This design comes from an exercise in tuning for small area and a short achievable clock period on the open sky130 flow, not from production work. The series may have gaps, and a smaller design here may also do less where the tests do not look. Function was not checked in any run shown here: the RTL went through the layout flow alone. Power is estimated from default activity; no workload was simulated.

==> flow/design.v, too long to show whole: its modules and the start of the top module <==
// module halfAdder: 10 lines
// module fullAdder: 11 lines
// module PipelinedRadix4BoothWallace32: 2247 lines
module PipelinedRadix4BoothWallace32
(
    input logic clk,
    input logic run,
    input logic signedFlag,  
    input logic [32 - 1 : 0] multiplicand,
    input logic [32 - 1 : 0] multiplier,
    output logic [64 - 1 : 0] out
);
  // ...
==> flow/run.sh <==
#!/bin/bash
# synth_recipe.tcl (not shown) runs the flow's synth.tcl, then flattens the netlist and writes it again
# the make line also repeats each setting of config.mk as NAME=value (left out here)
make -C /OpenROAD-flow-scripts/flow DESIGN_CONFIG=/design/flow/config.mk WORK_HOME=/design/flow/orfs CLKGATE_MAP_FILE= SYNTH_SCRIPT=/design/flow/synth_recipe.tcl finish
==> flow/config.mk <==
export PLATFORM = sky130hd
export DESIGN_NAME = PipelinedRadix4BoothWallace32
export DESIGN_NICKNAME = PipelinedRadix4BoothWallace32
export VERILOG_FILES = /design/flow/design.v
export SDC_FILE = /design/flow/constraint.sdc
export NUM_CORES = 4
export LEC_CHECK = 0
export ABC_CLOCK_PERIOD_IN_PS = 2900
export CAP_MARGIN = 20
export CORE_MARGIN = 2
export CORE_UTILIZATION = 40
export PLACE_DENSITY = 0.6
export SETUP_SLACK_MARGIN = 1.3
export SLEW_MARGIN = 20
export SYNTH_HIERARCHICAL = 1
export SYNTH_MINIMUM_KEEP_SIZE = 0
==> flow/constraint.sdc <==
create_clock -name core_clock -period 4.2 [get_ports {clk}]
set_input_delay 0.8400 -clock core_clock [delete_from_list [all_inputs] [get_ports {clk}]]
set_output_delay 0.8400 -clock core_clock [all_outputs]
set_load 0.01 [all_outputs]
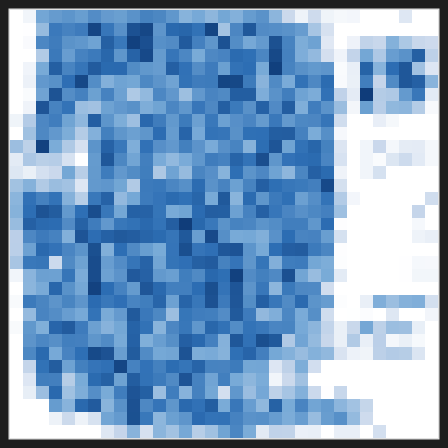
run_1/cell_density.png
33 x 33 tiles, from white (low) to dark blue (high), 0 to 100% covered.
nearly empty tiles: 16%
mean over tiles: 47%
emptiest ninth of the die: bottom right
initial core utilization: 40.2%
Final Util: 49.8%
Core Region: 105,000 um^2

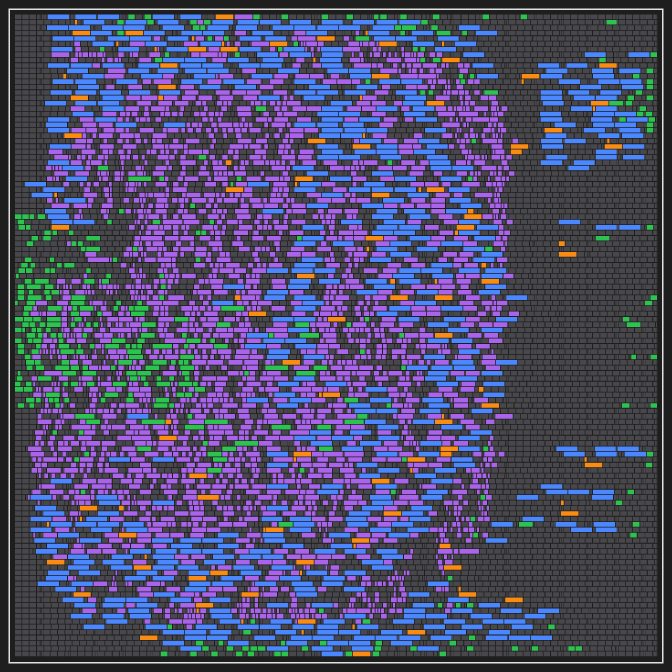
run_1/placement_by_type.png
Fill, decap, tap and diode cells in gray.
[purple] combinational and other logic | cells: 2,392
[green] other buffers and delay cells | cells: 370
[blue] flops | cells: 606
[orange] clock drivers and dummy loads | cells: 122
Final Cell Area: 52,200 um^2
fraction of area in registers: 34.9%
num rows: 119

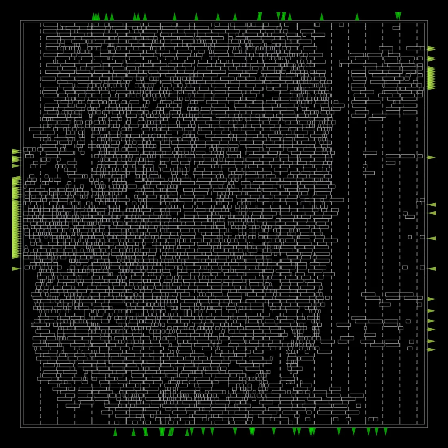
run_1/placement.png
FF+latch count: 606
number of fill cells in the layout: 9,037
num tapcells: 1,391
Finished Layout Cells: 4,882

==> run notes, run 1 <==
Worst IR Drop VDD about 0.00041 V; WL final ~130,000 um; Synth top cells by count edfxtp_1, xnor2_1, o22ai_1; DR vias/cell 5.81; wire per inst 26.3 um; Max Fclk 337 MHz; detailed-routing wirelength on met1 54,000 um; Final #Nets around 4k; Total Power 36.8 mW; LEAKAGE 18.8 nW; Mapped Cells 3,223; Initial DRT Pass Iterations 5; Final Slew Violations 0; total track usage 23.5%; Synth cell types between 70 and 80; status finished clean; CP arrival 3.37 ns; Async SR Flop Fraction 0%; warnings from Yosys 7; top cell type by total area after synthesis edfxtp_1; CP Class reg -> reg; EDFF count, synth 606; Die H roughly 330 um; synth top area cells edfxtp_1, fa_1, xnor2_1; antenna viol nets, final 0; Max-Cap Viols 0; WL met2 56,500 um; max_slew headroom 50.6%; layout cells sized above 1 20.4%; Fin Setup TNS 0 ns; worst-margin pin slew 0.741 ns; CTS root buf clkbuf_16; count of state elements after synthesis slightly above 600; worst hold path depth 0; top cell type's share of synthesized area 43.2%; GRT overflow 0; Hold Crit Class reg -> reg; first-pass GRT wire length 187,000 um; DR WL met3 13,400 um; area of the die 108,000 um^2; CP startpoint kind flip-flop; Tcrit/Tclk final ~71%; RSZ-0062 raised after global routing true; via count around 28k; count leader, synth edfxtp_1; Synthesized Nets 3,879; CTS Sinks 606; sequential area share after synthesis between 40% and 50%; Detail Placement HPWL 88,500 um; CTS Buf Count a little over 70; maximum fanout along the worst path 6; Crit. End Element flip-flop; DR top layer met5; CTS tree done; Chip Width ~330 um; DRT iter0 DRCs 3,190; Max clock buf depth 3; gpl congestion 0.904
-- run 1: cells by family (layout without fill, tap and decap cells) --
logic type	count (synthesis)	in the layout	synth area share [%]
buffers and inverters	349	616	3.14
AND/OR/NAND/NOR	292	292	3.30
AO/OA/AOI/OAI	802	802	12.2
other	0	1	0
flip-flops	606	606	43.2
adder cells (fa/ha/maj)	589	589	26.0
XOR/XNOR	585	585	12.2
-- run 1: through the flow --
step / instances / util, % / hold WS [ns] / area [um^2] / setup slack (ns)
after floorplan: 3223 / - / 0.400 / 43500 / 1.27
after global placement: 4629 / 44.2 / 0.400 / 46300 / 0.172
after detailed placement: 4629 / 44.2 / 0.405 / 46300 / 0.174
after CTS: 4840 / 48.5 / 0.413 / 50800 / 1.22
after global routing: 4882 / 49.8 / 0.417 / 52200 / 1.16
final: 4882 / 49.8 / 0.412 / 52200 / 1.24
-- run 1: layer usage --
metal / up-vias / track usage (%)
met5: - / 0
li1: 12178 / -
met3: 314 / 5.61
met4: 2 / 7.36
met2: 1448 / 35.7
met1: 14401 / 33.3
-- run 1: cell type report --
type / instances / area, um^2
multi-input combinational: 2268 / 24900
timing repair inverter: 20 / 279
timing repair buffer: 370 / 4320
clock inverter: 36 / 253
sequential: 606 / 18200
tap: 1391 / 1740
fill: 9037 / 52700
inverter: 104 / 641
antenna: 1 / 2.50
clock buffer: 86 / 1830
-- run 1: critical path, stage by stage, from the launching register on --
cell and delay (ns):
edfxtp_1 0.43, ha_4 0.35, o211ai_1 0.18, a211oi_2 0.41, nand3_1 0.19, a21boi_2 0.22
nor2_4 0.08, a21oi_4 0.16, o21ai_1 0.07, buf_4 0.18, o21a_1 0.21, o211a_1 0.21
-- run 1: power breakdown --
group	leakage (nW)	internal [mW]	total [mW]	switching, mW
registers	5.93	10.7	11.8	1.10
logic	11.9	8.57	19.3	10.7
clock network	1.00	3.13	5.68	2.55
total	18.8	22.4	36.8	14.4
-- run 1: what timing repair did --
| action | 4_1_cts | 5_1_grt |
|---|---|---|
| gates resized for setup | 279 | 168 |
| cloned | 25 | 7 |
| setup buffers | 64 | 34 |
| pin swaps | 93 | 53 |
| endpoints found under the setup margin | 267 | 220 |
| hold buffers | 0 | 0 |
-- run 1: placed cells by master (no fill, tap or decap), types with 9 or more instances in the layout --
cell type | netlist | layout
clkdlybuf4s50_1 | 0 | 97
buf_8 | 0 | 9
dlymetal6s2s_1 | 0 | 14
a21oi_4 | 0 | 15
xnor2_2 | 0 | 110
fa_1 | 479 | 462
o22ai_2 | 0 | 40
inv_12 | 0 | 9
inv_1 | 88 | 86
nand2_1 | 109 | 105
buf_6 | 0 | 28
nand4_1 | 17 | 17
a21o_1 | 26 | 26
nand2b_4 | 0 | 15
inv_6 | 0 | 9
nand3_1 | 16 | 14
a21oi_2 | 4 | 31
clkbuf_1 | 157 | 15
clkbuf_16 | 0 | 71
fa_2 | 0 | 17
ha_4 | 0 | 19
xnor2_1 | 526 | 404
edfxtp_1 | 606 | 606
nor2_1 | 63 | 56
o21ai_1 | 6 | 18
clkinv_1 | 2 | 15
and2_1 | 32 | 31
o22ai_1 | 485 | 445
buf_4 | 0 | 129
xor2_1 | 59 | 58
ha_2 | 0 | 13
o21bai_1 | 13 | 11
a21oi_1 | 101 | 59
buf_12 | 0 | 61
dlygate4sd2_1 | 0 | 13
o21ai_0 | 83 | 66
ha_1 | 110 | 78
xnor2_4 | 0 | 12
## Run 2: large edit since run 1, in outline
flow/design.v: 2268 -> 2352 lines; modules unchanged: 2
  PipelinedRadix4BoothWallace32: edited, 2247 -> 2331 lines
--- a/flow/config.mk
+++ b/flow/config.mk
@@ -6,10 +6,9 @@
 export NUM_CORES = 4
 export LEC_CHECK = 0
-export ABC_CLOCK_PERIOD_IN_PS = 2900
 export CAP_MARGIN = 20
 export CORE_MARGIN = 2
-export CORE_UTILIZATION = 40
-export PLACE_DENSITY = 0.6
-export SETUP_SLACK_MARGIN = 1.3
+export CORE_UTILIZATION = 50
+export PLACE_DENSITY = 0.65
+export SETUP_SLACK_MARGIN = 1.7
 export SLEW_MARGIN = 20
 export SYNTH_HIERARCHICAL = 1
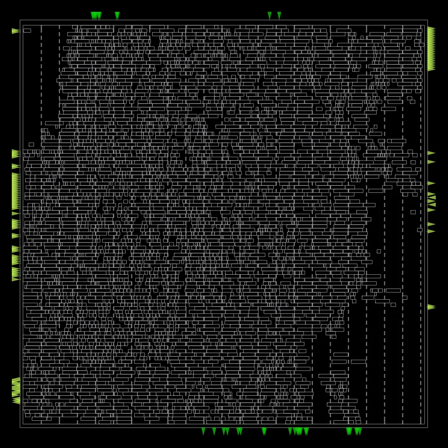
run_2/placement.png
Finished Layout Cells: 5,090
num rows: 112
fraction of area in registers: 37.3%
num tapcells: 1,254
number of fill cells in the layout: 7,123

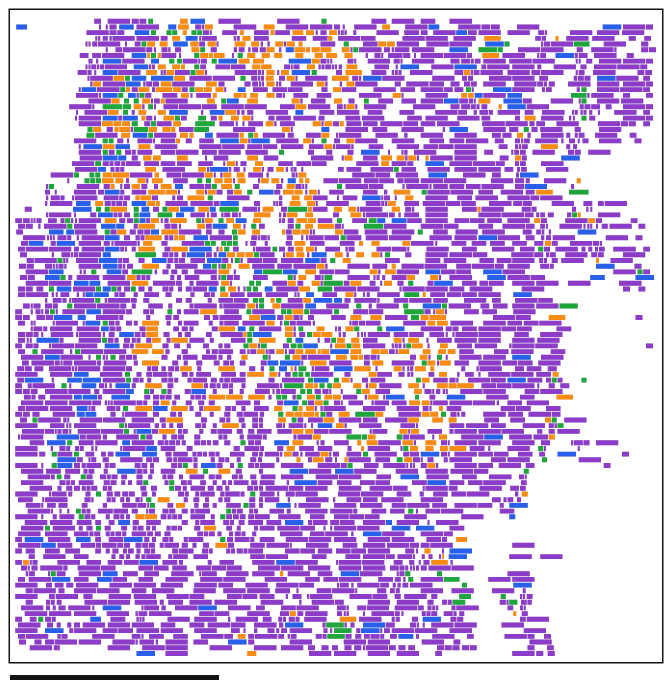
run_2/sizes.png
Bar = 100 um.
[blue] _6 and larger | cells: 227 | most used: clkbuf_16
[green] _3 and _4 cells | cells: 276 | most used: buf_4
[purple] _0 and _1 cells | cells: 2,860 | most used: edfxtp_1
[orange] _2 cells | cells: 469 | most used: o221a_2
Final Cell Area: 56,500 um^2
Non-CTS buffers: 464

==> run 2 against run 1 <==
  * Critical path type unchanged
  * Critical endpoint is now r4_c[4]
  * Area after synthesis is 12% higher
  * Hold slack better by 0.0050 ns
  * Global-route usage is 4.3 points higher
  * Still clean
==> run notes, run 2 <==
status finished clean; total track usage 27.8% (+4.3 points); antenna viol nets, final 0 (unchanged); wire per inst 27.2 um (+3.7%); placed cell areas 49,700 um^2 (+7.3%); via count 32.7k (+15%); EDFF count, synth 701 (+16%); Tcrit/Tclk final 61.4% (-9.1 points); Final Slew Violations 0 (unchanged); Max-Cap Viols 0 (unchanged); CTS tree done; area of the die 97,000 um^2 (-10%); Total Power 39.6 mW (+7.7%); CTS Buf Count 79 (+11%); Initial DRT Pass Iterations 6 (+1); sequential area share after synthesis 44.6% (+1.4 points); commonest non-fill, non-tap cell in the layout edfxtp_1; Die H 311 um (-5.2%); mux cell area share after synthesis 0% (unchanged); Max clock buf depth 3 (unchanged); Hold Crit Class reg -> reg; CTS root buf clkbuf_16; Chip Width 311 um (-5.2%); count of state elements after synthesis 701 (+16%); DRT iter0 DRCs 4,616 (+45%); Async SR Flop Fraction 0% (unchanged); first-pass GRT wire length 203,000 um (+8.2%); maximum fanout along the worst path 2 (-4); main combinational cell family by area after synthesis adder cells; WL final 139,000 um (+8.1%); Final #Nets 4,439 (+8.3%); CP startpoint kind flip-flop; DR vias/cell 6.42 (+11%); top cell type's share of synthesized area 44.6% (+1.4 points); commonest non-fill, non-tap cells in the layout edfxtp_1, fa_1, xor2_1; Synthesized Nets 4,296 (+11%); Post-Synth XOR/XNOR Area 7.12% (-5.0 points); synth top area cells edfxtp_1, fa_1, xor2_1; Max Fclk 388 MHz (+15%); Fin Setup TNS 0 ns (unchanged); post-synthesis adder-cell area fraction 23.7% (-2.4 points); LEAKAGE 20.8 nW (+11%); CP Depth 10 (-1); count leader, synth edfxtp_1; CP arrival 2.98 ns (-0.39 ns); top cell type by total area after synthesis edfxtp_1; Synth Area in Simple Gates 4.60% (+1.3 points); warnings from Yosys 7 (unchanged); cts hold-fix bufs 0 (unchanged); layout cells sized above 1 25.4% (+5.0 points); initial core utilization 50.5% (+10 points); Synth cell types 45 (-38%); buffer and inverter count on the worst path 0 (-1); worst-margin pin slew 0.796 ns (+0.0559 ns); RSZ-0062 raised after global routing true; gpl congestion 0.936 (+3.5%)
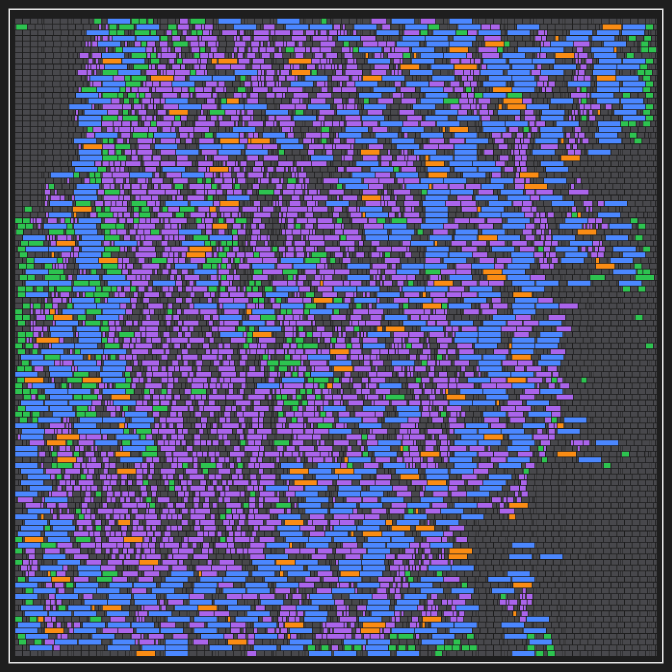
run_2/placement_by_type.png
Fill, decap, tap and diode cells in gray.
Core Region: 93,500 um^2
Final Util: 60.4%

[run 2: stage by stage]
step                hold slack, ns  std cells  utilization [%]  setup WS (ns)
floorplan                    0.400       3626                -           1.70
global route                 0.427       5086             60.4           1.49
CTS                          0.416       5033             58.3           1.52
finish                       0.417       5090             60.4           1.62
detailed placement           0.405       4728             53.2          0.762
global placement             0.402       4728             53.2          0.817
[run 2: repair_timing]
item	4_1_cts	5_1_grt
pin swaps	25	90
resized for setup	82	308
setup endpoints to repair	289	154
buffers inserted	159	48
cloned	2	5
[run 2: kinds of logic after synthesis]
logic type	count (synthesis)
compound gates	890
flops	701
fa+ha+maj	603
buf+inv	558
simple gates	490
xor+xnor	384
[run 2: layout make-up]
class	count	area, um^2	share of cell area, %
multi-input combinational	2367	25500	45.1
antenna	4	10.0	0.0177
timing repair inverter	4	30.0	0.0532
sequential	701	21100	37.3
timing repair buffer	464	5020	8.89
clock buffer	90	2060	3.65
tap	1254	1570	2.78
clock inverter	54	582	1.03
inverter	152	674	1.19
[run 2: worst reg2reg max path, stage by stage, from the launching register on]
cell and delay (ns):
edfxtp_1 0.40, fa_2 0.50, ha_4 0.18, fa_2 0.34
a21o_1 0.18, a21oi_2 0.16, o21bai_1 0.11, a21oi_2 0.17
nor2b_1 0.07, o21ai_1 0.13, nand2b_1 0.08
[run 2: report_power, final]
part,switching [mW],internal (mW)
logic,10.1,8.55
clock network,2.96,4.16
registers,1.65,12.2
total,14.7,24.9
[run 2: per-layer routing]
layer / global-route usage [%] / wire length [um] / vias to the layer above
li1: - / - / 13808
met1: 40.4 / 55300 / 16274
met2: 38.7 / 58300 / 2259
met3: 10.9 / 21100 / 354
met4: 7.11 / 3830 / 6
met5: 0.840 / 118 / -
## Run 3: large edit since run 2, in outline
flow/design.v: 2352 -> 2357 lines; modules unchanged: 2
  boothSel: new, 10 lines
  PipelinedRadix4BoothWallace32: edited, 2331 -> 2326 lines
==> module boothSel as of run 3 <==
module boothSel
(
    input logic onen,
    input logic twon,
    input logic yn1,
    input logic yn0,
    output logic pp
);
assign pp = ~((onen | yn1) & (twon | yn0));
endmodule
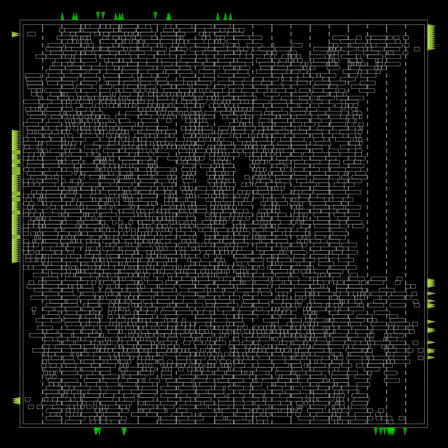
run_3/placement.png
Core Region: 83,600 um^2
num rows: 106
number of fill cells in the layout: 6,372
FF+latch count: 653
num tapcells: 1,080

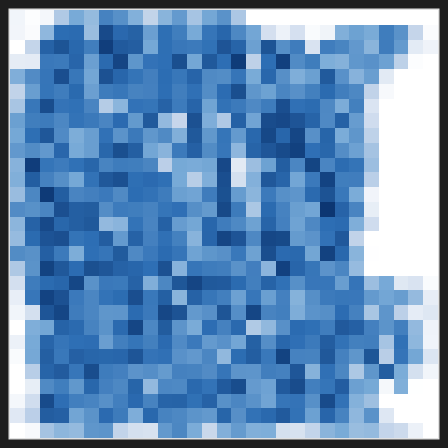
run_3/cell_density.png
29 x 29 tiles, from white (low) to dark blue (high), 0 to 100% covered.
fullest tile: 98%
nearly empty tiles: 11%
tiles over 75% full: 25%
initial core utilization: 50.5%
Final Util: 59.3%

==> run 3 against run 2 <==
  * Still clean on timing, DRC and antenna
  * Critical endpoint is now r4_c[5]
  * Sequential cell count fell by 48
  * Routed wire length fell by 20%
  * Highest routed layer unchanged
  * First-iteration DRC count fell by 32%
==> run notes, run 3 <==
sequential area share after synthesis 46.5% (+2.0 points); Die H 294 um (-5.5%); worst-margin pin slew 0.876 ns (+0.0796 ns); antenna viol nets, final 0 (unchanged); Final Slew Violations 0 (unchanged); gpl congestion 0.945 (+1.0%); DRT iter0 DRCs 3,140 (-32%); RSZ-0062 raised after global routing true; warnings from Yosys 7 (unchanged); CP Depth 10 (unchanged); maximum fanout along the worst path 2 (unchanged); busiest grt layer met2; status finished clean; layout cells sized above 1 14.3% (-11 points); Fin Setup TNS 0 ns (unchanged); total track usage 25.8% (-1.9 points); met2 Usage GRT 37.9% (-0.86 points); via count 26.8k (-18%); cts hold-fix bufs 0 (unchanged); Max clock buf depth 3 (unchanged); first-pass GRT wire length 169,000 um (-17%); Initial DRT Pass Iterations 7 (+1); CTS tree done; CTS root buf clkbuf_16; commonest non-fill, non-tap cell in the layout edfxtp_1
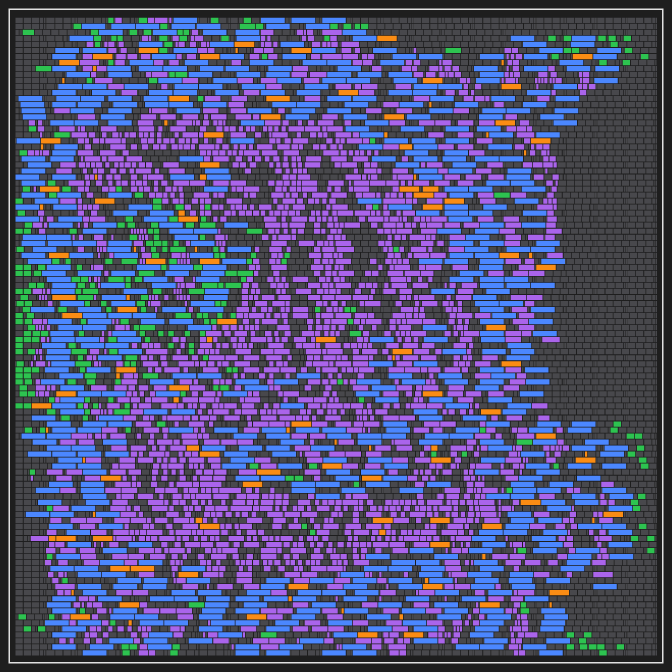
run_3/placement_by_type.png
Fill, decap, tap and diode cells in gray.
[green] other buffers and delay cells | cells: 302
[orange] clock drivers and dummy loads | cells: 123
[blue] flops | cells: 653
[purple] combinational and other logic | cells: 2,155
Final Cell Area: 49,600 um^2
fraction of area in registers: 39.6%

-- run 3: cell count changes after synthesis, moves of 37 or more --
cell      change
xnor2_1     +525
xor2_1      -284
o22ai_1     +274
nor2_1      -240
a221oi_1    -237
o221a_2     -237
clkbuf_1    -210
buf_1        -61
nand2_1      -54
o21ai_0      -51
edfxtp_1     -48
inv_1        -37
-- run 3: final cells by class --
type	instances	area (um^2)
well taps	1080	1350
flip-flops and latches	653	19600
repair buffers	302	3080
inverters	98	368
clock buffers	83	1860
clock inverters	40	350
diodes	2	5.00
multi-input cells	2057	22900
fillers	6372	34000
-- run 3: repair_timing --
item | CTS | global route
pin swaps | 30 | 54
setup endpoints to repair | 279 | 161
buffers inserted | 56 | 13
gates cloned | 0 | 0
gates resized for setup | 64 | 216
-- run 3: kinds of logic (layout without fill, tap and decap cells) --
kind of cell / count (synthesis) / after routing / share of synthesized area (%)
adder cells (fa/ha/maj): 603 / 603 / 26.5
flip-flops: 653 / 653 / 46.5
XOR/XNOR: 625 / 625 / 13.0
buffers and inverters: 233 / 523 / 2.08
AO/OA/AOI/OAI: 635 / 635 / 9.49
other: 0 / 2 / 0
AND/OR/NAND/NOR: 194 / 194 / 2.40
-- run 3: power by group --
group	switching (mW)	total (mW)	internal [mW]
combinational	9.69	18.2	8.52
sequential	1.33	13.1	11.8
clock	2.62	6.06	3.44
total	13.6	37.4	23.7
-- run 3: worst reg2reg max path, cell delays in order (launching register included) --
cell and delay (ns):
edfxtp_1 0.40, fa_1 0.52, ha_2 0.21, fa_2 0.35, a21o_1 0.18, a21oi_2 0.16
o21bai_1 0.10, a21oi_2 0.17, nor2b_1 0.07, o21ai_1 0.17, nand2b_1 0.07
-- run 3: through the flow --
step	power (mW)	cell area, um^2	setup WS, ns	hold slack, ns	std cells
floorplan	24.1	42400	1.70	0.400	2943
global placement	29.6	45200	1.22	0.401	4121
detailed placement	30.2	45200	1.18	0.405	4121
CTS	37.1	48200	1.53	0.405	4300
global route	40.3	49500	1.45	0.414	4313
finish	37.4	49600	1.56	0.415	4315
-- run 3: routing by layer --
metal	share of wire, %	vias up
li1	-	11306
met1	40	13294
met2	44	1805
met3	12	388
met4	3.8	16
met5	0.18	-
==> inputs of run 4 (changes only) <==
--- a/flow/design.v
+++ b/flow/design.v
@@ -1100,3 +1100,3 @@
 reg [63:0] r4_s;
-reg [6:0] r4_c;
+reg [14:0] r4_c;
 wire bg1, bp1;
@@ -1115,2 +1115,33 @@
 wire bg14, bp14;
+wire bg15, bp15;
+wire bg16, bp16;
+wire bg17, bp17;
+wire bg18, bp18;
+wire bg19, bp19;
+wire bg20, bp20;
+wire bg21, bp21;
+wire bg22, bp22;
+wire bg23, bp23;
+wire bg24, bp24;
+wire bg25, bp25;
+wire bg26, bp26;
+wire bg27, bp27;
+wire bg28, bp28;
+wire bg29, bp29;
+wire bg30, bp30;
+wire bg31, bp31;
+wire bg32, bp32;
+wire bg33, bp33;
+wire bg34, bp34;
+wire bg35, bp35;
+wire bg36, bp36;
+wire bg37, bp37;
+wire bg38, bp38;
+wire bg39, bp39;
+wire bg40, bp40;
+wire bg41, bp41;
+wire bg42, bp42;
+wire bg43, bp43;
+wire bg44, bp44;
+wire bg45, bp45;
 reg [63:0] r5;
@@ -2297,21 +2328,37 @@
 wire [63:0] opy = {r3[136], 1'b0, r3[133], 1'b0, r3[130], 1'b0, r3[127], 1'b0, r3[123], 1'b0, r3[119], 1'b0, r3[115], s1045, s1043, s1041, s1039, s1037, s1035, s1033, s1031, s1029, s1027, s1025, s1023, s1021, s1019, s1017, s1015, s1013, s1011, s1009, s1007, s1005, s1003, s1001, s999, s997, s995, s993, s991, s989, s987, s985, s983, s981, s979, s977, s975, s973, s971, s969, s967, s965, s963, s961, 1'b0, 1'b0, 1'b0, 1'b0, 1'b0, 1'b0, 1'b0, r3[1]};
-wire [8:0] bs0 = {1'b0, opx[7:0]} + {1'b0, opy[7:0]};
-wire [8:0] bs1 = {1'b0, opx[15:8]} + {1'b0, opy[15:8]};
-wire [8:0] bs2 = {1'b0, opx[23:16]} + {1'b0, opy[23:16]};
-wire [8:0] bs3 = {1'b0, opx[31:24]} + {1'b0, opy[31:24]};
-wire [8:0] bs4 = {1'b0, opx[39:32]} + {1'b0, opy[39:32]};
-wire [8:0] bs5 = {1'b0, opx[47:40]} + {1'b0, opy[47:40]};
-wire [8:0] bs6 = {1'b0, opx[55:48]} + {1'b0, opy[55:48]};
-wire [8:0] bs7 = {1'b0, opx[63:56]} + {1'b0, opy[63:56]};
-always_ff @(posedge clk) if (run) r4_s <= {bs7[7:0], bs6[7:0], bs5[7:0], bs4[7:0], bs3[7:0], bs2[7:0], bs1[7:0], bs0[7:0]};
-always_ff @(posedge clk) if (run) r4_c <= {bs6[8], bs5[8], bs4[8], bs3[8], bs2[8], bs1[8], bs0[8]};
-wire [7:0] ball;
-assign ball[0] = &r4_s[7:0];
-assign ball[1] = &r4_s[15:8];
-assign ball[2] = &r4_s[23:16];
-assign ball[3] = &r4_s[31:24];
-assign ball[4] = &r4_s[39:32];
-assign ball[5] = &r4_s[47:40];
-assign ball[6] = &r4_s[55:48];
-assign ball[7] = &r4_s[63:56];
+wire [4:0] bs0 = {1'b0, opx[3:0]} + {1'b0, opy[3:0]};
+wire [4:0] bs1 = {1'b0, opx[7:4]} + {1'b0, opy[7:4]};
+wire [4:0] bs2 = {1'b0, opx[11:8]} + {1'b0, opy[11:8]};
+wire [4:0] bs3 = {1'b0, opx[15:12]} + {1'b0, opy[15:12]};
+wire [4:0] bs4 = {1'b0, opx[19:16]} + {1'b0, opy[19:16]};
+wire [4:0] bs5 = {1'b0, opx[23:20]} + {1'b0, opy[23:20]};
+wire [4:0] bs6 = {1'b0, opx[27:24]} + {1'b0, opy[27:24]};
+wire [4:0] bs7 = {1'b0, opx[31:28]} + {1'b0, opy[31:28]};
+wire [4:0] bs8 = {1'b0, opx[35:32]} + {1'b0, opy[35:32]};
+wire [4:0] bs9 = {1'b0, opx[39:36]} + {1'b0, opy[39:36]};
+wire [4:0] bs10 = {1'b0, opx[43:40]} + {1'b0, opy[43:40]};
+wire [4:0] bs11 = {1'b0, opx[47:44]} + {1'b0, opy[47:44]};
+wire [4:0] bs12 = {1'b0, opx[51:48]} + {1'b0, opy[51:48]};
+wire [4:0] bs13 = {1'b0, opx[55:52]} + {1'b0, opy[55:52]};
+wire [4:0] bs14 = {1'b0, opx[59:56]} + {1'b0, opy[59:56]};
+wire [4:0] bs15 = {1'b0, opx[63:60]} + {1'b0, opy[63:60]};
+always_ff @(posedge clk) if (run) r4_s <= {bs15[3:0], bs14[3:0], bs13[3:0], bs12[3:0], bs11[3:0], bs10[3:0], bs9[3:0], bs8[3:0], bs7[3:0], bs6[3:0], bs5[3:0], bs4[3:0], bs3[3:0], bs2[3:0], bs1[3:0], bs0[3:0]};
+always_ff @(posedge clk) if (run) r4_c <= {bs14[4], bs13[4], bs12[4], bs11[4], bs10[4], bs9[4], bs8[4], bs7[4], bs6[4], bs5[4], bs4[4], bs3[4], bs2[4], bs1[4], bs0[4]};
+wire [15:0] ball;
+assign ball[0] = &r4_s[3:0];
+assign ball[1] = &r4_s[7:4];
+assign ball[2] = &r4_s[11:8];
+assign ball[3] = &r4_s[15:12];
+assign ball[4] = &r4_s[19:16];
+assign ball[5] = &r4_s[23:20];
+assign ball[6] = &r4_s[27:24];
+assign ball[7] = &r4_s[31:28];
+assign ball[8] = &r4_s[35:32];
+assign ball[9] = &r4_s[39:36];
+assign ball[10] = &r4_s[43:40];
+assign ball[11] = &r4_s[47:44];
+assign ball[12] = &r4_s[51:48];
+assign ball[13] = &r4_s[55:52];
+assign ball[14] = &r4_s[59:56];
+assign ball[15] = &r4_s[63:60];
 assign bg1 = r4_c[1] | (ball[1] & r4_c[0]);
@@ -2328,19 +2375,81 @@
 assign bp6 = ball[6] & ball[5];
-assign bg7 = bg2 | (bp2 & r4_c[0]);
-assign bp7 = bp2 & ball[0];
-assign bg8 = bg3 | (bp3 & bg1);
-assign bp8 = bp3 & bp1;
-assign bg9 = bg4 | (bp4 & bg2);
-assign bp9 = bp4 & bp2;
-assign bg10 = bg5 | (bp5 & bg3);
-assign bp10 = bp5 & bp3;
-assign bg11 = bg6 | (bp6 & bg4);
-assign bp11 = bp6 & bp4;
-assign bg12 = bg9 | (bp9 & r4_c[0]);
-assign bp12 = bp9 & ball[0];
-assign bg13 = bg10 | (bp10 & bg1);
-assign bp13 = bp10 & bp1;
-assign bg14 = bg11 | (bp11 & bg7);
-assign bp14 = bp11 & bp7;
-wire [7:0] bcin;
+assign bg7 = r4_c[7] | (ball[7] & r4_c[6]);
+assign bp7 = ball[7] & ball[6];
+assign bg8 = r4_c[8] | (ball[8] & r4_c[7]);
+assign bp8 = ball[8] & ball[7];
+assign bg9 = r4_c[9] | (ball[9] & r4_c[8]);
+assign bp9 = ball[9] & ball[8];
+assign bg10 = r4_c[10] | (ball[10] & r4_c[9]);
+assign bp10 = ball[10] & ball[9];
+assign bg11 = r4_c[11] | (ball[11] & r4_c[10]);
+assign bp11 = ball[11] & ball[10];
+assign bg12 = r4_c[12] | (ball[12] & r4_c[11]);
+assign bp12 = ball[12] & ball[11];
+assign bg13 = r4_c[13] | (ball[13] & r4_c[12]);
+assign bp13 = ball[13] & ball[12];
+assign bg14 = r4_c[14] | (ball[14] & r4_c[13]);
+assign bp14 = ball[14] & ball[13];
+assign bg15 = bg2 | (bp2 & r4_c[0]);
+assign bp15 = bp2 & ball[0];
+assign bg16 = bg3 | (bp3 & bg1);
+assign bp16 = bp3 & bp1;
+assign bg17 = bg4 | (bp4 & bg2);
+assign bp17 = bp4 & bp2;
+assign bg18 = bg5 | (bp5 & bg3);
+assign bp18 = bp5 & bp3;
+assign bg19 = bg6 | (bp6 & bg4);
+assign bp19 = bp6 & bp4;
+assign bg20 = bg7 | (bp7 & bg5);
+assign bp20 = bp7 & bp5;
+assign bg21 = bg8 | (bp8 & bg6);
+assign bp21 = bp8 & bp6;
+assign bg22 = bg9 | (bp9 & bg7);
+assign bp22 = bp9 & bp7;
+assign bg23 = bg10 | (bp10 & bg8);
+assign bp23 = bp10 & bp8;
+assign bg24 = bg11 | (bp11 & bg9);
+assign bp24 = bp11 & bp9;
+assign bg25 = bg12 | (bp12 & bg10);
+assign bp25 = bp12 & bp10;
+assign bg26 = bg13 | (bp13 & bg11);
+assign bp26 = bp13 & bp11;
+assign bg27 = bg14 | (bp14 & bg12);
+assign bp27 = bp14 & bp12;
+assign bg28 = bg17 | (bp17 & r4_c[0]);
+assign bp28 = bp17 & ball[0];
+assign bg29 = bg18 | (bp18 & bg1);
+assign bp29 = bp18 & bp1;
+assign bg30 = bg19 | (bp19 & bg15);
+assign bp30 = bp19 & bp15;
+assign bg31 = bg20 | (bp20 & bg16);
+assign bp31 = bp20 & bp16;
+assign bg32 = bg21 | (bp21 & bg17);
+assign bp32 = bp21 & bp17;
+assign bg33 = bg22 | (bp22 & bg18);
+assign bp33 = bp22 & bp18;
+assign bg34 = bg23 | (bp23 & bg19);
+assign bp34 = bp23 & bp19;
+assign bg35 = bg24 | (bp24 & bg20);
+assign bp35 = bp24 & bp20;
+assign bg36 = bg25 | (bp25 & bg21);
+assign bp36 = bp25 & bp21;
+assign bg37 = bg26 | (bp26 & bg22);
+assign bp37 = bp26 & bp22;
+assign bg38 = bg27 | (bp27 & bg23);
+assign bp38 = bp27 & bp23;
+assign bg39 = bg32 | (bp32 & r4_c[0]);
+assign bp39 = bp32 & ball[0];
+assign bg40 = bg33 | (bp33 & bg1);
+assign bp40 = bp33 & bp1;
+assign bg41 = bg34 | (bp34 & bg15);
+assign bp41 = bp34 & bp15;
+assign bg42 = bg35 | (bp35 & bg16);
+assign bp42 = bp35 & bp16;
+assign bg43 = bg36 | (bp36 & bg28);
+assign bp43 = bp36 & bp28;
+assign bg44 = bg37 | (bp37 & bg29);
+assign bp44 = bp37 & bp29;
+assign bg45 = bg38 | (bp38 & bg30);
+assign bp45 = bp38 & bp30;
+wire [15:0] bcin;
 assign bcin[0] = 1'b0;
@@ -2348,8 +2457,16 @@
 assign bcin[2] = bg1;
-assign bcin[3] = bg7;
-assign bcin[4] = bg8;
-assign bcin[5] = bg12;
-assign bcin[6] = bg13;
-assign bcin[7] = bg14;
-wire [63:0] prod = {(r4_s[63] ^ (bcin[7] & (&r4_s[62:56]))), (r4_s[62] ^ (bcin[7] & (&r4_s[61:56]))), (r4_s[61] ^ (bcin[7] & (&r4_s[60:56]))), (r4_s[60] ^ (bcin[7] & (&r4_s[59:56]))), (r4_s[59] ^ (bcin[7] & (&r4_s[58:56]))), (r4_s[58] ^ (bcin[7] & (&r4_s[57:56]))), (r4_s[57] ^ (bcin[7] & (&r4_s[56:56]))), (r4_s[56] ^ bcin[7]), (r4_s[55] ^ (bcin[6] & (&r4_s[54:48]))), (r4_s[54] ^ (bcin[6] & (&r4_s[53:48]))), (r4_s[53] ^ (bcin[6] & (&r4_s[52:48]))), (r4_s[52] ^ (bcin[6] & (&r4_s[51:48]))), (r4_s[51] ^ (bcin[6] & (&r4_s[50:48]))), (r4_s[50] ^ (bcin[6] & (&r4_s[49:48]))), (r4_s[49] ^ (bcin[6] & (&r4_s[48:48]))), (r4_s[48] ^ bcin[6]), (r4_s[47] ^ (bcin[5] & (&r4_s[46:40]))), (r4_s[46] ^ (bcin[5] & (&r4_s[45:40]))), (r4_s[45] ^ (bcin[5] & (&r4_s[44:40]))), (r4_s[44] ^ (bcin[5] & (&r4_s[43:40]))), (r4_s[43] ^ (bcin[5] & (&r4_s[42:40]))), (r4_s[42] ^ (bcin[5] & (&r4_s[41:40]))), (r4_s[41] ^ (bcin[5] & (&r4_s[40:40]))), (r4_s[40] ^ bcin[5]), (r4_s[39] ^ (bcin[4] & (&r4_s[38:32]))), (r4_s[38] ^ (bcin[4] & (&r4_s[37:32]))), (r4_s[37] ^ (bcin[4] & (&r4_s[36:32]))), (r4_s[36] ^ (bcin[4] & (&r4_s[35:32]))), (r4_s[35] ^ (bcin[4] & (&r4_s[34:32]))), (r4_s[34] ^ (bcin[4] & (&r4_s[33:32]))), (r4_s[33] ^ (bcin[4] & (&r4_s[32:32]))), (r4_s[32] ^ bcin[4]), (r4_s[31] ^ (bcin[3] & (&r4_s[30:24]))), (r4_s[30] ^ (bcin[3] & (&r4_s[29:24]))), (r4_s[29] ^ (bcin[3] & (&r4_s[28:24]))), (r4_s[28] ^ (bcin[3] & (&r4_s[27:24]))), (r4_s[27] ^ (bcin[3] & (&r4_s[26:24]))), (r4_s[26] ^ (bcin[3] & (&r4_s[25:24]))), (r4_s[25] ^ (bcin[3] & (&r4_s[24:24]))), (r4_s[24] ^ bcin[3]), (r4_s[23] ^ (bcin[2] & (&r4_s[22:16]))), (r4_s[22] ^ (bcin[2] & (&r4_s[21:16]))), (r4_s[21] ^ (bcin[2] & (&r4_s[20:16]))), (r4_s[20] ^ (bcin[2] & (&r4_s[19:16]))), (r4_s[19] ^ (bcin[2] & (&r4_s[18:16]))), (r4_s[18] ^ (bcin[2] & (&r4_s[17:16]))), (r4_s[17] ^ (bcin[2] & (&r4_s[16:16]))), (r4_s[16] ^ bcin[2]), (r4_s[15] ^ (bcin[1] & (&r4_s[14:8]))), (r4_s[14] ^ (bcin[1] & (&r4_s[13:8]))), (r4_s[13] ^ (bcin[1] & (&r4_s[12:8]))), (r4_s[12] ^ (bcin[1] & (&r4_s[11:8]))), (r4_s[11] ^ (bcin[1] & (&r4_s[10:8]))), (r4_s[10] ^ (bcin[1] & (&r4_s[9:8]))), (r4_s[9] ^ (bcin[1] & (&r4_s[8:8]))), (r4_s[8] ^ bcin[1]), (r4_s[7] ^ (bcin[0] & (&r4_s[6:0]))), (r4_s[6] ^ (bcin[0] & (&r4_s[5:0]))), (r4_s[5] ^ (bcin[0] & (&r4_s[4:0]))), (r4_s[4] ^ (bcin[0] & (&r4_s[3:0]))), (r4_s[3] ^ (bcin[0] & (&r4_s[2:0]))), (r4_s[2] ^ (bcin[0] & (&r4_s[1:0]))), (r4_s[1] ^ (bcin[0] & (&r4_s[0:0]))), (r4_s[0] ^ bcin[0])};
+assign bcin[3] = bg15;
+assign bcin[4] = bg16;
+assign bcin[5] = bg28;
+assign bcin[6] = bg29;
+assign bcin[7] = bg30;
+assign bcin[8] = bg31;
+assign bcin[9] = bg39;
+assign bcin[10] = bg40;
+assign bcin[11] = bg41;
+assign bcin[12] = bg42;
+assign bcin[13] = bg43;
+assign bcin[14] = bg44;
+assign bcin[15] = bg45;
+wire [63:0] prod = {(r4_s[63] ^ (bcin[15] & (&r4_s[62:60]))), (r4_s[62] ^ (bcin[15] & (&r4_s[61:60]))), (r4_s[61] ^ (bcin[15] & (&r4_s[60:60]))), (r4_s[60] ^ bcin[15]), (r4_s[59] ^ (bcin[14] & (&r4_s[58:56]))), (r4_s[58] ^ (bcin[14] & (&r4_s[57:56]))), (r4_s[57] ^ (bcin[14] & (&r4_s[56:56]))), (r4_s[56] ^ bcin[14]), (r4_s[55] ^ (bcin[13] & (&r4_s[54:52]))), (r4_s[54] ^ (bcin[13] & (&r4_s[53:52]))), (r4_s[53] ^ (bcin[13] & (&r4_s[52:52]))), (r4_s[52] ^ bcin[13]), (r4_s[51] ^ (bcin[12] & (&r4_s[50:48]))), (r4_s[50] ^ (bcin[12] & (&r4_s[49:48]))), (r4_s[49] ^ (bcin[12] & (&r4_s[48:48]))), (r4_s[48] ^ bcin[12]), (r4_s[47] ^ (bcin[11] & (&r4_s[46:44]))), (r4_s[46] ^ (bcin[11] & (&r4_s[45:44]))), (r4_s[45] ^ (bcin[11] & (&r4_s[44:44]))), (r4_s[44] ^ bcin[11]), (r4_s[43] ^ (bcin[10] & (&r4_s[42:40]))), (r4_s[42] ^ (bcin[10] & (&r4_s[41:40]))), (r4_s[41] ^ (bcin[10] & (&r4_s[40:40]))), (r4_s[40] ^ bcin[10]), (r4_s[39] ^ (bcin[9] & (&r4_s[38:36]))), (r4_s[38] ^ (bcin[9] & (&r4_s[37:36]))), (r4_s[37] ^ (bcin[9] & (&r4_s[36:36]))), (r4_s[36] ^ bcin[9]), (r4_s[35] ^ (bcin[8] & (&r4_s[34:32]))), (r4_s[34] ^ (bcin[8] & (&r4_s[33:32]))), (r4_s[33] ^ (bcin[8] & (&r4_s[32:32]))), (r4_s[32] ^ bcin[8]), (r4_s[31] ^ (bcin[7] & (&r4_s[30:28]))), (r4_s[30] ^ (bcin[7] & (&r4_s[29:28]))), (r4_s[29] ^ (bcin[7] & (&r4_s[28:28]))), (r4_s[28] ^ bcin[7]), (r4_s[27] ^ (bcin[6] & (&r4_s[26:24]))), (r4_s[26] ^ (bcin[6] & (&r4_s[25:24]))), (r4_s[25] ^ (bcin[6] & (&r4_s[24:24]))), (r4_s[24] ^ bcin[6]), (r4_s[23] ^ (bcin[5] & (&r4_s[22:20]))), (r4_s[22] ^ (bcin[5] & (&r4_s[21:20]))), (r4_s[21] ^ (bcin[5] & (&r4_s[20:20]))), (r4_s[20] ^ bcin[5]), (r4_s[19] ^ (bcin[4] & (&r4_s[18:16]))), (r4_s[18] ^ (bcin[4] & (&r4_s[17:16]))), (r4_s[17] ^ (bcin[4] & (&r4_s[16:16]))), (r4_s[16] ^ bcin[4]), (r4_s[15] ^ (bcin[3] & (&r4_s[14:12]))), (r4_s[14] ^ (bcin[3] & (&r4_s[13:12]))), (r4_s[13] ^ (bcin[3] & (&r4_s[12:12]))), (r4_s[12] ^ bcin[3]), (r4_s[11] ^ (bcin[2] & (&r4_s[10:8]))), (r4_s[10] ^ (bcin[2] & (&r4_s[9:8]))), (r4_s[9] ^ (bcin[2] & (&r4_s[8:8]))), (r4_s[8] ^ bcin[2]), (r4_s[7] ^ (bcin[1] & (&r4_s[6:4]))), (r4_s[6] ^ (bcin[1] & (&r4_s[5:4]))), (r4_s[5] ^ (bcin[1] & (&r4_s[4:4]))), (r4_s[4] ^ bcin[1]), (r4_s[3] ^ (bcin[0] & (&r4_s[2:0]))), (r4_s[2] ^ (bcin[0] & (&r4_s[1:0]))), (r4_s[1] ^ (bcin[0] & (&r4_s[0:0]))), (r4_s[0] ^ bcin[0])};
 always_ff @(posedge clk) if (run) r5 <= prod;
--- a/flow/config.mk
+++ b/flow/config.mk
@@ -10,2 +10,4 @@
 export CORE_UTILIZATION = 50
+export CTS_BUF_LIST = sky130_fd_sc_hd__clkbuf_4 sky130_fd_sc_hd__clkbuf_8
+export CTS_CLUSTER_SIZE = 30
 export PLACE_DENSITY = 0.65
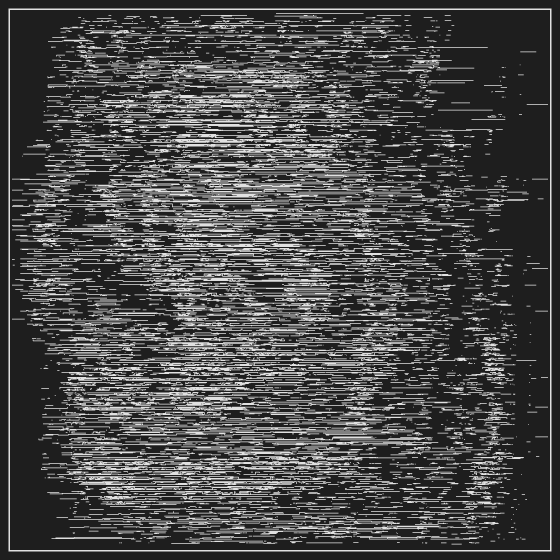
run_4/layer_met1.png
wire length on this layer: 49.6 mm
main direction: horizontal
via count: 27.8k
GRT met1 Usage: 40.0%
WL final: 121,000 um

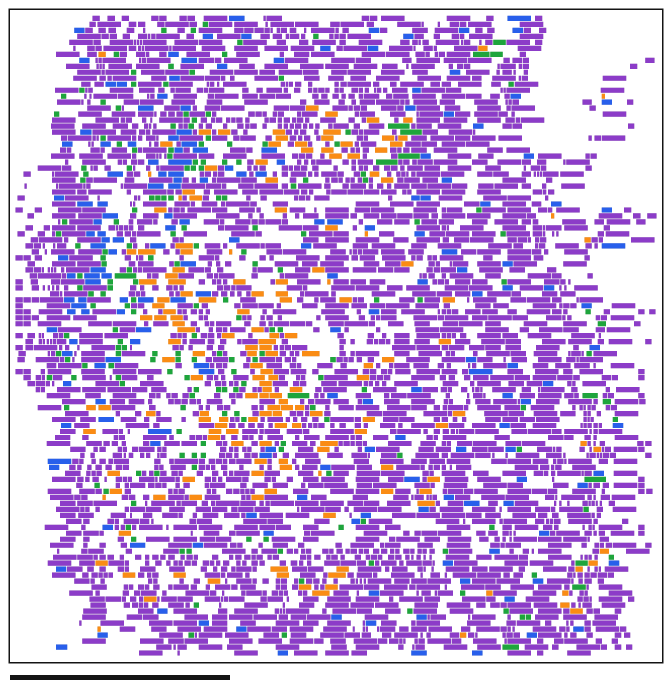
run_4/sizes.png
Bar = 100 um.
[orange] _2 cells | cells: 170 | most used: xnor2_2
[blue] _6 and larger | cells: 184 | most used: clkbuf_8
[green] _3 and _4 cells | cells: 201 | most used: buf_4
[purple] _0 and _1 cells | cells: 2,829 | most used: edfxtp_1

==> run 4 against run 3 <==
  * Via count increased by 3.7%
  * Synthesized cell count increased by 1.4%
  * Clock skew increased by 0.040 ns
  * Largest cell class unchanged
==> run notes, run 4 <==
initial core utilization 50.3% (-0.15 points); antenna viol nets, final 0 (unchanged); Final Slew Violations 0 (unchanged); Initial DRT Pass Iterations 6 (-1); commonest non-fill, non-tap cell in the layout edfxtp_1; DRT iter0 DRCs 3,394 (+8.1%); Final Cell Area 50,400 um^2 (+1.6%); Comb power frac 48.1% (-0.6 points); worst-margin pin slew 0.924 ns (+0.0479 ns); net switching power 14.1 mW (+3.3%); Final Util 59.3% (about the same); sequential area share after synthesis 46.4% (-0.094 points); gpl congestion 0.971 (+2.7%); status finished clean; Placed Cells 4,244 (+3.0%); layout cells sized above 1 16.4% (+2.1 points); maximum fanout along the worst path 6 (+4); Fin Setup TNS 0 ns (unchanged); switch share 37.8% (+1.3 points); Max clock buf depth 3 (unchanged); Flop pwr share 36.1% (+1.0 points); number of fill cells in the layout 6,582 (+3.3%); CTS root buf clkbuf_8; CP Depth 6 (-4); Clk pwr share 15.8% (-0.4 points)
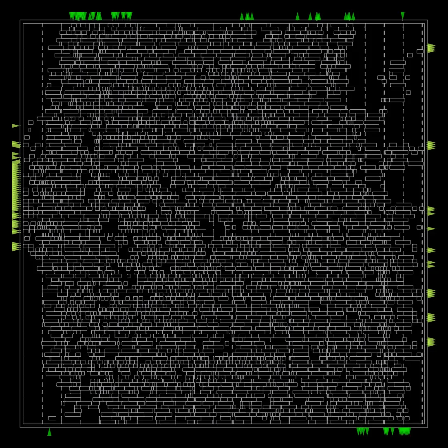
run_4/placement.png
Core Region: 84,900 um^2
num rows: 107
num tapcells: 1,144

-- run 4: cell types whose count changed in the layout (fill, tap and decap cells not counted), moves of 13 or more --
cell             before  now
clkbuf_4              0   42
xnor2_2              99  114
a21oi_1              21   38
clkdlybuf4s50_1     129   85
inv_1                98  128
clkbuf_16            73    0
xnor2_1             492  451
ha_1                110  128
a21oi_2              21    2
dlygate4sd2_1         0   41
clkbuf_8              0  114
buf_4               109  142
clkinv_1             12   25
o21bai_1             16    3
-- run 4: cell type report --
class                      instances  area [um^2]  share of cell area [%]
tap                             1144         1430                    2.84
antenna                            2         5.00                 0.00994
multi-input combinational       2063        23100                    45.8
clock inverter                    47          398                   0.790
timing repair buffer             332         3310                    6.58
clock buffer                     154         1860                    3.69
inverter                         128          480                   0.954
sequential                       660        19800                    39.4
-- run 4: worst reg2reg max path: cells and delay by family (launching register included) --
kind / cells / cell delay, ns
AO/OA/AOI/OAI: 1 / 0.16
flip-flops: 1 / 0.49
XOR/XNOR: 1 / 0.20
adder cells (fa/ha/maj): 2 / 1.08
buffers and inverters: 2 / 0.40
-- run 4: kinds of logic after synthesis --
kind of cell / after synthesis / share of synthesized area [%]
AO/OA/AOI/OAI: 640 / 9.50
flip-flops: 660 / 46.4
buffers and inverters: 262 / 2.32
AND/OR/NAND/NOR: 204 / 2.69
adder cells (fa/ha/maj): 618 / 26.7
XOR/XNOR: 601 / 12.3
-- run 4: power groups by stage --
stage               clock network, mW  registers (mW)  logic (mW)
CTS                              6.04            13.4        17.6
floorplan                           0            13.3        10.4
global placement                    0            13.6        16.7
detailed placement                  0            13.7        17.3
global route                     6.32            13.7        20.1
finish                           5.89            13.4        17.9
-- run 4: per-layer routing --
| layer | track usage, % | part of all wire, % | vias to the layer above |
|---|---|---|---|
| met1 | 40.0 | 41 | 13899 |
| met3 | 9.09 | 13 | 410 |
| met2 | 39.7 | 42 | 1877 |
| met5 | 0 | 0 | - |
| li1 | - | - | 11619 |
| met4 | 11.4 | 4.6 | 0 |
-- run 4: what timing repair did --
item / 4_1_cts / 5_1_grt
hold buffers: 0 / 0
endpoints found under the setup margin: 315 / 138
resized for setup: 81 / 175
pin swaps: 0 / 16
buffers inserted: 80 / 3
--- run 5: outline of the changes from run 4 ---
flow/design.v: 2474 -> 2447 lines; modules unchanged: 2
  PipelinedRadix4BoothWallace32: edited, 2443 -> 2426 lines
  removed: boothSel
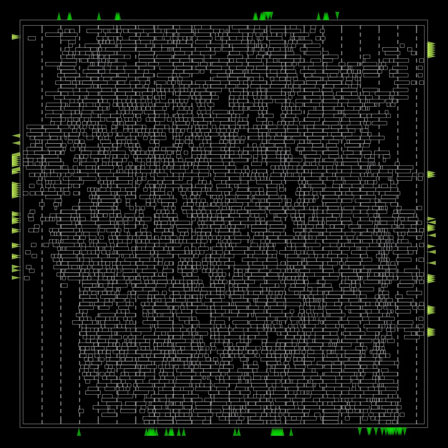
run_5/placement.png
Finished Layout Cells: 4,520
Core Region: 86,900 um^2
FF+latch count: 660
num tapcells: 1,155
num rows: 108

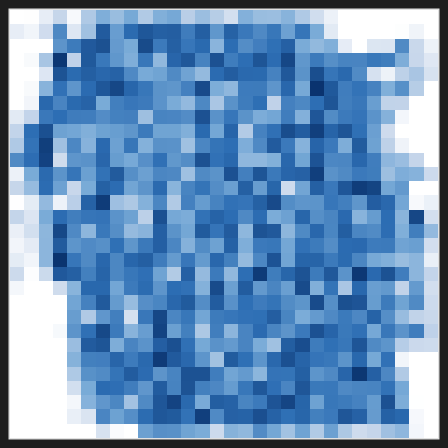
run_5/cell_density.png
30 x 30 tiles, from white (low) to dark blue (high), 0 to 100% covered.
tiles over 75% full: 23%
nearly empty tiles: 10%
fullest tile: 99%
emptiest ninth of the die: bottom left
mean over tiles: 54%

==> run 5 against run 4 <==
  * Maximum frequency rose by 1.6%
  * Area after synthesis rose by 2.9%
  * Clock power fell by 2%
  * Die area rose by 2.9%
  * Cell count fell by 0.22%
  * Sequential power barely moved
  * Global-route usage fell by 0.19 points
  * Largest power group unchanged
  * Largest cell class unchanged
  * Non-clock buffer count rose by 8
  * Setup slack improved by 0.040 ns
  * Highest routed layer is now met5
  * Sequential cell count did not move
  * First-iteration DRC count rose by 2.0%
  * Critical endpoint is now r2[81]
==> run notes, run 5 <==
status finished clean; cell area after synthesis around 44,000 um^2; maximum fanout along the worst path 33 (+27); Clk pwr share 15.5% (-0.3 points); initial core utilization 50.6% (+0.29 points); gpl congestion 0.873 (-10%); net switching power 14.1 mW (about the same); layout cells sized above 1 13.4% (-3.0 points); Comb power frac 47.9% (-0.2 points); met2 Usage GRT 41.4% (+1.7 points); DRT iter0 DRCs 3,461 (+2.0%); Fin Setup TNS 0 ns (unchanged); Max-Cap Viols 0; busiest grt layer met2; commonest non-fill, non-tap cell in the layout edfxtp_1; switch share 37.8% (-0.043 points); Flop pwr share 36.7% (+0.6 points); cts hold-fix bufs 0 (unchanged); GRT met1 Usage 37.4% (-2.6 points); syn avg cell area 14.0 um^2; Max clock buf depth 3 (unchanged); CTS root buf clkbuf_8; GRT met3 Usage 8.82% (-0.27 points); Placed Cells 4,228 (-0.38%); antenna viol nets, final 0 (unchanged); min Tclk post-route 2.53 ns; top cell type by total area after synthesis edfxtp_1; WL final 124,000 um (+2.5%); via count 27.7k (-0.24%); pwr/cell area 743 nW/um^2; sequential area share after synthesis 45.1% (-1.3 points)
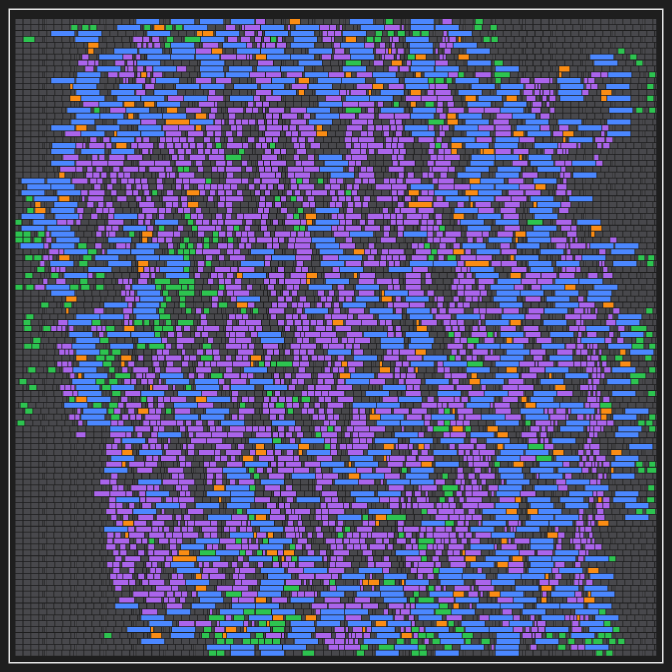
run_5/placement_by_type.png
Fill, decap, tap and diode cells in gray.
Final Cell Area: 50,200 um^2
Final Util: 57.7%

[run 5: kinds of logic after synthesis]
| logic type | Yosys count | share of synthesized area (%) |
|---|---|---|
| fa+ha+maj | 618 | 26.0 |
| simple gates | 207 | 2.76 |
| xor+xnor | 617 | 12.3 |
| buf+inv | 421 | 3.60 |
| flops | 660 | 45.1 |
| compound gates | 622 | 10.3 |
[run 5: layout make-up]
type | count | area [um^2]
Antenna cell | 4 | 10.0
Sequential cell | 660 | 19800
Inverter | 93 | 349
Clock buffer | 141 | 1770
Multi-Input combinational cell | 2064 | 22800
Timing Repair Buffer | 340 | 3500
Fill cell | 6748 | 36700
Tap cell | 1155 | 1450
Clock inverter | 63 | 422
[run 5: critical path: cells and delay by family, from the launching register on]
kind | cells | cell delay, ns
adder cells (fa/ha/maj) | 2 | 1.07
flip-flops | 1 | 0.40
XOR/XNOR | 1 | 0.29
buffers and inverters | 1 | 0.25
AO/OA/AOI/OAI | 1 | 0.15
[run 5: repair_timing]
action / in CTS / in global routing
resized for setup: 111 / 96
setup buffers: 82 / 1
pin swaps: 2 / 37
hold endpoints to repair: 0 / 0
gates cloned: 0 / 1
endpoints found under the setup margin: 324 / 113
[run 5: power by group through the flow]
| stage | clock network (mW) | registers [mW] | logic (mW) |
|---|---|---|---|
| 2_1_floorplan | 0 | 13.4 | 11.1 |
| 3_3_place_gp | 0 | 13.8 | 16.8 |
| 3_5_place_dp | 0 | 14.0 | 17.5 |
| 4_1_cts | 5.89 | 13.7 | 17.8 |
| 5_1_grt | 6.17 | 13.9 | 20.2 |
| 6_report | 5.76 | 13.7 | 17.8 |
[run 5: layer usage]
metal | vias to the layer above | share of wire, %
met4 | 2 | 4.5
met1 | 14018 | 39
li1 | 11445 | -
met3 | 430 | 12
met2 | 1842 | 44
met5 | - | 0.010
==> inputs of run 6 (changes only) <==
--- a/flow/config.mk
+++ b/flow/config.mk
@@ -13,3 +13,3 @@
 export PLACE_DENSITY = 0.65
-export SETUP_SLACK_MARGIN = 1.7
+export SETUP_SLACK_MARGIN = 1.8
 export SLEW_MARGIN = 20
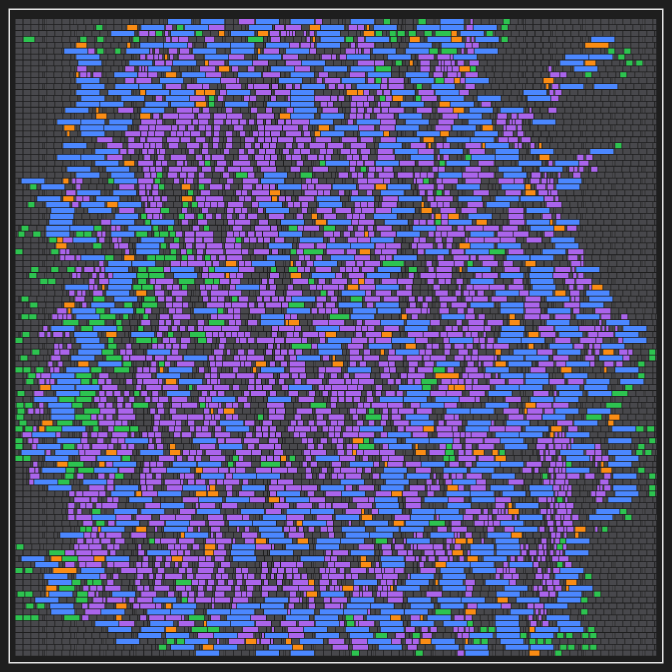
run_6/placement_by_type.png
Fill, decap, tap and diode cells in gray.
Final Cell Area: 51,000 um^2
fraction of area in registers: 38.8%
Final Util: 58.7%

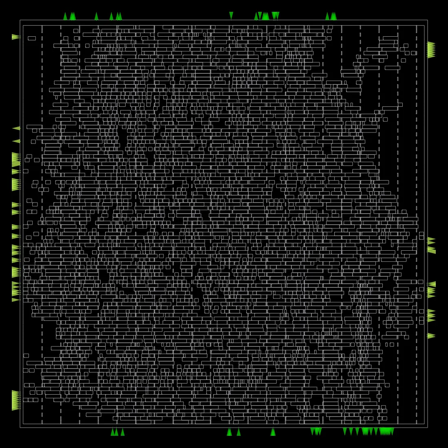
run_6/placement.png
number of fill cells in the layout: 6,738
Finished Layout Cells: 4,503

==> run 6 against run 5 <==
  * Still clean on timing, DRC and antenna
  * Total power increased by 1.9%
  * Setup slack improved by 0.045 ns
  * Final area increased by 1.7%
  * Cell count decreased by 0.38%
  * Count of clock-buffer cells in the layout increased by 7
  * Sequential share of layout area decreased by 0.68 points
  * Sequential cell count unchanged
  * Maximum frequency increased by 1.8%
  * Area after synthesis unchanged
  * Core utilization increased by 1.0 points
  * Global-route usage increased by 0.44 points
  * Register-to-register slack improved by 0.05 ns
  * Critical path type unchanged
  * Highest routed layer unchanged
==> run notes, run 6 <==
status finished clean; commonest non-fill, non-tap cell in the layout edfxtp_1; maximum fanout along the worst path 7 (-79%); max_slew headroom 44.2%; cts hold-fix bufs 0 (unchanged); layout cells sized above 1 17.6% (+4.2 points); cell area after synthesis 44,000 um^2 (unchanged); busiest grt layer met2; flop-to-flop setup slack around 1.7 ns; top cell type by total area after synthesis edfxtp_1; clock insertion delay at the later pin of the skew report 0.81 ns; num rows 108 (unchanged); CTS root buf clkbuf_8; wire per inst about 28 um; CTS Sinks 660; sequential area share after synthesis 45.1% (unchanged); Core Region 86,900 um^2 (unchanged); warnings from Yosys 7; Top Ports between 100 and 150; Chip Width 300 um; EDFF count, synth between 600 and 700; buffer and inverter count on the worst path 2 (+1); I/O Buffers 130; gpl congestion 0.878 (+0.63%); antenna viol nets, final 0 (unchanged); Reg2Reg Depth 6; CP Depth 6 (+1); Die H 300 um; Fin Setup TNS 0 ns (unchanged); Mapped Cells 3,145; GRT overflow 0; min Tclk post-route 2.48 ns (-0.0454 ns); Tcrit/Tclk final 59.2%; initial antenna violation count 5; initial core utilization 50.6% (unchanged); commonest non-fill, non-tap cells in the layout edfxtp_1, xnor2_1, fa_1; max reg flops approximately 300; GRT met3 Usage 9.34% (+0.53 points); top cell type's share of synthesized area 45.1%; CP delay by family, top adder cells; Final #Nets between 3k and 4k; RSZ-0062 raised after global routing true; Max-Cap Viols 0 (unchanged); pwr/cell area 744 nW/um^2 (+0.18%); Initial DRT Pass Iterations 9; CTS tree done; DRT iter0 DRCs 3,807 (+10%); count leader, synth edfxtp_1; Max clock buf depth 3 (unchanged); crit-path max cell delay ~0.63 ns; LEAKAGE around 18 nW; met2 Usage GRT 41.9% (+0.47 points); syn avg cell area 14.0 um^2 (unchanged); largest net degree at the start of global routing 110; placed cell areas 46,400 um^2; total track usage 28.3%
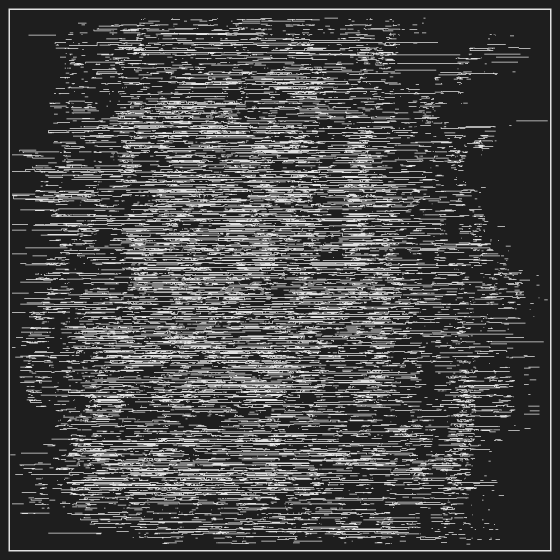
run_6/layer_met1.png
via count: 28.0k
GRT met1 Usage: 38.9%
WL final: 126,000 um

[run 6: power by group]
part | total, mW | switching [mW] | internal (mW)
Clock | 5.81 | 2.77 | 3.04
Combinational | 18.4 | 10.1 | 8.32
Sequential | 13.8 | 1.60 | 12.2
Total | 38.0 | 14.5 | 23.5
[run 6: cell families (layout without fill, tap and decap cells)]
| kind of cell | Yosys count | after routing | share of synthesized area, % |
|---|---|---|---|
| DFF | 660 | 660 | 45.1 |
| AOI/OAI and AO/OA | 622 | 622 | 10.3 |
| adders and majority gates | 618 | 618 | 26.0 |
| xor gates and xnor gates | 617 | 617 | 12.3 |
| buffers and inverters | 421 | 623 | 3.60 |
| and+or+nand+nor | 207 | 207 | 2.76 |
| other | 0 | 1 | 0 |
[run 6: worst reg2reg max path: cells and delay by family (launching register included)]
family | cells | cell delay, ns
compound gates | 1 | 0.18
fa+ha+maj | 2 | 1.06
xor+xnor | 1 | 0.13
flops | 1 | 0.51
buf+inv | 2 | 0.35
[run 6: cell type report]
class                      instances  area, um^2
inverter                          93         349
multi-input combinational       2064       23600
sequential                       660       19800
fill                            6738       35900
clock inverter                    58         359
tap                             1155        1450
timing repair buffer             324        3640
antenna                            1        2.50
clock buffer                     148        1840
[run 6: metrics by stage]
stage               std cells  setup WS, ns  hold WS (ns)  total power, mW  util, %
floorplan                3145          1.88         0.400             24.5        -
global placement         4205          1.02         0.404             30.9     53.3
detailed placement       4206          1.07         0.405             31.7     53.4
CTS                      4482          1.71         0.401             37.7     57.3
global route             4503          1.69         0.432             40.9     58.7
finish                   4503          1.72         0.405             38.0     58.7
[run 6: metal layers]
layer,part of all wire [%],wire length [um]
met4,4.0,5080
met3,13,16900
met1,39,49100
met2,44,55300
met5,0.066,83
[run 6: timing repair]
item | CTS | global route
pin swaps | 70 | 135
gates resized for setup | 221 | 255
cloned | 1 | 5
buffers inserted | 69 | 15
setup endpoints to repair | 338 | 148
==> inputs of run 7 (changes only) <==
--- a/flow/config.mk
+++ b/flow/config.mk
@@ -12,4 +12,5 @@
 export CTS_CLUSTER_SIZE = 30
+export GPL_ROUTABILITY_DRIVEN = 0
 export PLACE_DENSITY = 0.65
-export SETUP_SLACK_MARGIN = 1.8
+export SETUP_SLACK_MARGIN = 1.7
 export SLEW_MARGIN = 20
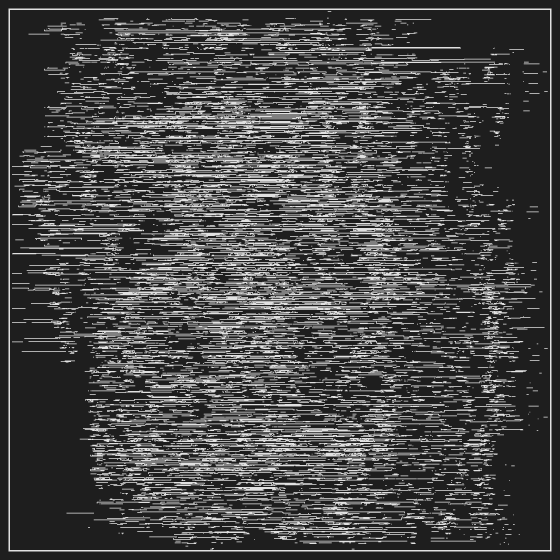
run_7/layer_met1.png
longest straight run: 89.7 um
nets with wire on the layer: 3,659
GRT met1 Usage: 37.4%
WL final: 124,000 um
via count: 27.7k

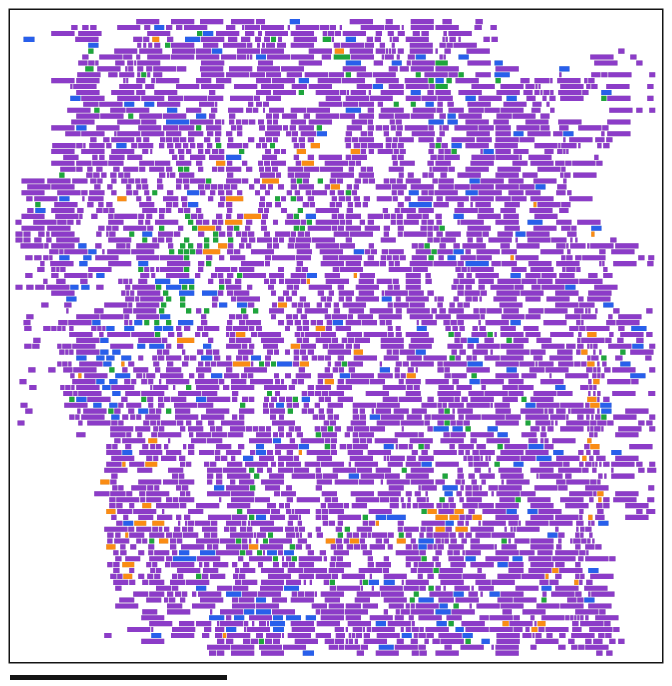
run_7/sizes.png
Bar = 100 um.
[green] _3 and _4 cells | cells: 160 | most used: buf_4
[orange] _2 cells | cells: 78 | most used: a22oi_2
[blue] _6 and larger | cells: 211 | most used: clkbuf_8
[purple] _0 and _1 cells | cells: 2,912 | most used: edfxtp_1
P&R area growth vs syn: 14.1%
Final Cell Area: 50,200 um^2
PnR worst setup slack: 1.67 ns

==> run 7 against run 6 <==
  * Critical path type unchanged
  * Non-clock buffer count is 16 higher
  * Via count fell by 0.78%
  * First-iteration DRC count is 9.1% lower
  * Global-route usage down 0.44 points
  * Maximum frequency fell by 1.8%
  * Clock skew up 0.00096 ns
  * Register-to-register slack lost 0.05 ns
==> run notes, run 7 <==
status finished clean; Top Ports 131 (unchanged); Final #Nets 3,958 (+0.38%); Tcrit/Tclk final 60.2% (+1.1 points); DR top layer met5; warnings from Yosys 7 (unchanged); commonest non-fill, non-tap cell in the layout edfxtp_1; Fin Setup TNS 0 ns (unchanged); top cell type's share of synthesized area 45.1% (unchanged); Reg2Reg Depth 5 (-1); DR WL met3 15,400 um (-9.0%); syn avg cell area 14.0 um^2 (unchanged); largest net degree at the start of global routing 131 (+19%); crit-path max cell delay 0.55 ns (-0.08 ns); Die H 300 um (unchanged); commonest non-fill, non-tap cells in the layout edfxtp_1, xnor2_1, fa_1; CTS tree done; WL met2 55,100 um (-0.31%); placed cell areas 46,500 um^2 (+0.39%); Final Util 57.7% (-1.0 points); Total Power 37.3 mW (-1.9%); Int Pwr 23.2 mW (-1.4%); sequential area share after synthesis 45.1% (unchanged); pre-CTS WS 0.846 ns (-0.221 ns); count leader, synth edfxtp_1; num rows 108 (unchanged); min Tclk post-route 2.53 ns (+0.0454 ns); flop-to-flop setup slack 1.67 ns (-0.05 ns); EDFF count, synth 660 (unchanged); switch share 37.8% (-0.31 points); detailed-routing wirelength on met1 48,300 um (-1.5%); I/O Buffers 130 (unchanged); initial core utilization 50.6% (unchanged); Max clock buf depth 3 (unchanged); top cell type by total area after synthesis edfxtp_1; net switching power 14.1 mW (-2.7%); Clock Pin Slew Worst Setup and Hold Paths 0.06 ns; maximum fanout along the worst path 33 (+26); cts hold-fix bufs 0 (unchanged); layout cells sized above 1 13.4% (-4.2 points); max_slew headroom 43.8% (-0.37 points); number of fill cells in the layout 6,748 (+0.15%); predominant post-synthesis flop cell edfxtp_1; Initial DRT Pass Iterations 7 (-2); max reg flops 299 (unchanged); LEAKAGE 18.1 nW (-0.88%); antenna viol nets, final 0 (unchanged); Max Fclk 395 MHz; RSZ-0062 raised after global routing true; DRT iter0 DRCs 3,461 (-9.1%); cell area after synthesis 44,000 um^2 (unchanged); pwr/cell area 743 nW/um^2 (-0.17%); CTS Sinks 660 (unchanged); Finished Layout Cells 4,520 (+0.38%); Clk pwr share 15.5% (+0.2 points); worst-margin pin slew about 0.84 ns; GRT overflow 0 (unchanged); CP Class reg -> reg; DR vias/cell between 6 and 7; Flop pwr share 36.7% (+0.5 points)
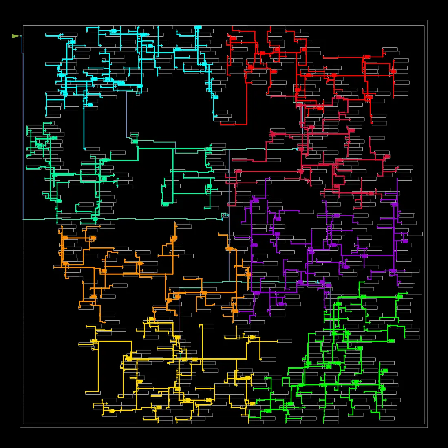
run_7/clock_tree.png
CTS root buf: clkbuf_8
# H-tree levels: 3

run 7: cell types whose count changed in the layout (fill, tap and decap cells not counted), moves of 29 or more:
cell,delta
a22oi_1,+95
buf_4,+36
fa_1,+29
a22oi_2,-95
fa_2,-29
run 7: worst max-delay path, delay by kind of cell (launching register included):
family	cells	cell delay, ns
buffers and inverters	1	0.25
flip-flops	1	0.40
adder cells (fa/ha/maj)	2	1.07
AO/OA/AOI/OAI	1	0.15
XOR/XNOR	1	0.29
run 7: final cells by class:
class / count / area [um^2] / area share [%]
inverters: 93 / 349 / 0.696
diodes: 4 / 10.0 / 0.0200
clock inverters: 63 / 422 / 0.841
well taps: 1155 / 1450 / 2.88
multi-input cells: 2064 / 22800 / 45.5
repair buffers: 340 / 3500 / 6.98
flip-flops and latches: 660 / 19800 / 39.5
clock buffers: 141 / 1770 / 3.53
run 7: cells by family after synthesis:
| group | synth area share, % |
|---|---|
| simple gates | 2.76 |
| xor+xnor | 12.3 |
| compound gates | 10.3 |
| fa+ha+maj | 26.0 |
| flops | 45.1 |
| buf+inv | 3.60 |
run 7: metal layers:
| layer | vias up | GRT usage (%) |
|---|---|---|
| li1 | 11445 | - |
| met3 | 430 | 8.82 |
| met4 | 2 | 13.0 |
| met5 | - | 0.106 |
| met1 | 14018 | 37.4 |
| met2 | 1842 | 41.4 |
run 7: repair_timing:
item / 4_1_cts / 5_1_grt
gates resized for setup: 111 / 96
cloned: 0 / 1
pin swaps: 2 / 37
setup endpoints to repair: 324 / 113
setup buffers: 82 / 1
run 7: power by group through the flow:
| stage | sequential [mW] | combinational, mW | clock, mW |
|---|---|---|---|
| finish | 13.7 | 17.8 | 5.76 |
| global route | 13.9 | 20.2 | 6.17 |
| CTS | 13.7 | 17.8 | 5.89 |
| detailed placement | 14.0 | 17.5 | 0 |
| global placement | 13.8 | 16.8 | 0 |
| floorplan | 13.4 | 11.1 | 0 |
==> inputs of run 8 (changes only) <==
--- a/flow/config.mk
+++ b/flow/config.mk
@@ -10,5 +10,3 @@
 export CORE_UTILIZATION = 50
-export CTS_BUF_LIST = sky130_fd_sc_hd__clkbuf_4 sky130_fd_sc_hd__clkbuf_8
 export CTS_CLUSTER_SIZE = 30
-export GPL_ROUTABILITY_DRIVEN = 0
 export PLACE_DENSITY = 0.65
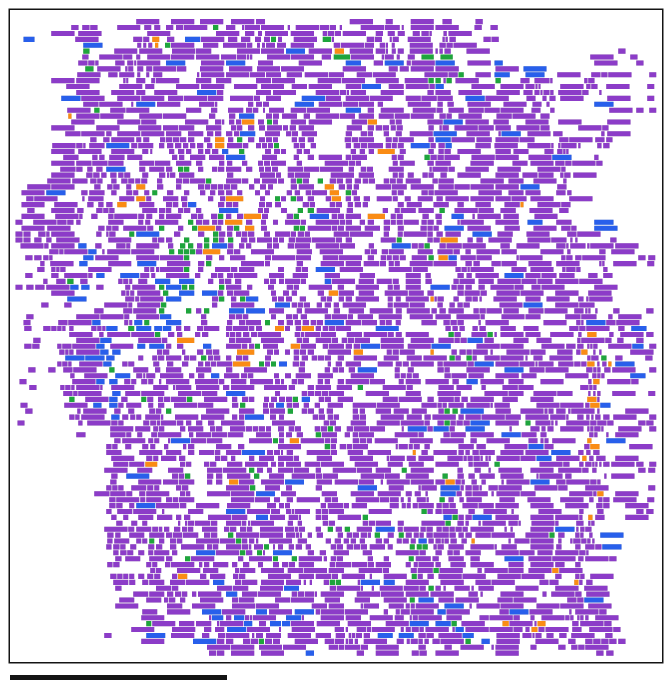
run_8/sizes.png
Bar = 100 um.
[green] _3 and _4 cells | cells: 141 | most used: buf_4
[blue] _6 and larger | cells: 186 | most used: clkbuf_16
[orange] _2 cells | cells: 59 | most used: a22oi_2
[purple] _0 and _1 cells | cells: 2,913 | most used: edfxtp_1
Non-CTS buffers: 343
PnR worst setup slack: 1.67 ns
Final Cell Area: 50,600 um^2
P&R area growth vs syn: 15.0%

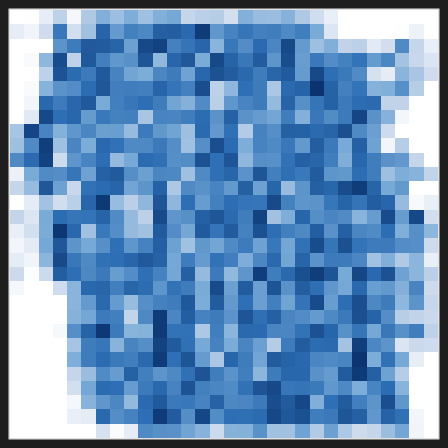
run_8/cell_density.png
30 x 30 tiles, from white (low) to dark blue (high), 0 to 100% covered.
mean over tiles: 54%
tiles over 75% full: 24%
emptiest ninth of the die: bottom left

==> run 8 against run 7 <==
  * Still clean on timing, DRC and antenna
  * Via count shrank 0.88%
  * Critical path depth grew 1
  * Sequential power about the same
  * Register-to-register slack about the same
  * Total power up 3.8%
  * Maximum frequency barely moved
  * Non-clock buffer count is 3 higher
==> run notes, run 8 <==
Max clock buf depth 3 (unchanged); Clock Pin Slew Worst Setup and Hold Paths 0.06 ns (about the same); worst-margin pin slew 0.808 ns (-0.0347 ns); Post-Synth XOR/XNOR Area 12.3% (unchanged); Top Ports 131 (unchanged); post-synthesis adder-cell area fraction 26.0% (unchanged); CTS Sinks 660 (unchanged); count leader, synth edfxtp_1; via count 27.5k (-0.88%); min Tclk post-route 2.53 ns (-0.000320 ns); initial core utilization 50.6% (unchanged); Tcrit/Tclk final 60.2% (about the same); cts hold-fix bufs 0 (unchanged); Clk pwr share 18.0% (+2.5 points); max reg flops 299 (unchanged); Final #Nets 3,924 (-0.86%); status finished clean; Fin Setup TNS 0 ns (unchanged); flop-to-flop setup slack 1.67 ns (about the same); area fraction in compound gates after synthesis 10.3% (unchanged); num rows 108 (unchanged); Die H 300 um (unchanged); Initial DRT Pass Iterations 6 (-1); max_slew headroom 46.1% (+2.3 points); EDFF count, synth 660 (unchanged); pwr/cell area 765 nW/um^2 (+2.9%); largest net degree at the start of global routing 131 (unchanged); layout cells sized above 1 11.7% (-1.7 points); commonest non-fill, non-tap cell in the layout edfxtp_1; CTS root buf clkbuf_16; top cell type's share of synthesized area 45.1% (unchanged); # H-tree levels 3 (unchanged); syn avg cell area 14.0 um^2 (unchanged); warnings from Yosys 7 (unchanged); LEAKAGE 18.1 nW (about the same); DR vias/cell 6.17 (+0.59%); Int Pwr 24.5 mW (+5.5%); top cell type by total area after synthesis edfxtp_1; Max Fclk 395 MHz (about the same); commonest non-fill, non-tap cells in the layout edfxtp_1, xnor2_1, a22oi_1; switch share 36.7% (-1.0 points); Antenna diodes 0 (-4); WL final 124,000 um (-0.69%); Synth Area in Simple Gates 2.76% (unchanged); GRT overflow 0 (unchanged); RSZ-0062 raised after global routing true; mux cell area share after synthesis 0% (unchanged); CP Class reg -> reg; Sequential cell area 19,800 um^2 (unchanged); DRT iter0 DRCs 3,649 (+5.4%)
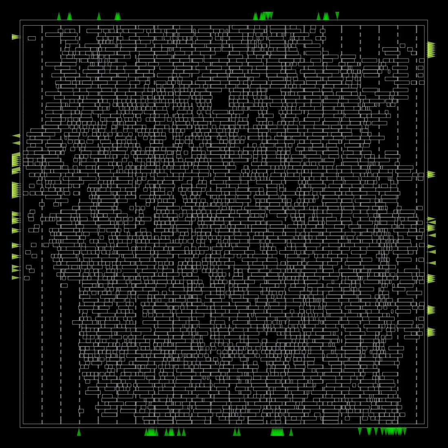
run_8/placement.png
Finished Layout Cells: 4,454
Final Util: 58.2%
number of fill cells in the layout: 6,654

run 8: changes by cell type in the layout (fill, tap and decap cells not counted), sizes merged, moves of 4 or more:
cell           delta
diode             -4
buf               +6
dlygate4sd2      -57
clkinv           -21
clkbuf           -56
bufinv            +7
clkdlybuf4s50    +60
run 8: routing by layer:
metal	global-route usage [%]	vias to the layer above	part of all wire [%]
met5	0.423	-	0.096
met4	11.8	6	4.1
met3	8.28	355	12
met2	41.6	1794	45
met1	37.7	13983	39
li1	-	11354	-
run 8: critical path: stages, from the launching register on:
cell and delay, ns:
edfxtp_1 0.43, buf_12 0.17, buf_4 0.19, a22oi_1 0.25
xnor2_1 0.20, fa_1 0.52, fa_1 0.47
run 8: layout make-up:
type                            instances  area share (%)
Multi-Input combinational cell       2064            45.0
Sequential cell                       660            39.2
Timing Repair Buffer                  343            7.07
Tap cell                             1155            2.86
Clock inverter                         51            1.25
Inverter                               93           0.690
Clock buffer                           88            3.93
run 8: per-stage QoR:
stage	std cells	cell area (um^2)	utilization [%]	setup WS, ns
3_5_place_dp	4228	46500	53.6	0.846
5_1_grt	4454	50600	58.2	1.65
3_3_place_gp	4228	46500	53.6	0.911
6_report	4454	50600	58.2	1.67
4_1_cts	4449	50300	57.9	1.68
2_1_floorplan	3145	44000	-	1.69
run 8: logic make-up after synthesis:
group,Yosys count
compound gates,622
flops,660
fa+ha+maj,618
buf+inv,421
simple gates,207
xor+xnor,617
run 8: what timing repair did:
action / 4_1_cts / 5_1_grt
endpoints found under the setup margin: 267 / 103
pin swaps: 2 / 18
resized for setup: 51 / 71
buffers inserted: 82 / 5
run 8: power by group through the flow:
stage	clock (mW)	combinational, mW	sequential (mW)
2_1_floorplan	0	11.1	13.4
4_1_cts	7.08	18.1	13.7
3_3_place_gp	0	16.8	13.8
5_1_grt	7.36	20.4	13.9
3_5_place_dp	0	17.5	14.0
6_report	6.95	18.1	13.7
==> inputs of run 9 (changes only) <==
--- a/flow/config.mk
+++ b/flow/config.mk
@@ -10,2 +10,3 @@
 export CORE_UTILIZATION = 50
+export CTS_BUF_LIST = sky130_fd_sc_hd__clkbuf_8
 export CTS_CLUSTER_SIZE = 30
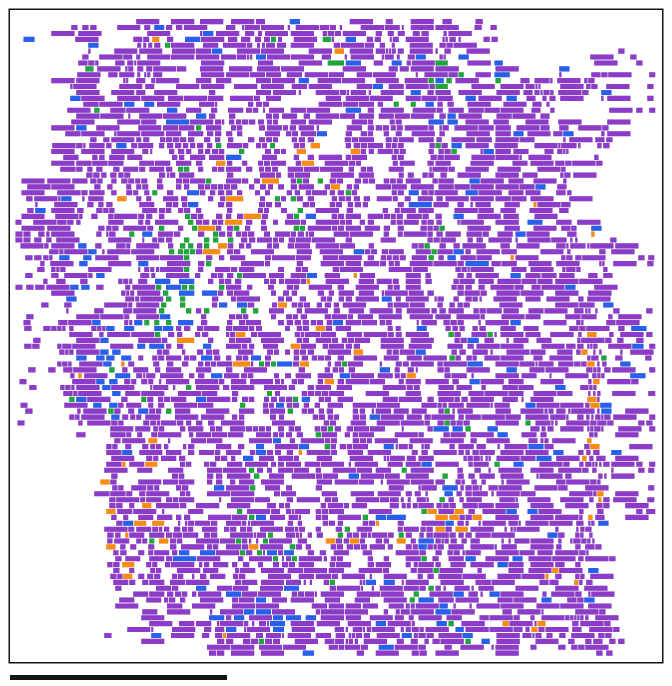
run_9/sizes.png
Bar = 100 um.
Non-CTS buffers: 340
Final Cell Area: 50,000 um^2
P&R area growth vs syn: 13.9%
PnR worst setup slack: 1.65 ns

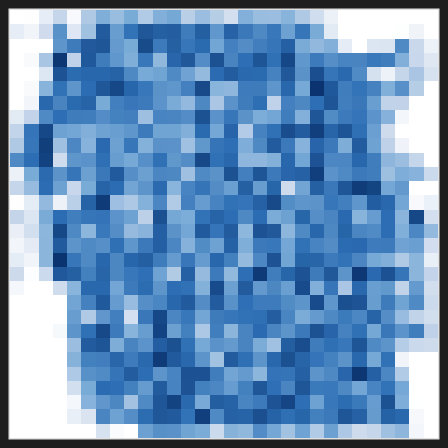
run_9/cell_density.png
30 x 30 tiles, from white (low) to dark blue (high), 0 to 100% covered.
emptiest ninth of the die: bottom left
nearly empty tiles: 10%
mean over tiles: 54%
fullest tile: 99%
tiles over 75% full: 23%

==> run 9 against run 8 <==
  * Still clean on timing, DRC and antenna
  * Non-clock buffer count decreased by 3
  * Critical path depth down 1
  * Die area did not move
  * Routed wire length grew 0.87%
  * Synthesized cell count did not move
  * Sequential power about the same
  * Area after synthesis unchanged
  * Maximum frequency fell by 0.72%
  * Core utilization decreased by 0.59 points
  * Hold slack lost 0.0021 ns
  * Critical path type unchanged
==> run notes, run 9 <==
RSZ-0062 raised after global routing true; count leader, synth edfxtp_1; top cell type by total area after synthesis edfxtp_1; Finished Layout Cells 4,519 (+1.5%); max reg flops 299 (unchanged); min Tclk post-route 2.55 ns (+0.0183 ns); GRT overflow 0 (unchanged); layout cells sized above 1 12.6% (+0.86 points); worst-margin pin slew 0.855 ns (+0.0467 ns); crit-path max cell delay 0.57 ns (+0.05 ns); CP Depth 5 (-1); syn avg cell area 14.0 um^2 (unchanged); Max clock buf depth 3 (unchanged); placed cell areas 46,500 um^2 (unchanged); number of fill cells in the layout 6,769 (+1.7%); commonest non-fill, non-tap cells in the layout edfxtp_1, xnor2_1, fa_1; switch share 38.1% (+1.3 points); Top Ports 131 (unchanged); # H-tree levels 3 (unchanged); Placed Cells 4,228 (unchanged); status finished clean; slowest stage cell, crit path fa_1; top cell type's share of synthesized area 45.1% (unchanged); Int Pwr 22.9 mW (-6.2%); buffer and inverter count on the worst path 1 (-1); DRT iter0 DRCs 3,450 (-5.5%); WL final 125,000 um (+0.87%); initial core utilization 50.6% (unchanged); Initial DRT Pass Iterations 6 (unchanged); Critical Path Most Common Cell fa_1; Fin Setup TNS 0 ns (unchanged); warnings from Yosys 7 (unchanged); Sequential cell area 19,800 um^2 (unchanged); CP Class reg -> reg; cells along the critical path buf_6 > a22oi_1 > xnor2_1 > fa_1 > fa_1; flop-to-flop setup slack 1.65 ns (-0.02 ns); pwr/cell area 740 nW/um^2 (-3.2%); LEAKAGE 18.1 nW (+0.11%); Clk pwr share 14.9% (-3.1 points); largest net degree at the start of global routing 131 (unchanged); CTS Sinks 660 (unchanged); pre-CTS WS 0.846 ns (unchanged); num rows 108 (unchanged); Max Fclk 392 MHz (-0.72%); CTS root buf clkbuf_8; CP delay by family, top adder cells; commonest non-fill, non-tap cell in the layout edfxtp_1; max_slew headroom 43.0% (-3.1 points)
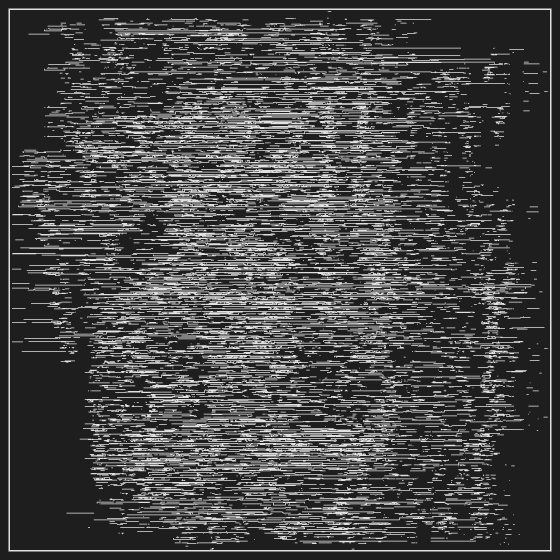
run_9/layer_met1.png
nets with wire on the layer: 3,659
longest straight run: 89.7 um

[run 9: worst register-to-register path: stages, from the launching register on]
cell,delay (ns)
edfxtp_1,0.34
buf_6,0.41
a22oi_1,0.20
xnor2_1,0.24
fa_1,0.48
fa_1,0.57
[run 9: cell families after synthesis]
| kind of cell | count (synthesis) | share of synthesized area, % |
|---|---|---|
| buffers and inverters | 421 | 3.60 |
| AND/OR/NAND/NOR | 207 | 2.76 |
| AO/OA/AOI/OAI | 622 | 10.3 |
| adder cells (fa/ha/maj) | 618 | 26.0 |
| flip-flops | 660 | 45.1 |
| XOR/XNOR | 617 | 12.3 |
[run 9: per-stage QoR]
stage          hold WS, ns  utilization (%)
2_1_floorplan        0.400                -
3_3_place_gp         0.404             53.6
3_5_place_dp         0.405             53.6
4_1_cts              0.417             57.1
5_1_grt              0.426             57.6
6_report             0.416             57.6
[run 9: what timing repair did]
item / CTS / global route
resized for setup: 112 / 95
hold buffers: 0 / 0
pin swaps: 2 / 37
buffers inserted: 82 / 1
gates cloned: 0 / 1
setup endpoints to repair: 325 / 113
[run 9: power groups by stage]
stage | Sequential, mW | Combinational, mW | Clock [mW]
finish | 13.7 | 17.8 | 5.53
global placement | 13.8 | 16.8 | 0
CTS | 13.7 | 17.8 | 5.65
detailed placement | 14.0 | 17.5 | 0
global route | 13.9 | 20.2 | 5.93
floorplan | 13.4 | 11.1 | 0
[run 9: area by class of cell]
cell class                 instances  area share, %
clock inverter                    90           1.04
antenna                            3         0.0150
clock buffer                     114           3.13
inverter                          93          0.697
multi-input combinational       2064           45.6
tap                             1155           2.89
sequential                       660           39.6
timing repair buffer             340           6.99
[run 9: routing by layer]
metal / vias to the layer above / global-route usage (%) / routed length, um / share of wire (%)
met5: - / 0.106 / 23 / 0.018
met4: 4 / 12.6 / 5080 / 4.1
met3: 405 / 8.48 / 15200 / 12
met2: 1874 / 41.6 / 55800 / 45
met1: 14073 / 37.6 / 48500 / 39
li1: 11432 / - / - / -
==> inputs of run 10 (changes only) <==
--- a/flow/config.mk
+++ b/flow/config.mk
@@ -11,3 +11,4 @@
 export CTS_BUF_LIST = sky130_fd_sc_hd__clkbuf_8
-export CTS_CLUSTER_SIZE = 30
+export CTS_CLUSTER_DIAMETER = 40
+export CTS_CLUSTER_SIZE = 40
 export PLACE_DENSITY = 0.65
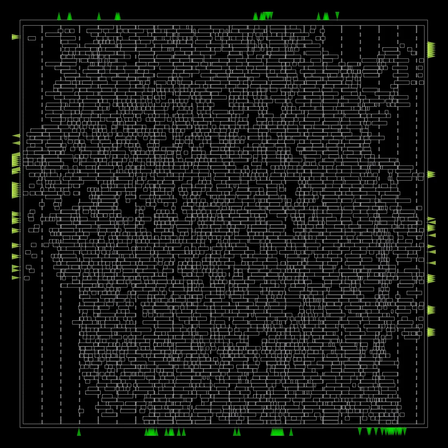
run_10/placement.png
number of fill cells in the layout: 6,701
fraction of area in registers: 39.3%
Final Util: 58.0%
Finished Layout Cells: 4,520

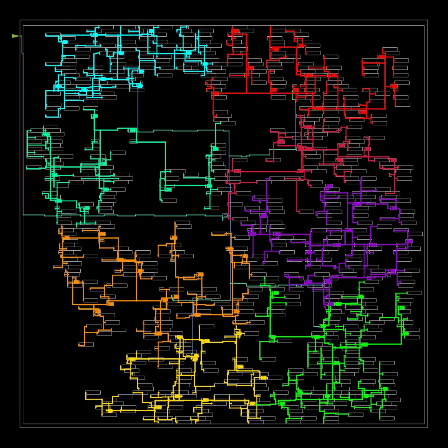
run_10/clock_tree.png
CTS Buf Count: 105
CTS Sinks: 660

==> run 10 against run 9 <==
  * Highest routed layer unchanged
  * Critical path type unchanged
  * Clock power up 13%
  * Largest power group unchanged
  * First-iteration DRC count decreased by 3.6%
  * Synthesized cell count unchanged
  * Hold slack better by 0.0048 ns
==> run notes, run 10 <==
status finished clean; WL final 124,000 um (-0.36%); Top Ports 131 (unchanged); max_slew headroom 46.3% (+3.3 points); CP delay by family, top adder cells; GRT overflow 0 (unchanged); PnR worst setup slack 1.68 ns (+0.0323 ns); hold_ws 0.421 ns (+0.00479 ns); layout cells sized above 1 14.2% (+1.6 points); DRT iter0 DRCs 3,327 (-3.6%); top cell type by total area after synthesis edfxtp_1; crit-path max cell delay 0.52 ns (-0.05 ns); pwr/cell area 750 nW/um^2 (+1.4%); Initial DRT Pass Iterations 8 (+2); P&R area growth vs syn 14.7%; largest net degree at the start of global routing 131 (unchanged); Max clock buf depth 3 (unchanged); CTS root buf clkbuf_8; commonest non-fill, non-tap cells in the layout edfxtp_1, xnor2_1, fa_1; pre-CTS WS 0.846 ns (unchanged); flop-to-flop setup slack 1.68 ns (+0.03 ns); min Tclk post-route 2.52 ns (-0.0323 ns); max reg flops 299 (unchanged); CP Class reg -> reg; commonest non-fill, non-tap cell in the layout edfxtp_1; # H-tree levels 3 (unchanged); LEAKAGE 18.2 nW (+0.14%); worst-margin pin slew 0.806 ns (-0.0489 ns); Fin Setup TNS 0 ns (unchanged); count leader, synth edfxtp_1; Max Fclk 398 MHz (+1.3%); num rows 108 (unchanged); RSZ-0062 raised after global routing true; buffer and inverter count on the worst path 2 (+1); CP Depth 6 (+1); warnings from Yosys 7 (unchanged); initial core utilization 50.6% (unchanged)
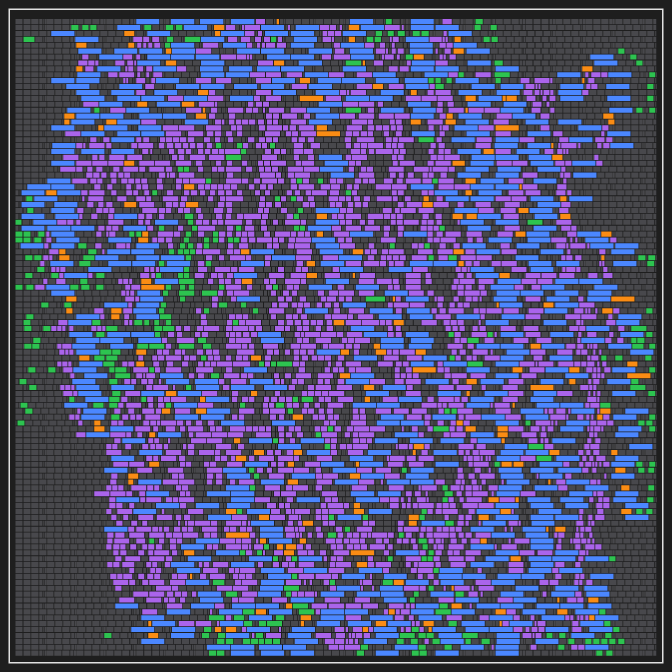
run_10/placement_by_type.png
Fill, decap, tap and diode cells in gray.
[blue] flops | cells: 660
[purple] combinational and other logic | cells: 2,157
[green] other buffers and delay cells | cells: 346
[orange] clock drivers and dummy loads | cells: 199
Final Cell Area: 50,400 um^2

-- run 10: power breakdown --
part           total [mW]  switching, mW  internal (mW)
clock network        6.24           3.06           3.19
logic                17.9           9.86           8.05
registers            13.7           1.52           12.1
total                37.8           14.4           23.4
-- run 10: layout make-up --
| type | count | area (um^2) |
|---|---|---|
| fillers | 6701 | 36500 |
| multi-input cells | 2064 | 22900 |
| flip-flops and latches | 660 | 19800 |
| repair buffers | 346 | 3500 |
| clock buffers | 107 | 1470 |
| well taps | 1155 | 1450 |
| clock inverters | 92 | 933 |
| inverters | 93 | 349 |
| diodes | 3 | 7.51 |
-- run 10: kinds of logic (layout without fill, tap and decap cells) --
family / Yosys count / after routing / share of synthesized area, %
compound gates: 622 / 622 / 10.3
fa+ha+maj: 618 / 618 / 26.0
flops: 660 / 660 / 45.1
xor+xnor: 617 / 617 / 12.3
simple gates: 207 / 207 / 2.76
other cells: 0 / 3 / 0
buf+inv: 421 / 638 / 3.60
-- run 10: repair_timing --
action	in CTS	in global routing
setup buffers	84	5
pin swaps	3	35
resized for setup	123	106
endpoints found under the setup margin	324	87
gates cloned	0	1
-- run 10: per-layer routing --
metal / wire [um] / global-route usage, % / vias up
li1: - / - / 11442
met1: 48000 / 37.3 / 14009
met2: 55100 / 41.9 / 1830
met3: 15600 / 8.72 / 395
met4: 5360 / 12.0 / 4
met5: 56 / 0.317 / -
-- run 10: stage by stage --
step / util [%] / std cells / power (mW) / cell area, um^2
floorplan: - / 3145 / 24.5 / 44000
global placement: 53.6 / 4228 / 30.6 / 46500
detailed placement: 53.6 / 4228 / 31.5 / 46500
CTS: 57.5 / 4511 / 37.9 / 49900
global route: 58.0 / 4519 / 40.8 / 50400
finish: 58.0 / 4520 / 37.8 / 50400
==> inputs of run 11 (changes only) <==
--- a/flow/config.mk
+++ b/flow/config.mk
@@ -9,7 +9,6 @@
 export CORE_MARGIN = 2
-export CORE_UTILIZATION = 50
-export CTS_BUF_LIST = sky130_fd_sc_hd__clkbuf_8
-export CTS_CLUSTER_DIAMETER = 40
-export CTS_CLUSTER_SIZE = 40
-export PLACE_DENSITY = 0.65
+export CORE_UTILIZATION = 55
+export CTS_BUF_LIST = sky130_fd_sc_hd__clkbuf_4 sky130_fd_sc_hd__clkbuf_8
+export CTS_CLUSTER_SIZE = 30
+export PLACE_DENSITY = 0.72
 export SETUP_SLACK_MARGIN = 1.7
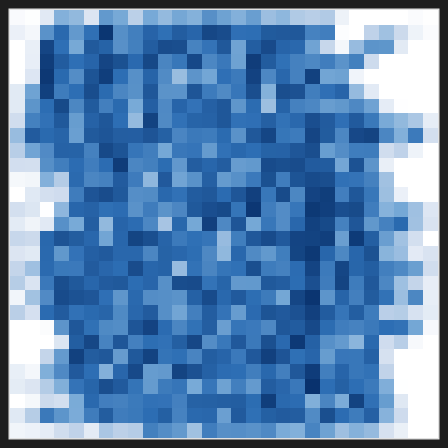
run_11/cell_density.png
29 x 29 tiles, from white (low) to dark blue (high), 0 to 100% covered.
tiles over 75% full: 38%
fullest tile: 99%
emptiest ninth of the die: top right

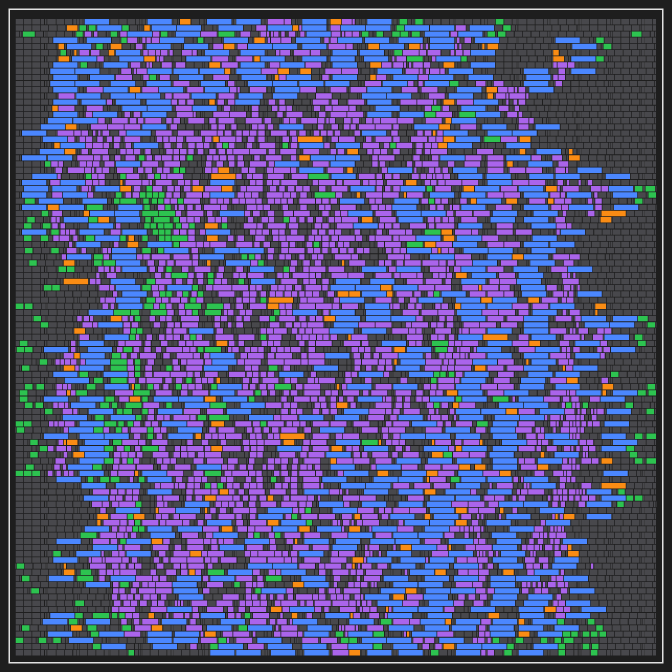
run_11/placement_by_type.png
Fill, decap, tap and diode cells in gray.
fraction of area in registers: 39.5%
num rows: 103
Final Cell Area: 50,200 um^2

==> run 11 against run 10 <==
  * Still clean
  * Clock skew down 0.031 ns
  * Clock power down 3%
  * Maximum frequency fell by 1.6%
  * Register-to-register slack worse by 0.04 ns
  * Hold slack worse by 0.0021 ns
  * Combinational power is 3% higher
  * Setup slack worse by 0.042 ns
  * Count of clock-buffer cells in the layout up 41
  * Critical path type unchanged
  * Critical endpoint is now r2[101]
==> run notes, run 11 <==
Initial DRT Pass Iterations 6 (-2); max_slew headroom 47.0% (+0.74 points); Fin Setup TNS 0 ns (unchanged); max reg flops 299 (unchanged); CP Depth 7 (+1); initial core utilization 55.6% (+5.1 points); status finished clean; CP delay by family, top adder cells; # H-tree levels 3 (unchanged); Total Power 38.2 mW (+0.96%); RSZ-0062 raised after global routing true; detailed-routing wirelength on met1 45,800 um (-4.6%); CTS Sinks 660 (unchanged); net switching power 14.4 mW (-0.40%); crit-path max cell delay 0.49 ns (-0.03 ns); flop-to-flop setup slack 1.64 ns (-0.04 ns); commonest non-fill, non-tap cell in the layout edfxtp_1; warnings from Yosys 7 (unchanged); P&R area growth vs syn 14.3%; Comb power frac 48.1% (+0.7 points); largest net degree at the start of global routing 95 (-27%); placed cell areas 46,400 um^2 (-0.37%); count leader, synth edfxtp_1; WL met2 53,400 um (-3.1%); DRT iter0 DRCs 4,259 (+28%); Flop pwr share 36.0% (about the same); GRT overflow 0 (unchanged)
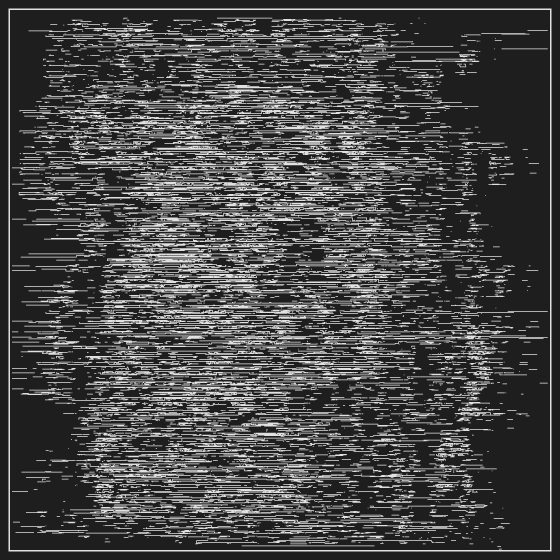
run_11/layer_met1.png
main direction: horizontal
wire length on this layer: 45.8 mm
longest straight run: 78.2 um
share of all routed wire: 37%
nets with wire on the layer: 3,628
WL final: 124,000 um
GRT met1 Usage: 40.8%

[run 11: cell count changes in the layout (fill, tap and decap cells not counted), sizes merged]
| cell | change |
|---|---|
| bufinv | -2 |
| diode | -1 |
| inv | -27 |
| clkbuf | +43 |
| clkinvlp | -10 |
| dlymetal6s2s | +7 |
| clkinv | +3 |
| dlygate4sd2 | -27 |
| clkdlybuf4s50 | +20 |
[run 11: cells by family after synthesis]
logic type | count (synthesis) | share of synthesized area (%)
AOI/OAI and AO/OA | 622 | 10.3
xor gates and xnor gates | 617 | 12.3
adders and majority gates | 618 | 26.0
buffers and inverters | 421 | 3.60
DFF | 660 | 45.1
and+or+nand+nor | 207 | 2.76
[run 11: stage by stage]
stage,utilization (%),worst slack (ns)
global route,63.6,1.64
floorplan,-,1.69
global placement,58.7,0.981
detailed placement,58.7,1.09
finish,63.6,1.64
CTS,63.0,1.69
[run 11: worst reg2reg max path: stages (launching register included)]
cell and delay [ns]:
edfxtp_1 0.36, buf_4 0.19, buf_4 0.17, clkbuf_16 0.17, a22oi_1 0.24, xnor2_1 0.19, fa_2 0.48, fa_1 0.49
[run 11: power groups by stage]
| stage | logic (mW) | registers (mW) | clock network (mW) |
|---|---|---|---|
| floorplan | 11.1 | 13.4 | 0 |
| global placement | 16.8 | 13.9 | 0 |
| detailed placement | 17.7 | 14.0 | 0 |
| CTS | 18.1 | 13.7 | 6.16 |
| global route | 20.5 | 14.0 | 6.44 |
| finish | 18.4 | 13.7 | 6.05 |
[run 11: metal layers]
layer	vias to the layer above	GRT usage, %
met4	4	13.5
met5	-	0.930
met2	2352	44.2
met3	503	11.1
met1	14154	40.8
li1	11436	-
[run 11: what timing repair did]
item                       in CTS  in global routing
gates resized for setup        76                 78
setup buffers                  92                 10
pin swaps                       3                 26
gates cloned                    0                  3
setup endpoints to repair     285                 84
[run 11: cell type report]
cell class | count | area, um^2
antenna | 2 | 5.00
clock buffer | 148 | 1820
clock inverter | 56 | 483
fill | 5685 | 28800
inverter | 93 | 349
multi-input combinational | 2064 | 22800
sequential | 660 | 19800
tap | 1050 | 1310
timing repair buffer | 348 | 3630
--- run 12: outline of the changes from run 11 ---
flow/design.v: 2447 -> 2510 lines; modules unchanged: 2
  PipelinedRadix4BoothWallace32: edited, 2426 -> 2489 lines
--- a/flow/config.mk
+++ b/flow/config.mk
@@ -8,8 +8,8 @@
 export CAP_MARGIN = 20
 export CORE_MARGIN = 2
-export CORE_UTILIZATION = 55
+export CORE_UTILIZATION = 50
 export CTS_BUF_LIST = sky130_fd_sc_hd__clkbuf_4 sky130_fd_sc_hd__clkbuf_8
 export CTS_CLUSTER_SIZE = 30
-export PLACE_DENSITY = 0.72
+export PLACE_DENSITY = 0.65
 export SETUP_SLACK_MARGIN = 1.7
 export SLEW_MARGIN = 20
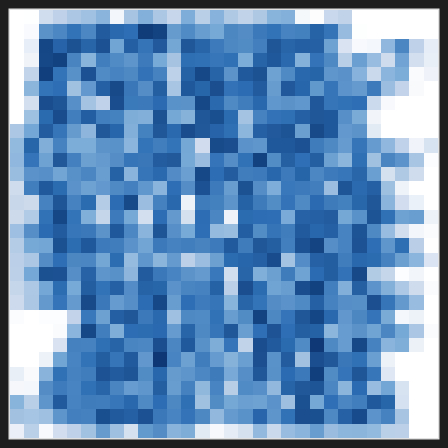
run_12/cell_density.png
30 x 30 tiles, from white (low) to dark blue (high), 0 to 100% covered.
emptiest ninth of the die: top right
tiles over 75% full: 26%
fullest tile: 97%
nearly empty tiles: 7.9%
mean over tiles: 56%

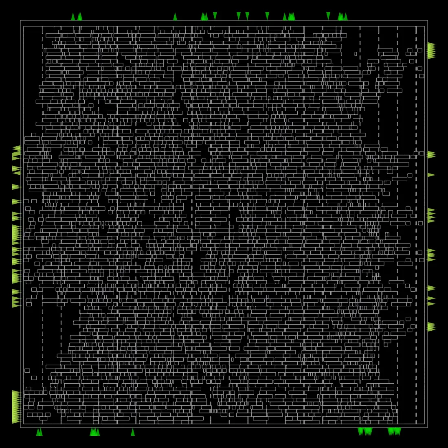
run_12/placement.png
num rows: 108
Core Region: 87,000 um^2
Final Util: 59.3%
number of fill cells in the layout: 6,688

==> run 12 against run 11 <==
  * Via count decreased by 2.3%
  * Non-clock buffer count decreased by 13
  * Cell count increased by 4.2%
  * Setup slack got worse by 0.026 ns
  * Clock skew decreased by 0.0034 ns
  * Global-route usage decreased by 3.5 points
  * Clock power decreased by 3%
  * Maximum frequency decreased by 0.99%
  * Sequential share of layout area decreased by 1.1 points
  * Sequential power about the same
  * Final area increased by 2.8%
  * Routed wire length decreased by 0.43%
  * Critical path type unchanged
  * Critical endpoint is now r2[94]
  * Largest power group unchanged
==> run notes, run 12 <==
status finished clean; # H-tree levels 3 (unchanged); Flop pwr share 36.3% (+0.3 points); top cell type by total area after synthesis edfxtp_1; Initial DRT Pass Iterations 6 (unchanged); Synth top cells by count edfxtp_1, xor2_1, a22oi_1; Die H 301 um; CP Depth 5 (-2); P&R area growth vs syn 17.2%; CTS tree done; Int Pwr 22.9 mW; crit-path max cell delay 0.63 ns (+0.14 ns); PnR worst setup slack 1.62 ns (-0.0257 ns); count leader, synth edfxtp_1; max_slew headroom 41.8% (-5.2 points); warnings from Yosys 7 (unchanged); I/O Buffers 130; worst-margin pin slew roughly 0.87 ns; pwr/cell area 716 nW/um^2; Post-Route Skew 0.0462 ns; Hold Crit Class reg -> reg; RSZ-0062 raised after global routing true; max reg flops 299 (unchanged); maximum fanout along the worst path 17; WP data required ~4.7 ns; cell area after synthesis about 44,000 um^2; setup violators final 0; CP delay by family, top adder cells; CTS Buf Count 112; Placed Cells 4,300; CP arrival between 3 and 4 ns; net switching power 14.1 mW (-1.7%); commonest non-fill, non-tap cell in the layout edfxtp_1; Finished Layout Cells around 4.6k; Detail Placement HPWL 85,900 um; predominant post-synthesis flop cell edfxtp_1; pre-CTS WS 1.19 ns (+0.0928 ns); DRT iter0 DRCs 3,203 (-25%); first-pass GRT wire length 181,000 um; slowest stage cell, crit path fa_2; largest net degree at the start of global routing 103 (+8.4%); Crit. End Element flip-flop; min Tclk post-route 2.58 ns; Top Ports ~130; count of state elements after synthesis 660; Comb power frac 47.8% (-0.3 points); Fin Setup TNS 0 ns (unchanged); GRT overflow 0 (unchanged); Tcrit/Tclk final 61.5%; DR vias/cell between 6 and 7; CTS Sinks 660 (unchanged); Total Power 37.0 mW (-3.1%); total track usage 26.8%; Clk pwr share 15.9%; Synth cell types 55; flop-to-flop setup slack 1.62 ns (-0.03 ns); LEAKAGE 19.8 nW; initial core utilization 50.6% (-5.0 points)
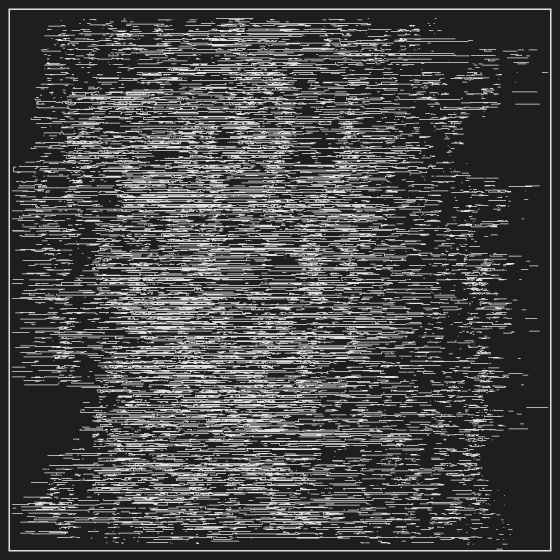
run_12/layer_met1.png
via count: 27.8k
WL final: 124,000 um
GRT met1 Usage: 39.8%

run 12: cell count changes after synthesis, moves of 13 or more:
cell	previous run	this run
o21ai_0	44	19
and2_1	31	4
inv_1	93	166
a21oi_1	22	41
a21o_1	15	29
nand2_1	39	52
clkbuf_1	315	147
buf_2	0	52
nor2_1	9	43
xnor2_1	563	51
xor2_1	54	549
buf_1	13	63
run 12: logic make-up after synthesis:
| family | synth area share (%) |
|---|---|
| simple gates | 2.85 |
| compound gates | 10.5 |
| buf+inv | 3.79 |
| xor+xnor | 12.0 |
| fa+ha+maj | 25.9 |
| flops | 45.0 |
run 12: timing repair:
item	in CTS	in global routing
gates resized for setup	131	236
cloned	0	10
pin swaps	12	53
endpoints found under the setup margin	331	126
endpoints found under the hold margin	0	0
setup buffers	64	18
run 12: layer usage:
layer,GRT usage [%],part of all wire [%]
met1,39.8,42
met4,9.31,3.8
met5,0,0.093
met3,8.23,12
met2,37.4,42
run 12: power by group through the flow:
stage | combinational, mW | sequential (mW) | clock, mW
2_1_floorplan | 10.6 | 13.1 | 0
3_3_place_gp | 16.5 | 13.6 | 0
3_5_place_dp | 17.0 | 13.7 | 0
4_1_cts | 17.3 | 13.4 | 6.03
5_1_grt | 19.9 | 13.7 | 6.33
6_report | 17.7 | 13.4 | 5.89
run 12: final cells by class:
class / count / area, um^2 / area share (%)
diodes: 3 / 7.51 / 0.0145
flip-flops and latches: 660 / 19800 / 38.4
multi-input cells: 2076 / 23900 / 46.3
clock buffers: 138 / 1740 / 3.36
repair buffers: 335 / 3590 / 6.96
clock inverters: 72 / 531 / 1.03
well taps: 1155 / 1450 / 2.80
inverters: 166 / 623 / 1.21
run 12: metrics by stage:
stage	util [%]	cell area, um^2
after floorplan	-	44100
after global placement	53.7	46700
after detailed placement	53.7	46700
after CTS	57.4	49900
after global routing	59.3	51600
final	59.3	51600
==> inputs of run 13 (changes only) <==
--- a/flow/design.v
+++ b/flow/design.v
@@ -2362,5 +2362,5 @@
 fullAdder fa_l6_479 (.x(r3[124]), .y(r3[125]), .cin(r3[126]), .sum(s1051), .cout(c1052));
-wire [63:0] opx = {~r3[135], ~r3[134], ~r3[132], ~r3[131], ~r3[129], ~r3[128], ~c1052, ~s1051, ~c1050, ~s1049, ~c1048, ~s1047, ~c1046, ~c1044, ~c1042, ~c1040, ~c1038, ~c1036, ~c1034, ~c1032, ~c1030, ~c1028, ~c1026, ~c1024, ~c1022, ~c1020, ~c1018, ~c1016, ~c1014, ~c1012, ~c1010, ~c1008, ~c1006, ~c1004, ~c1002, ~c1000, ~c998, ~c996, ~c994, ~c992, ~c990, ~c988, ~c986, ~c984, ~c982, ~c980, ~c978, ~c976, ~c974, ~c972, ~c970, ~c968, ~c966, ~c964, ~c962, ~c960, ~s959, ~r3[7], ~r3[6], ~r3[5], ~r3[4], ~r3[3], ~r3[2], ~r3[0]};
-wire [63:0] opy = {~r3[136], 1'b0, ~r3[133], 1'b0, ~r3[130], 1'b0, ~r3[127], 1'b0, ~r3[123], 1'b0, ~r3[119], 1'b0, ~r3[115], ~s1045, ~s1043, ~s1041, ~s1039, ~s1037, ~s1035, ~s1033, ~s1031, ~s1029, ~s1027, ~s1025, ~s1023, ~s1021, ~s1019, ~s1017, ~s1015, ~s1013, ~s1011, ~s1009, ~s1007, ~s1005, ~s1003, ~s1001, ~s999, ~s997, ~s995, ~s993, ~s991, ~s989, ~s987, ~s985, ~s983, ~s981, ~s979, ~s977, ~s975, ~s973, ~s971, ~s969, ~s967, ~s965, ~s963, ~s961, 1'b0, 1'b0, 1'b0, 1'b0, 1'b0, 1'b0, 1'b0, ~r3[1]};
-wire [4:0] bs0 = {1'b0, opx[3:0]} + {1'b0, opy[3:0]};
+wire [63:0] opx = {r3[135], r3[134], r3[132], r3[131], r3[129], r3[128], c1052, s1051, c1050, s1049, c1048, s1047, c1046, c1044, c1042, c1040, c1038, c1036, c1034, c1032, c1030, c1028, c1026, c1024, c1022, c1020, c1018, c1016, c1014, c1012, c1010, c1008, c1006, c1004, c1002, c1000, c998, c996, c994, c992, c990, c988, c986, c984, c982, c980, c978, c976, c974, c972, c970, c968, c966, c964, c962, c960, s959, r3[7], r3[6], r3[5], r3[4], r3[3], r3[2], r3[0]};
+wire [63:0] opy = {r3[136], 1'b1, r3[133], 1'b1, r3[130], 1'b1, r3[127], 1'b1, r3[123], 1'b1, r3[119], 1'b1, r3[115], s1045, s1043, s1041, s1039, s1037, s1035, s1033, s1031, s1029, s1027, s1025, s1023, s1021, s1019, s1017, s1015, s1013, s1011, s1009, s1007, s1005, s1003, s1001, s999, s997, s995, s993, s991, s989, s987, s985, s983, s981, s979, s977, s975, s973, s971, s969, s967, s965, s963, s961, 1'b1, 1'b1, 1'b1, 1'b1, 1'b1, 1'b1, 1'b1, r3[1]};
+wire [4:0] bs0 = {1'b0, opx[3:0]} + {1'b0, opy[3:0]} + 1'b1;
 wire [4:0] bs1 = {1'b0, opx[7:4]} + {1'b0, opy[7:4]};
@@ -2506,3 +2506,3 @@
 assign bcin[15] = bg45;
-wire [63:0] prod = {(r4_s[63] ^ (bcin[15] & (&r4_s[62:60]))), (r4_s[62] ^ (bcin[15] & (&r4_s[61:60]))), (r4_s[61] ^ (bcin[15] & (&r4_s[60:60]))), (r4_s[60] ^ bcin[15]), (r4_s[59] ^ (bcin[14] & (&r4_s[58:56]))), (r4_s[58] ^ (bcin[14] & (&r4_s[57:56]))), (r4_s[57] ^ (bcin[14] & (&r4_s[56:56]))), (r4_s[56] ^ bcin[14]), (r4_s[55] ^ (bcin[13] & (&r4_s[54:52]))), (r4_s[54] ^ (bcin[13] & (&r4_s[53:52]))), (r4_s[53] ^ (bcin[13] & (&r4_s[52:52]))), (r4_s[52] ^ bcin[13]), (r4_s[51] ^ (bcin[12] & (&r4_s[50:48]))), (r4_s[50] ^ (bcin[12] & (&r4_s[49:48]))), (r4_s[49] ^ (bcin[12] & (&r4_s[48:48]))), (r4_s[48] ^ bcin[12]), (r4_s[47] ^ (bcin[11] & (&r4_s[46:44]))), (r4_s[46] ^ (bcin[11] & (&r4_s[45:44]))), (r4_s[45] ^ (bcin[11] & (&r4_s[44:44]))), (r4_s[44] ^ bcin[11]), (r4_s[43] ^ (bcin[10] & (&r4_s[42:40]))), (r4_s[42] ^ (bcin[10] & (&r4_s[41:40]))), (r4_s[41] ^ (bcin[10] & (&r4_s[40:40]))), (r4_s[40] ^ bcin[10]), (r4_s[39] ^ (bcin[9] & (&r4_s[38:36]))), (r4_s[38] ^ (bcin[9] & (&r4_s[37:36]))), (r4_s[37] ^ (bcin[9] & (&r4_s[36:36]))), (r4_s[36] ^ bcin[9]), (r4_s[35] ^ (bcin[8] & (&r4_s[34:32]))), (r4_s[34] ^ (bcin[8] & (&r4_s[33:32]))), (r4_s[33] ^ (bcin[8] & (&r4_s[32:32]))), (r4_s[32] ^ bcin[8]), (r4_s[31] ^ (bcin[7] & (&r4_s[30:28]))), (r4_s[30] ^ (bcin[7] & (&r4_s[29:28]))), (r4_s[29] ^ (bcin[7] & (&r4_s[28:28]))), (r4_s[28] ^ bcin[7]), (r4_s[27] ^ (bcin[6] & (&r4_s[26:24]))), (r4_s[26] ^ (bcin[6] & (&r4_s[25:24]))), (r4_s[25] ^ (bcin[6] & (&r4_s[24:24]))), (r4_s[24] ^ bcin[6]), (r4_s[23] ^ (bcin[5] & (&r4_s[22:20]))), (r4_s[22] ^ (bcin[5] & (&r4_s[21:20]))), (r4_s[21] ^ (bcin[5] & (&r4_s[20:20]))), (r4_s[20] ^ bcin[5]), (r4_s[19] ^ (bcin[4] & (&r4_s[18:16]))), (r4_s[18] ^ (bcin[4] & (&r4_s[17:16]))), (r4_s[17] ^ (bcin[4] & (&r4_s[16:16]))), (r4_s[16] ^ bcin[4]), (r4_s[15] ^ (bcin[3] & (&r4_s[14:12]))), (r4_s[14] ^ (bcin[3] & (&r4_s[13:12]))), (r4_s[13] ^ (bcin[3] & (&r4_s[12:12]))), (r4_s[12] ^ bcin[3]), (r4_s[11] ^ (bcin[2] & (&r4_s[10:8]))), (r4_s[10] ^ (bcin[2] & (&r4_s[9:8]))), (r4_s[9] ^ (bcin[2] & (&r4_s[8:8]))), (r4_s[8] ^ bcin[2]), (r4_s[7] ^ (bcin[1] & (&r4_s[6:4]))), (r4_s[6] ^ (bcin[1] & (&r4_s[5:4]))), (r4_s[5] ^ (bcin[1] & (&r4_s[4:4]))), (r4_s[4] ^ bcin[1]), (r4_s[3] ^ (bcin[0] & (&r4_s[2:0]))), (r4_s[2] ^ (bcin[0] & (&r4_s[1:0]))), (r4_s[1] ^ (bcin[0] & (&r4_s[0:0]))), (r4_s[0] ^ bcin[0])};
+wire [63:0] prod = {~(r4_s[63] ^ (bcin[15] & (&r4_s[62:60]))), ~(r4_s[62] ^ (bcin[15] & (&r4_s[61:60]))), ~(r4_s[61] ^ (bcin[15] & (&r4_s[60:60]))), ~(r4_s[60] ^ bcin[15]), ~(r4_s[59] ^ (bcin[14] & (&r4_s[58:56]))), ~(r4_s[58] ^ (bcin[14] & (&r4_s[57:56]))), ~(r4_s[57] ^ (bcin[14] & (&r4_s[56:56]))), ~(r4_s[56] ^ bcin[14]), ~(r4_s[55] ^ (bcin[13] & (&r4_s[54:52]))), ~(r4_s[54] ^ (bcin[13] & (&r4_s[53:52]))), ~(r4_s[53] ^ (bcin[13] & (&r4_s[52:52]))), ~(r4_s[52] ^ bcin[13]), ~(r4_s[51] ^ (bcin[12] & (&r4_s[50:48]))), ~(r4_s[50] ^ (bcin[12] & (&r4_s[49:48]))), ~(r4_s[49] ^ (bcin[12] & (&r4_s[48:48]))), ~(r4_s[48] ^ bcin[12]), ~(r4_s[47] ^ (bcin[11] & (&r4_s[46:44]))), ~(r4_s[46] ^ (bcin[11] & (&r4_s[45:44]))), ~(r4_s[45] ^ (bcin[11] & (&r4_s[44:44]))), ~(r4_s[44] ^ bcin[11]), ~(r4_s[43] ^ (bcin[10] & (&r4_s[42:40]))), ~(r4_s[42] ^ (bcin[10] & (&r4_s[41:40]))), ~(r4_s[41] ^ (bcin[10] & (&r4_s[40:40]))), ~(r4_s[40] ^ bcin[10]), ~(r4_s[39] ^ (bcin[9] & (&r4_s[38:36]))), ~(r4_s[38] ^ (bcin[9] & (&r4_s[37:36]))), ~(r4_s[37] ^ (bcin[9] & (&r4_s[36:36]))), ~(r4_s[36] ^ bcin[9]), ~(r4_s[35] ^ (bcin[8] & (&r4_s[34:32]))), ~(r4_s[34] ^ (bcin[8] & (&r4_s[33:32]))), ~(r4_s[33] ^ (bcin[8] & (&r4_s[32:32]))), ~(r4_s[32] ^ bcin[8]), ~(r4_s[31] ^ (bcin[7] & (&r4_s[30:28]))), ~(r4_s[30] ^ (bcin[7] & (&r4_s[29:28]))), ~(r4_s[29] ^ (bcin[7] & (&r4_s[28:28]))), ~(r4_s[28] ^ bcin[7]), ~(r4_s[27] ^ (bcin[6] & (&r4_s[26:24]))), ~(r4_s[26] ^ (bcin[6] & (&r4_s[25:24]))), ~(r4_s[25] ^ (bcin[6] & (&r4_s[24:24]))), ~(r4_s[24] ^ bcin[6]), ~(r4_s[23] ^ (bcin[5] & (&r4_s[22:20]))), ~(r4_s[22] ^ (bcin[5] & (&r4_s[21:20]))), ~(r4_s[21] ^ (bcin[5] & (&r4_s[20:20]))), ~(r4_s[20] ^ bcin[5]), ~(r4_s[19] ^ (bcin[4] & (&r4_s[18:16]))), ~(r4_s[18] ^ (bcin[4] & (&r4_s[17:16]))), ~(r4_s[17] ^ (bcin[4] & (&r4_s[16:16]))), ~(r4_s[16] ^ bcin[4]), ~(r4_s[15] ^ (bcin[3] & (&r4_s[14:12]))), ~(r4_s[14] ^ (bcin[3] & (&r4_s[13:12]))), ~(r4_s[13] ^ (bcin[3] & (&r4_s[12:12]))), ~(r4_s[12] ^ bcin[3]), ~(r4_s[11] ^ (bcin[2] & (&r4_s[10:8]))), ~(r4_s[10] ^ (bcin[2] & (&r4_s[9:8]))), ~(r4_s[9] ^ (bcin[2] & (&r4_s[8:8]))), ~(r4_s[8] ^ bcin[2]), ~(r4_s[7] ^ (bcin[1] & (&r4_s[6:4]))), ~(r4_s[6] ^ (bcin[1] & (&r4_s[5:4]))), ~(r4_s[5] ^ (bcin[1] & (&r4_s[4:4]))), ~(r4_s[4] ^ bcin[1]), ~(r4_s[3] ^ (bcin[0] & (&r4_s[2:0]))), ~(r4_s[2] ^ (bcin[0] & (&r4_s[1:0]))), ~(r4_s[1] ^ (bcin[0] & (&r4_s[0:0]))), ~(r4_s[0] ^ bcin[0])};
 always_ff @(posedge clk) if (run) r5 <= prod;
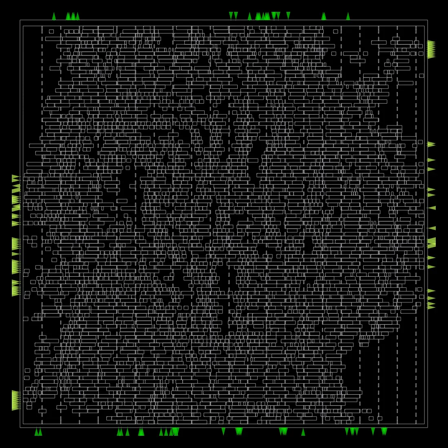
run_13/placement.png
Final Util: 58.2%
FF+latch count: 661
number of fill cells in the layout: 6,820
fraction of area in registers: 39.2%
Finished Layout Cells: 4,597

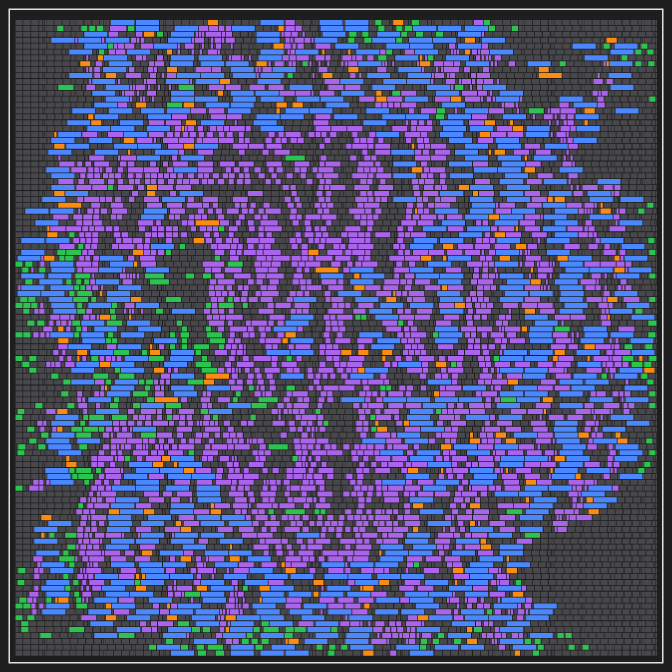
run_13/placement_by_type.png
Fill, decap, tap and diode cells in gray.
Final Cell Area: 50,700 um^2

==> run 13 against run 12 <==
  * Die area is essentially flat
  * Sequential share of layout area grew 0.80 points
  * Final area shrank 1.9%
  * Critical path depth grew 1
==> run notes, run 13 <==
max reg flops 299 (unchanged); busiest grt layer met2; Placed Cells 4,313 (+0.30%); first-pass GRT wire length 170,000 um (-6.0%); Detail Placement HPWL 79,500 um (-7.5%); GRT overflow 0 (unchanged); count leader, synth edfxtp_1; top cell type by total area after synthesis edfxtp_1; Crit. End Element flip-flop; warnings from Yosys 7 (unchanged); pwr/cell area 726 nW/um^2 (+1.4%); worst-margin pin slew 0.901 ns (+0.0362 ns); GRT met3 Usage 6.23% (-2.0 points); Top Ports 131 (unchanged); Fin Setup TNS 0 ns (unchanged); Hold Crit Class reg -> reg; # H-tree levels 3 (unchanged); num rows 108 (unchanged); maximum fanout along the worst path 17 (unchanged); WL final 112,000 um (-9.3%); LEAKAGE 19.3 nW (-2.3%); predominant post-synthesis flop cell edfxtp_1; pre-CTS WS 1.20 ns (+0.0169 ns); flop-to-flop setup slack 1.68 ns (+0.07 ns); Synth top cells by count edfxtp_1, xor2_1, a22oi_1; setup violators final 0 (unchanged); CTS Sinks 661 (+0.15%); Die H 301 um (about the same); Synth cell types 53 (-3.6%); status finished clean; CTS Buf Count 116 (+3.6%)
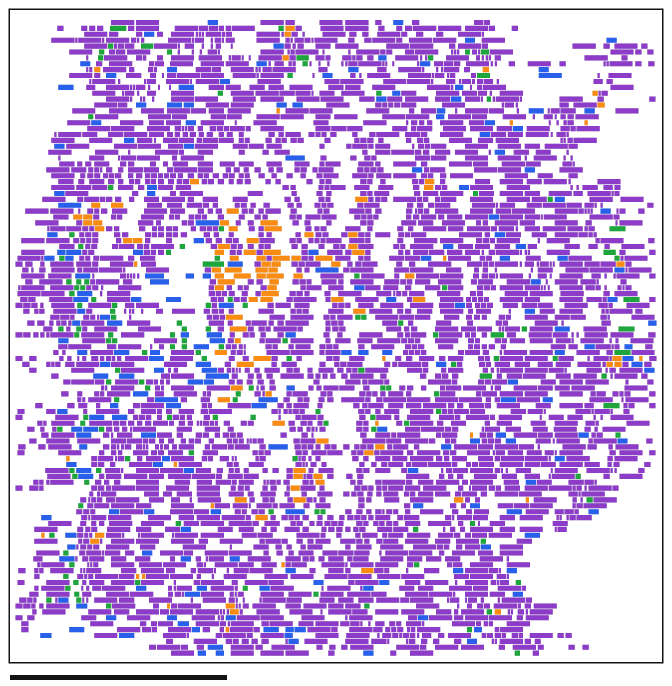
run_13/sizes.png
Bar = 100 um.
[orange] _2 cells | cells: 113 | most used: a22oi_2
[green] _3 and _4 cells | cells: 144 | most used: buf_4
[purple] _0 and _1 cells | cells: 2,977 | most used: edfxtp_1
[blue] _6 and larger | cells: 207 | most used: clkbuf_8
Non-CTS buffers: 306
PnR worst setup slack: 1.68 ns
P&R area growth vs syn: 15.0%

run 13: cells by family after synthesis:
group                      share of synthesized area, %
adders and majority gates                          25.7
AOI/OAI and AO/OA                                  10.4
buffers and inverters                              3.91
DFF                                                45.0
xor gates and xnor gates                           12.2
and+or+nand+nor                                    2.71
run 13: timing repair:
item	CTS	global route
gates resized for setup	112	133
pin swaps	3	23
buffers inserted	47	17
setup endpoints to repair	311	113
gates cloned	0	6
run 13: stage by stage:
stage / hold slack (ns) / utilization (%) / total power, mW / area [um^2]
3_5_place_dp: 0.405 / 53.7 / 30.8 / 46800
5_1_grt: 0.436 / 58.2 / 40.0 / 50700
3_3_place_gp: 0.402 / 53.7 / 30.1 / 46800
4_1_cts: 0.416 / 57.1 / 36.9 / 49700
2_1_floorplan: 0.400 / - / 24.5 / 44200
6_report: 0.421 / 58.2 / 36.8 / 50700
run 13: final cells by class:
cell class                 instances  area [um^2]
antenna                            1         2.50
clock buffer                     147         1850
clock inverter                    66          462
fill                            6820        36400
inverter                         197          742
multi-input combinational       2064        23000
sequential                       661        19800
tap                             1155         1450
timing repair buffer             306         3320
run 13: where the power goes:
| part | leakage (nW) | internal, mW | switching [mW] |
|---|---|---|---|
| Clock | 1.22 | 3.25 | 2.74 |
| Sequential | 6.43 | 12.0 | 1.44 |
| Combinational | 11.7 | 7.81 | 9.50 |
| Total | 19.3 | 23.1 | 13.7 |
run 13: layer usage:
layer  up-vias  part of all wire [%]  wire (um)
li1      11553                     -          -
met1     13635                    42      46500
met2      1448                    46      51100
met3       288                   9.5      10700
met4         8                   3.2       3610
met5         -                 0.052         58
run 13: critical path, stage by stage, from the launching register on:
cell and delay (ns):
edfxtp_1 0.43, buf_4 0.17, clkbuf_16 0.19, xor2_1 0.17
a22oi_1 0.24, fa_2 0.54, fa_1 0.51

separate check: timing with driven ports:
Ports are ideal in the flow. The routed layouts listed here were re-timed in OpenROAD. Step 1: set_driving_cell puts a clkbuf_16 on clk and a buf_2 on each other input, an assumption about the parent block. Step 2 times the ports against the registers' clock, not the clock port: input delays grow and output delays shrink by t, the midpoint of the rising clock arrivals with the driver on. Slacks: ideal / step 1 / step 2; pairs: ideal / step 1.
run	t, ns	setup WS [ns]	worst hold slack (ns)	worst setup path at the end
run 1	0.716	1.235 / 1.235 / 0.623	0.412 / 0.412 / 0.412	input to register
run 2	0.739	1.620 / 1.620 / 1.620	0.417 / 0.417 / 0.417	register to register
run 3	0.704	1.556 / 1.556 / 1.556	0.415 / 0.415 / 0.415	register to register
run 4	0.819	1.630 / 1.630 / 1.630	0.418 / 0.418 / 0.418	register to register
run 5	0.834	1.670 / 1.670 / 1.670	0.416 / 0.416 / 0.416	register to register
run 6	0.845	1.715 / 1.715 / 1.561	0.405 / 0.405 / 0.405	input to register
run 7	0.834	1.670 / 1.670 / 1.670	0.416 / 0.416 / 0.416	register to register
run 8	0.708	1.670 / 1.670 / 1.670	0.418 / 0.418 / 0.418	register to register
run 9	0.832	1.652 / 1.652 / 1.652	0.416 / 0.416 / 0.416	input to register
run 10	0.823	1.684 / 1.684 / 1.684	0.421 / 0.421 / 0.421	register to register
run 11	0.806	1.643 / 1.643 / 1.643	0.419 / 0.419 / 0.419	register to register
run 12	0.822	1.617 / 1.617 / 1.617	0.424 / 0.424 / 0.424	register to register
run 13	0.822	1.684 / 1.684 / 1.684	0.421 / 0.421 / 0.421	register to register
After both steps every run listed still meets setup and hold. For run 1, which loses most, drivers alone change the setup slack by 0.000 ns; drivers and shift together by -0.612 ns.
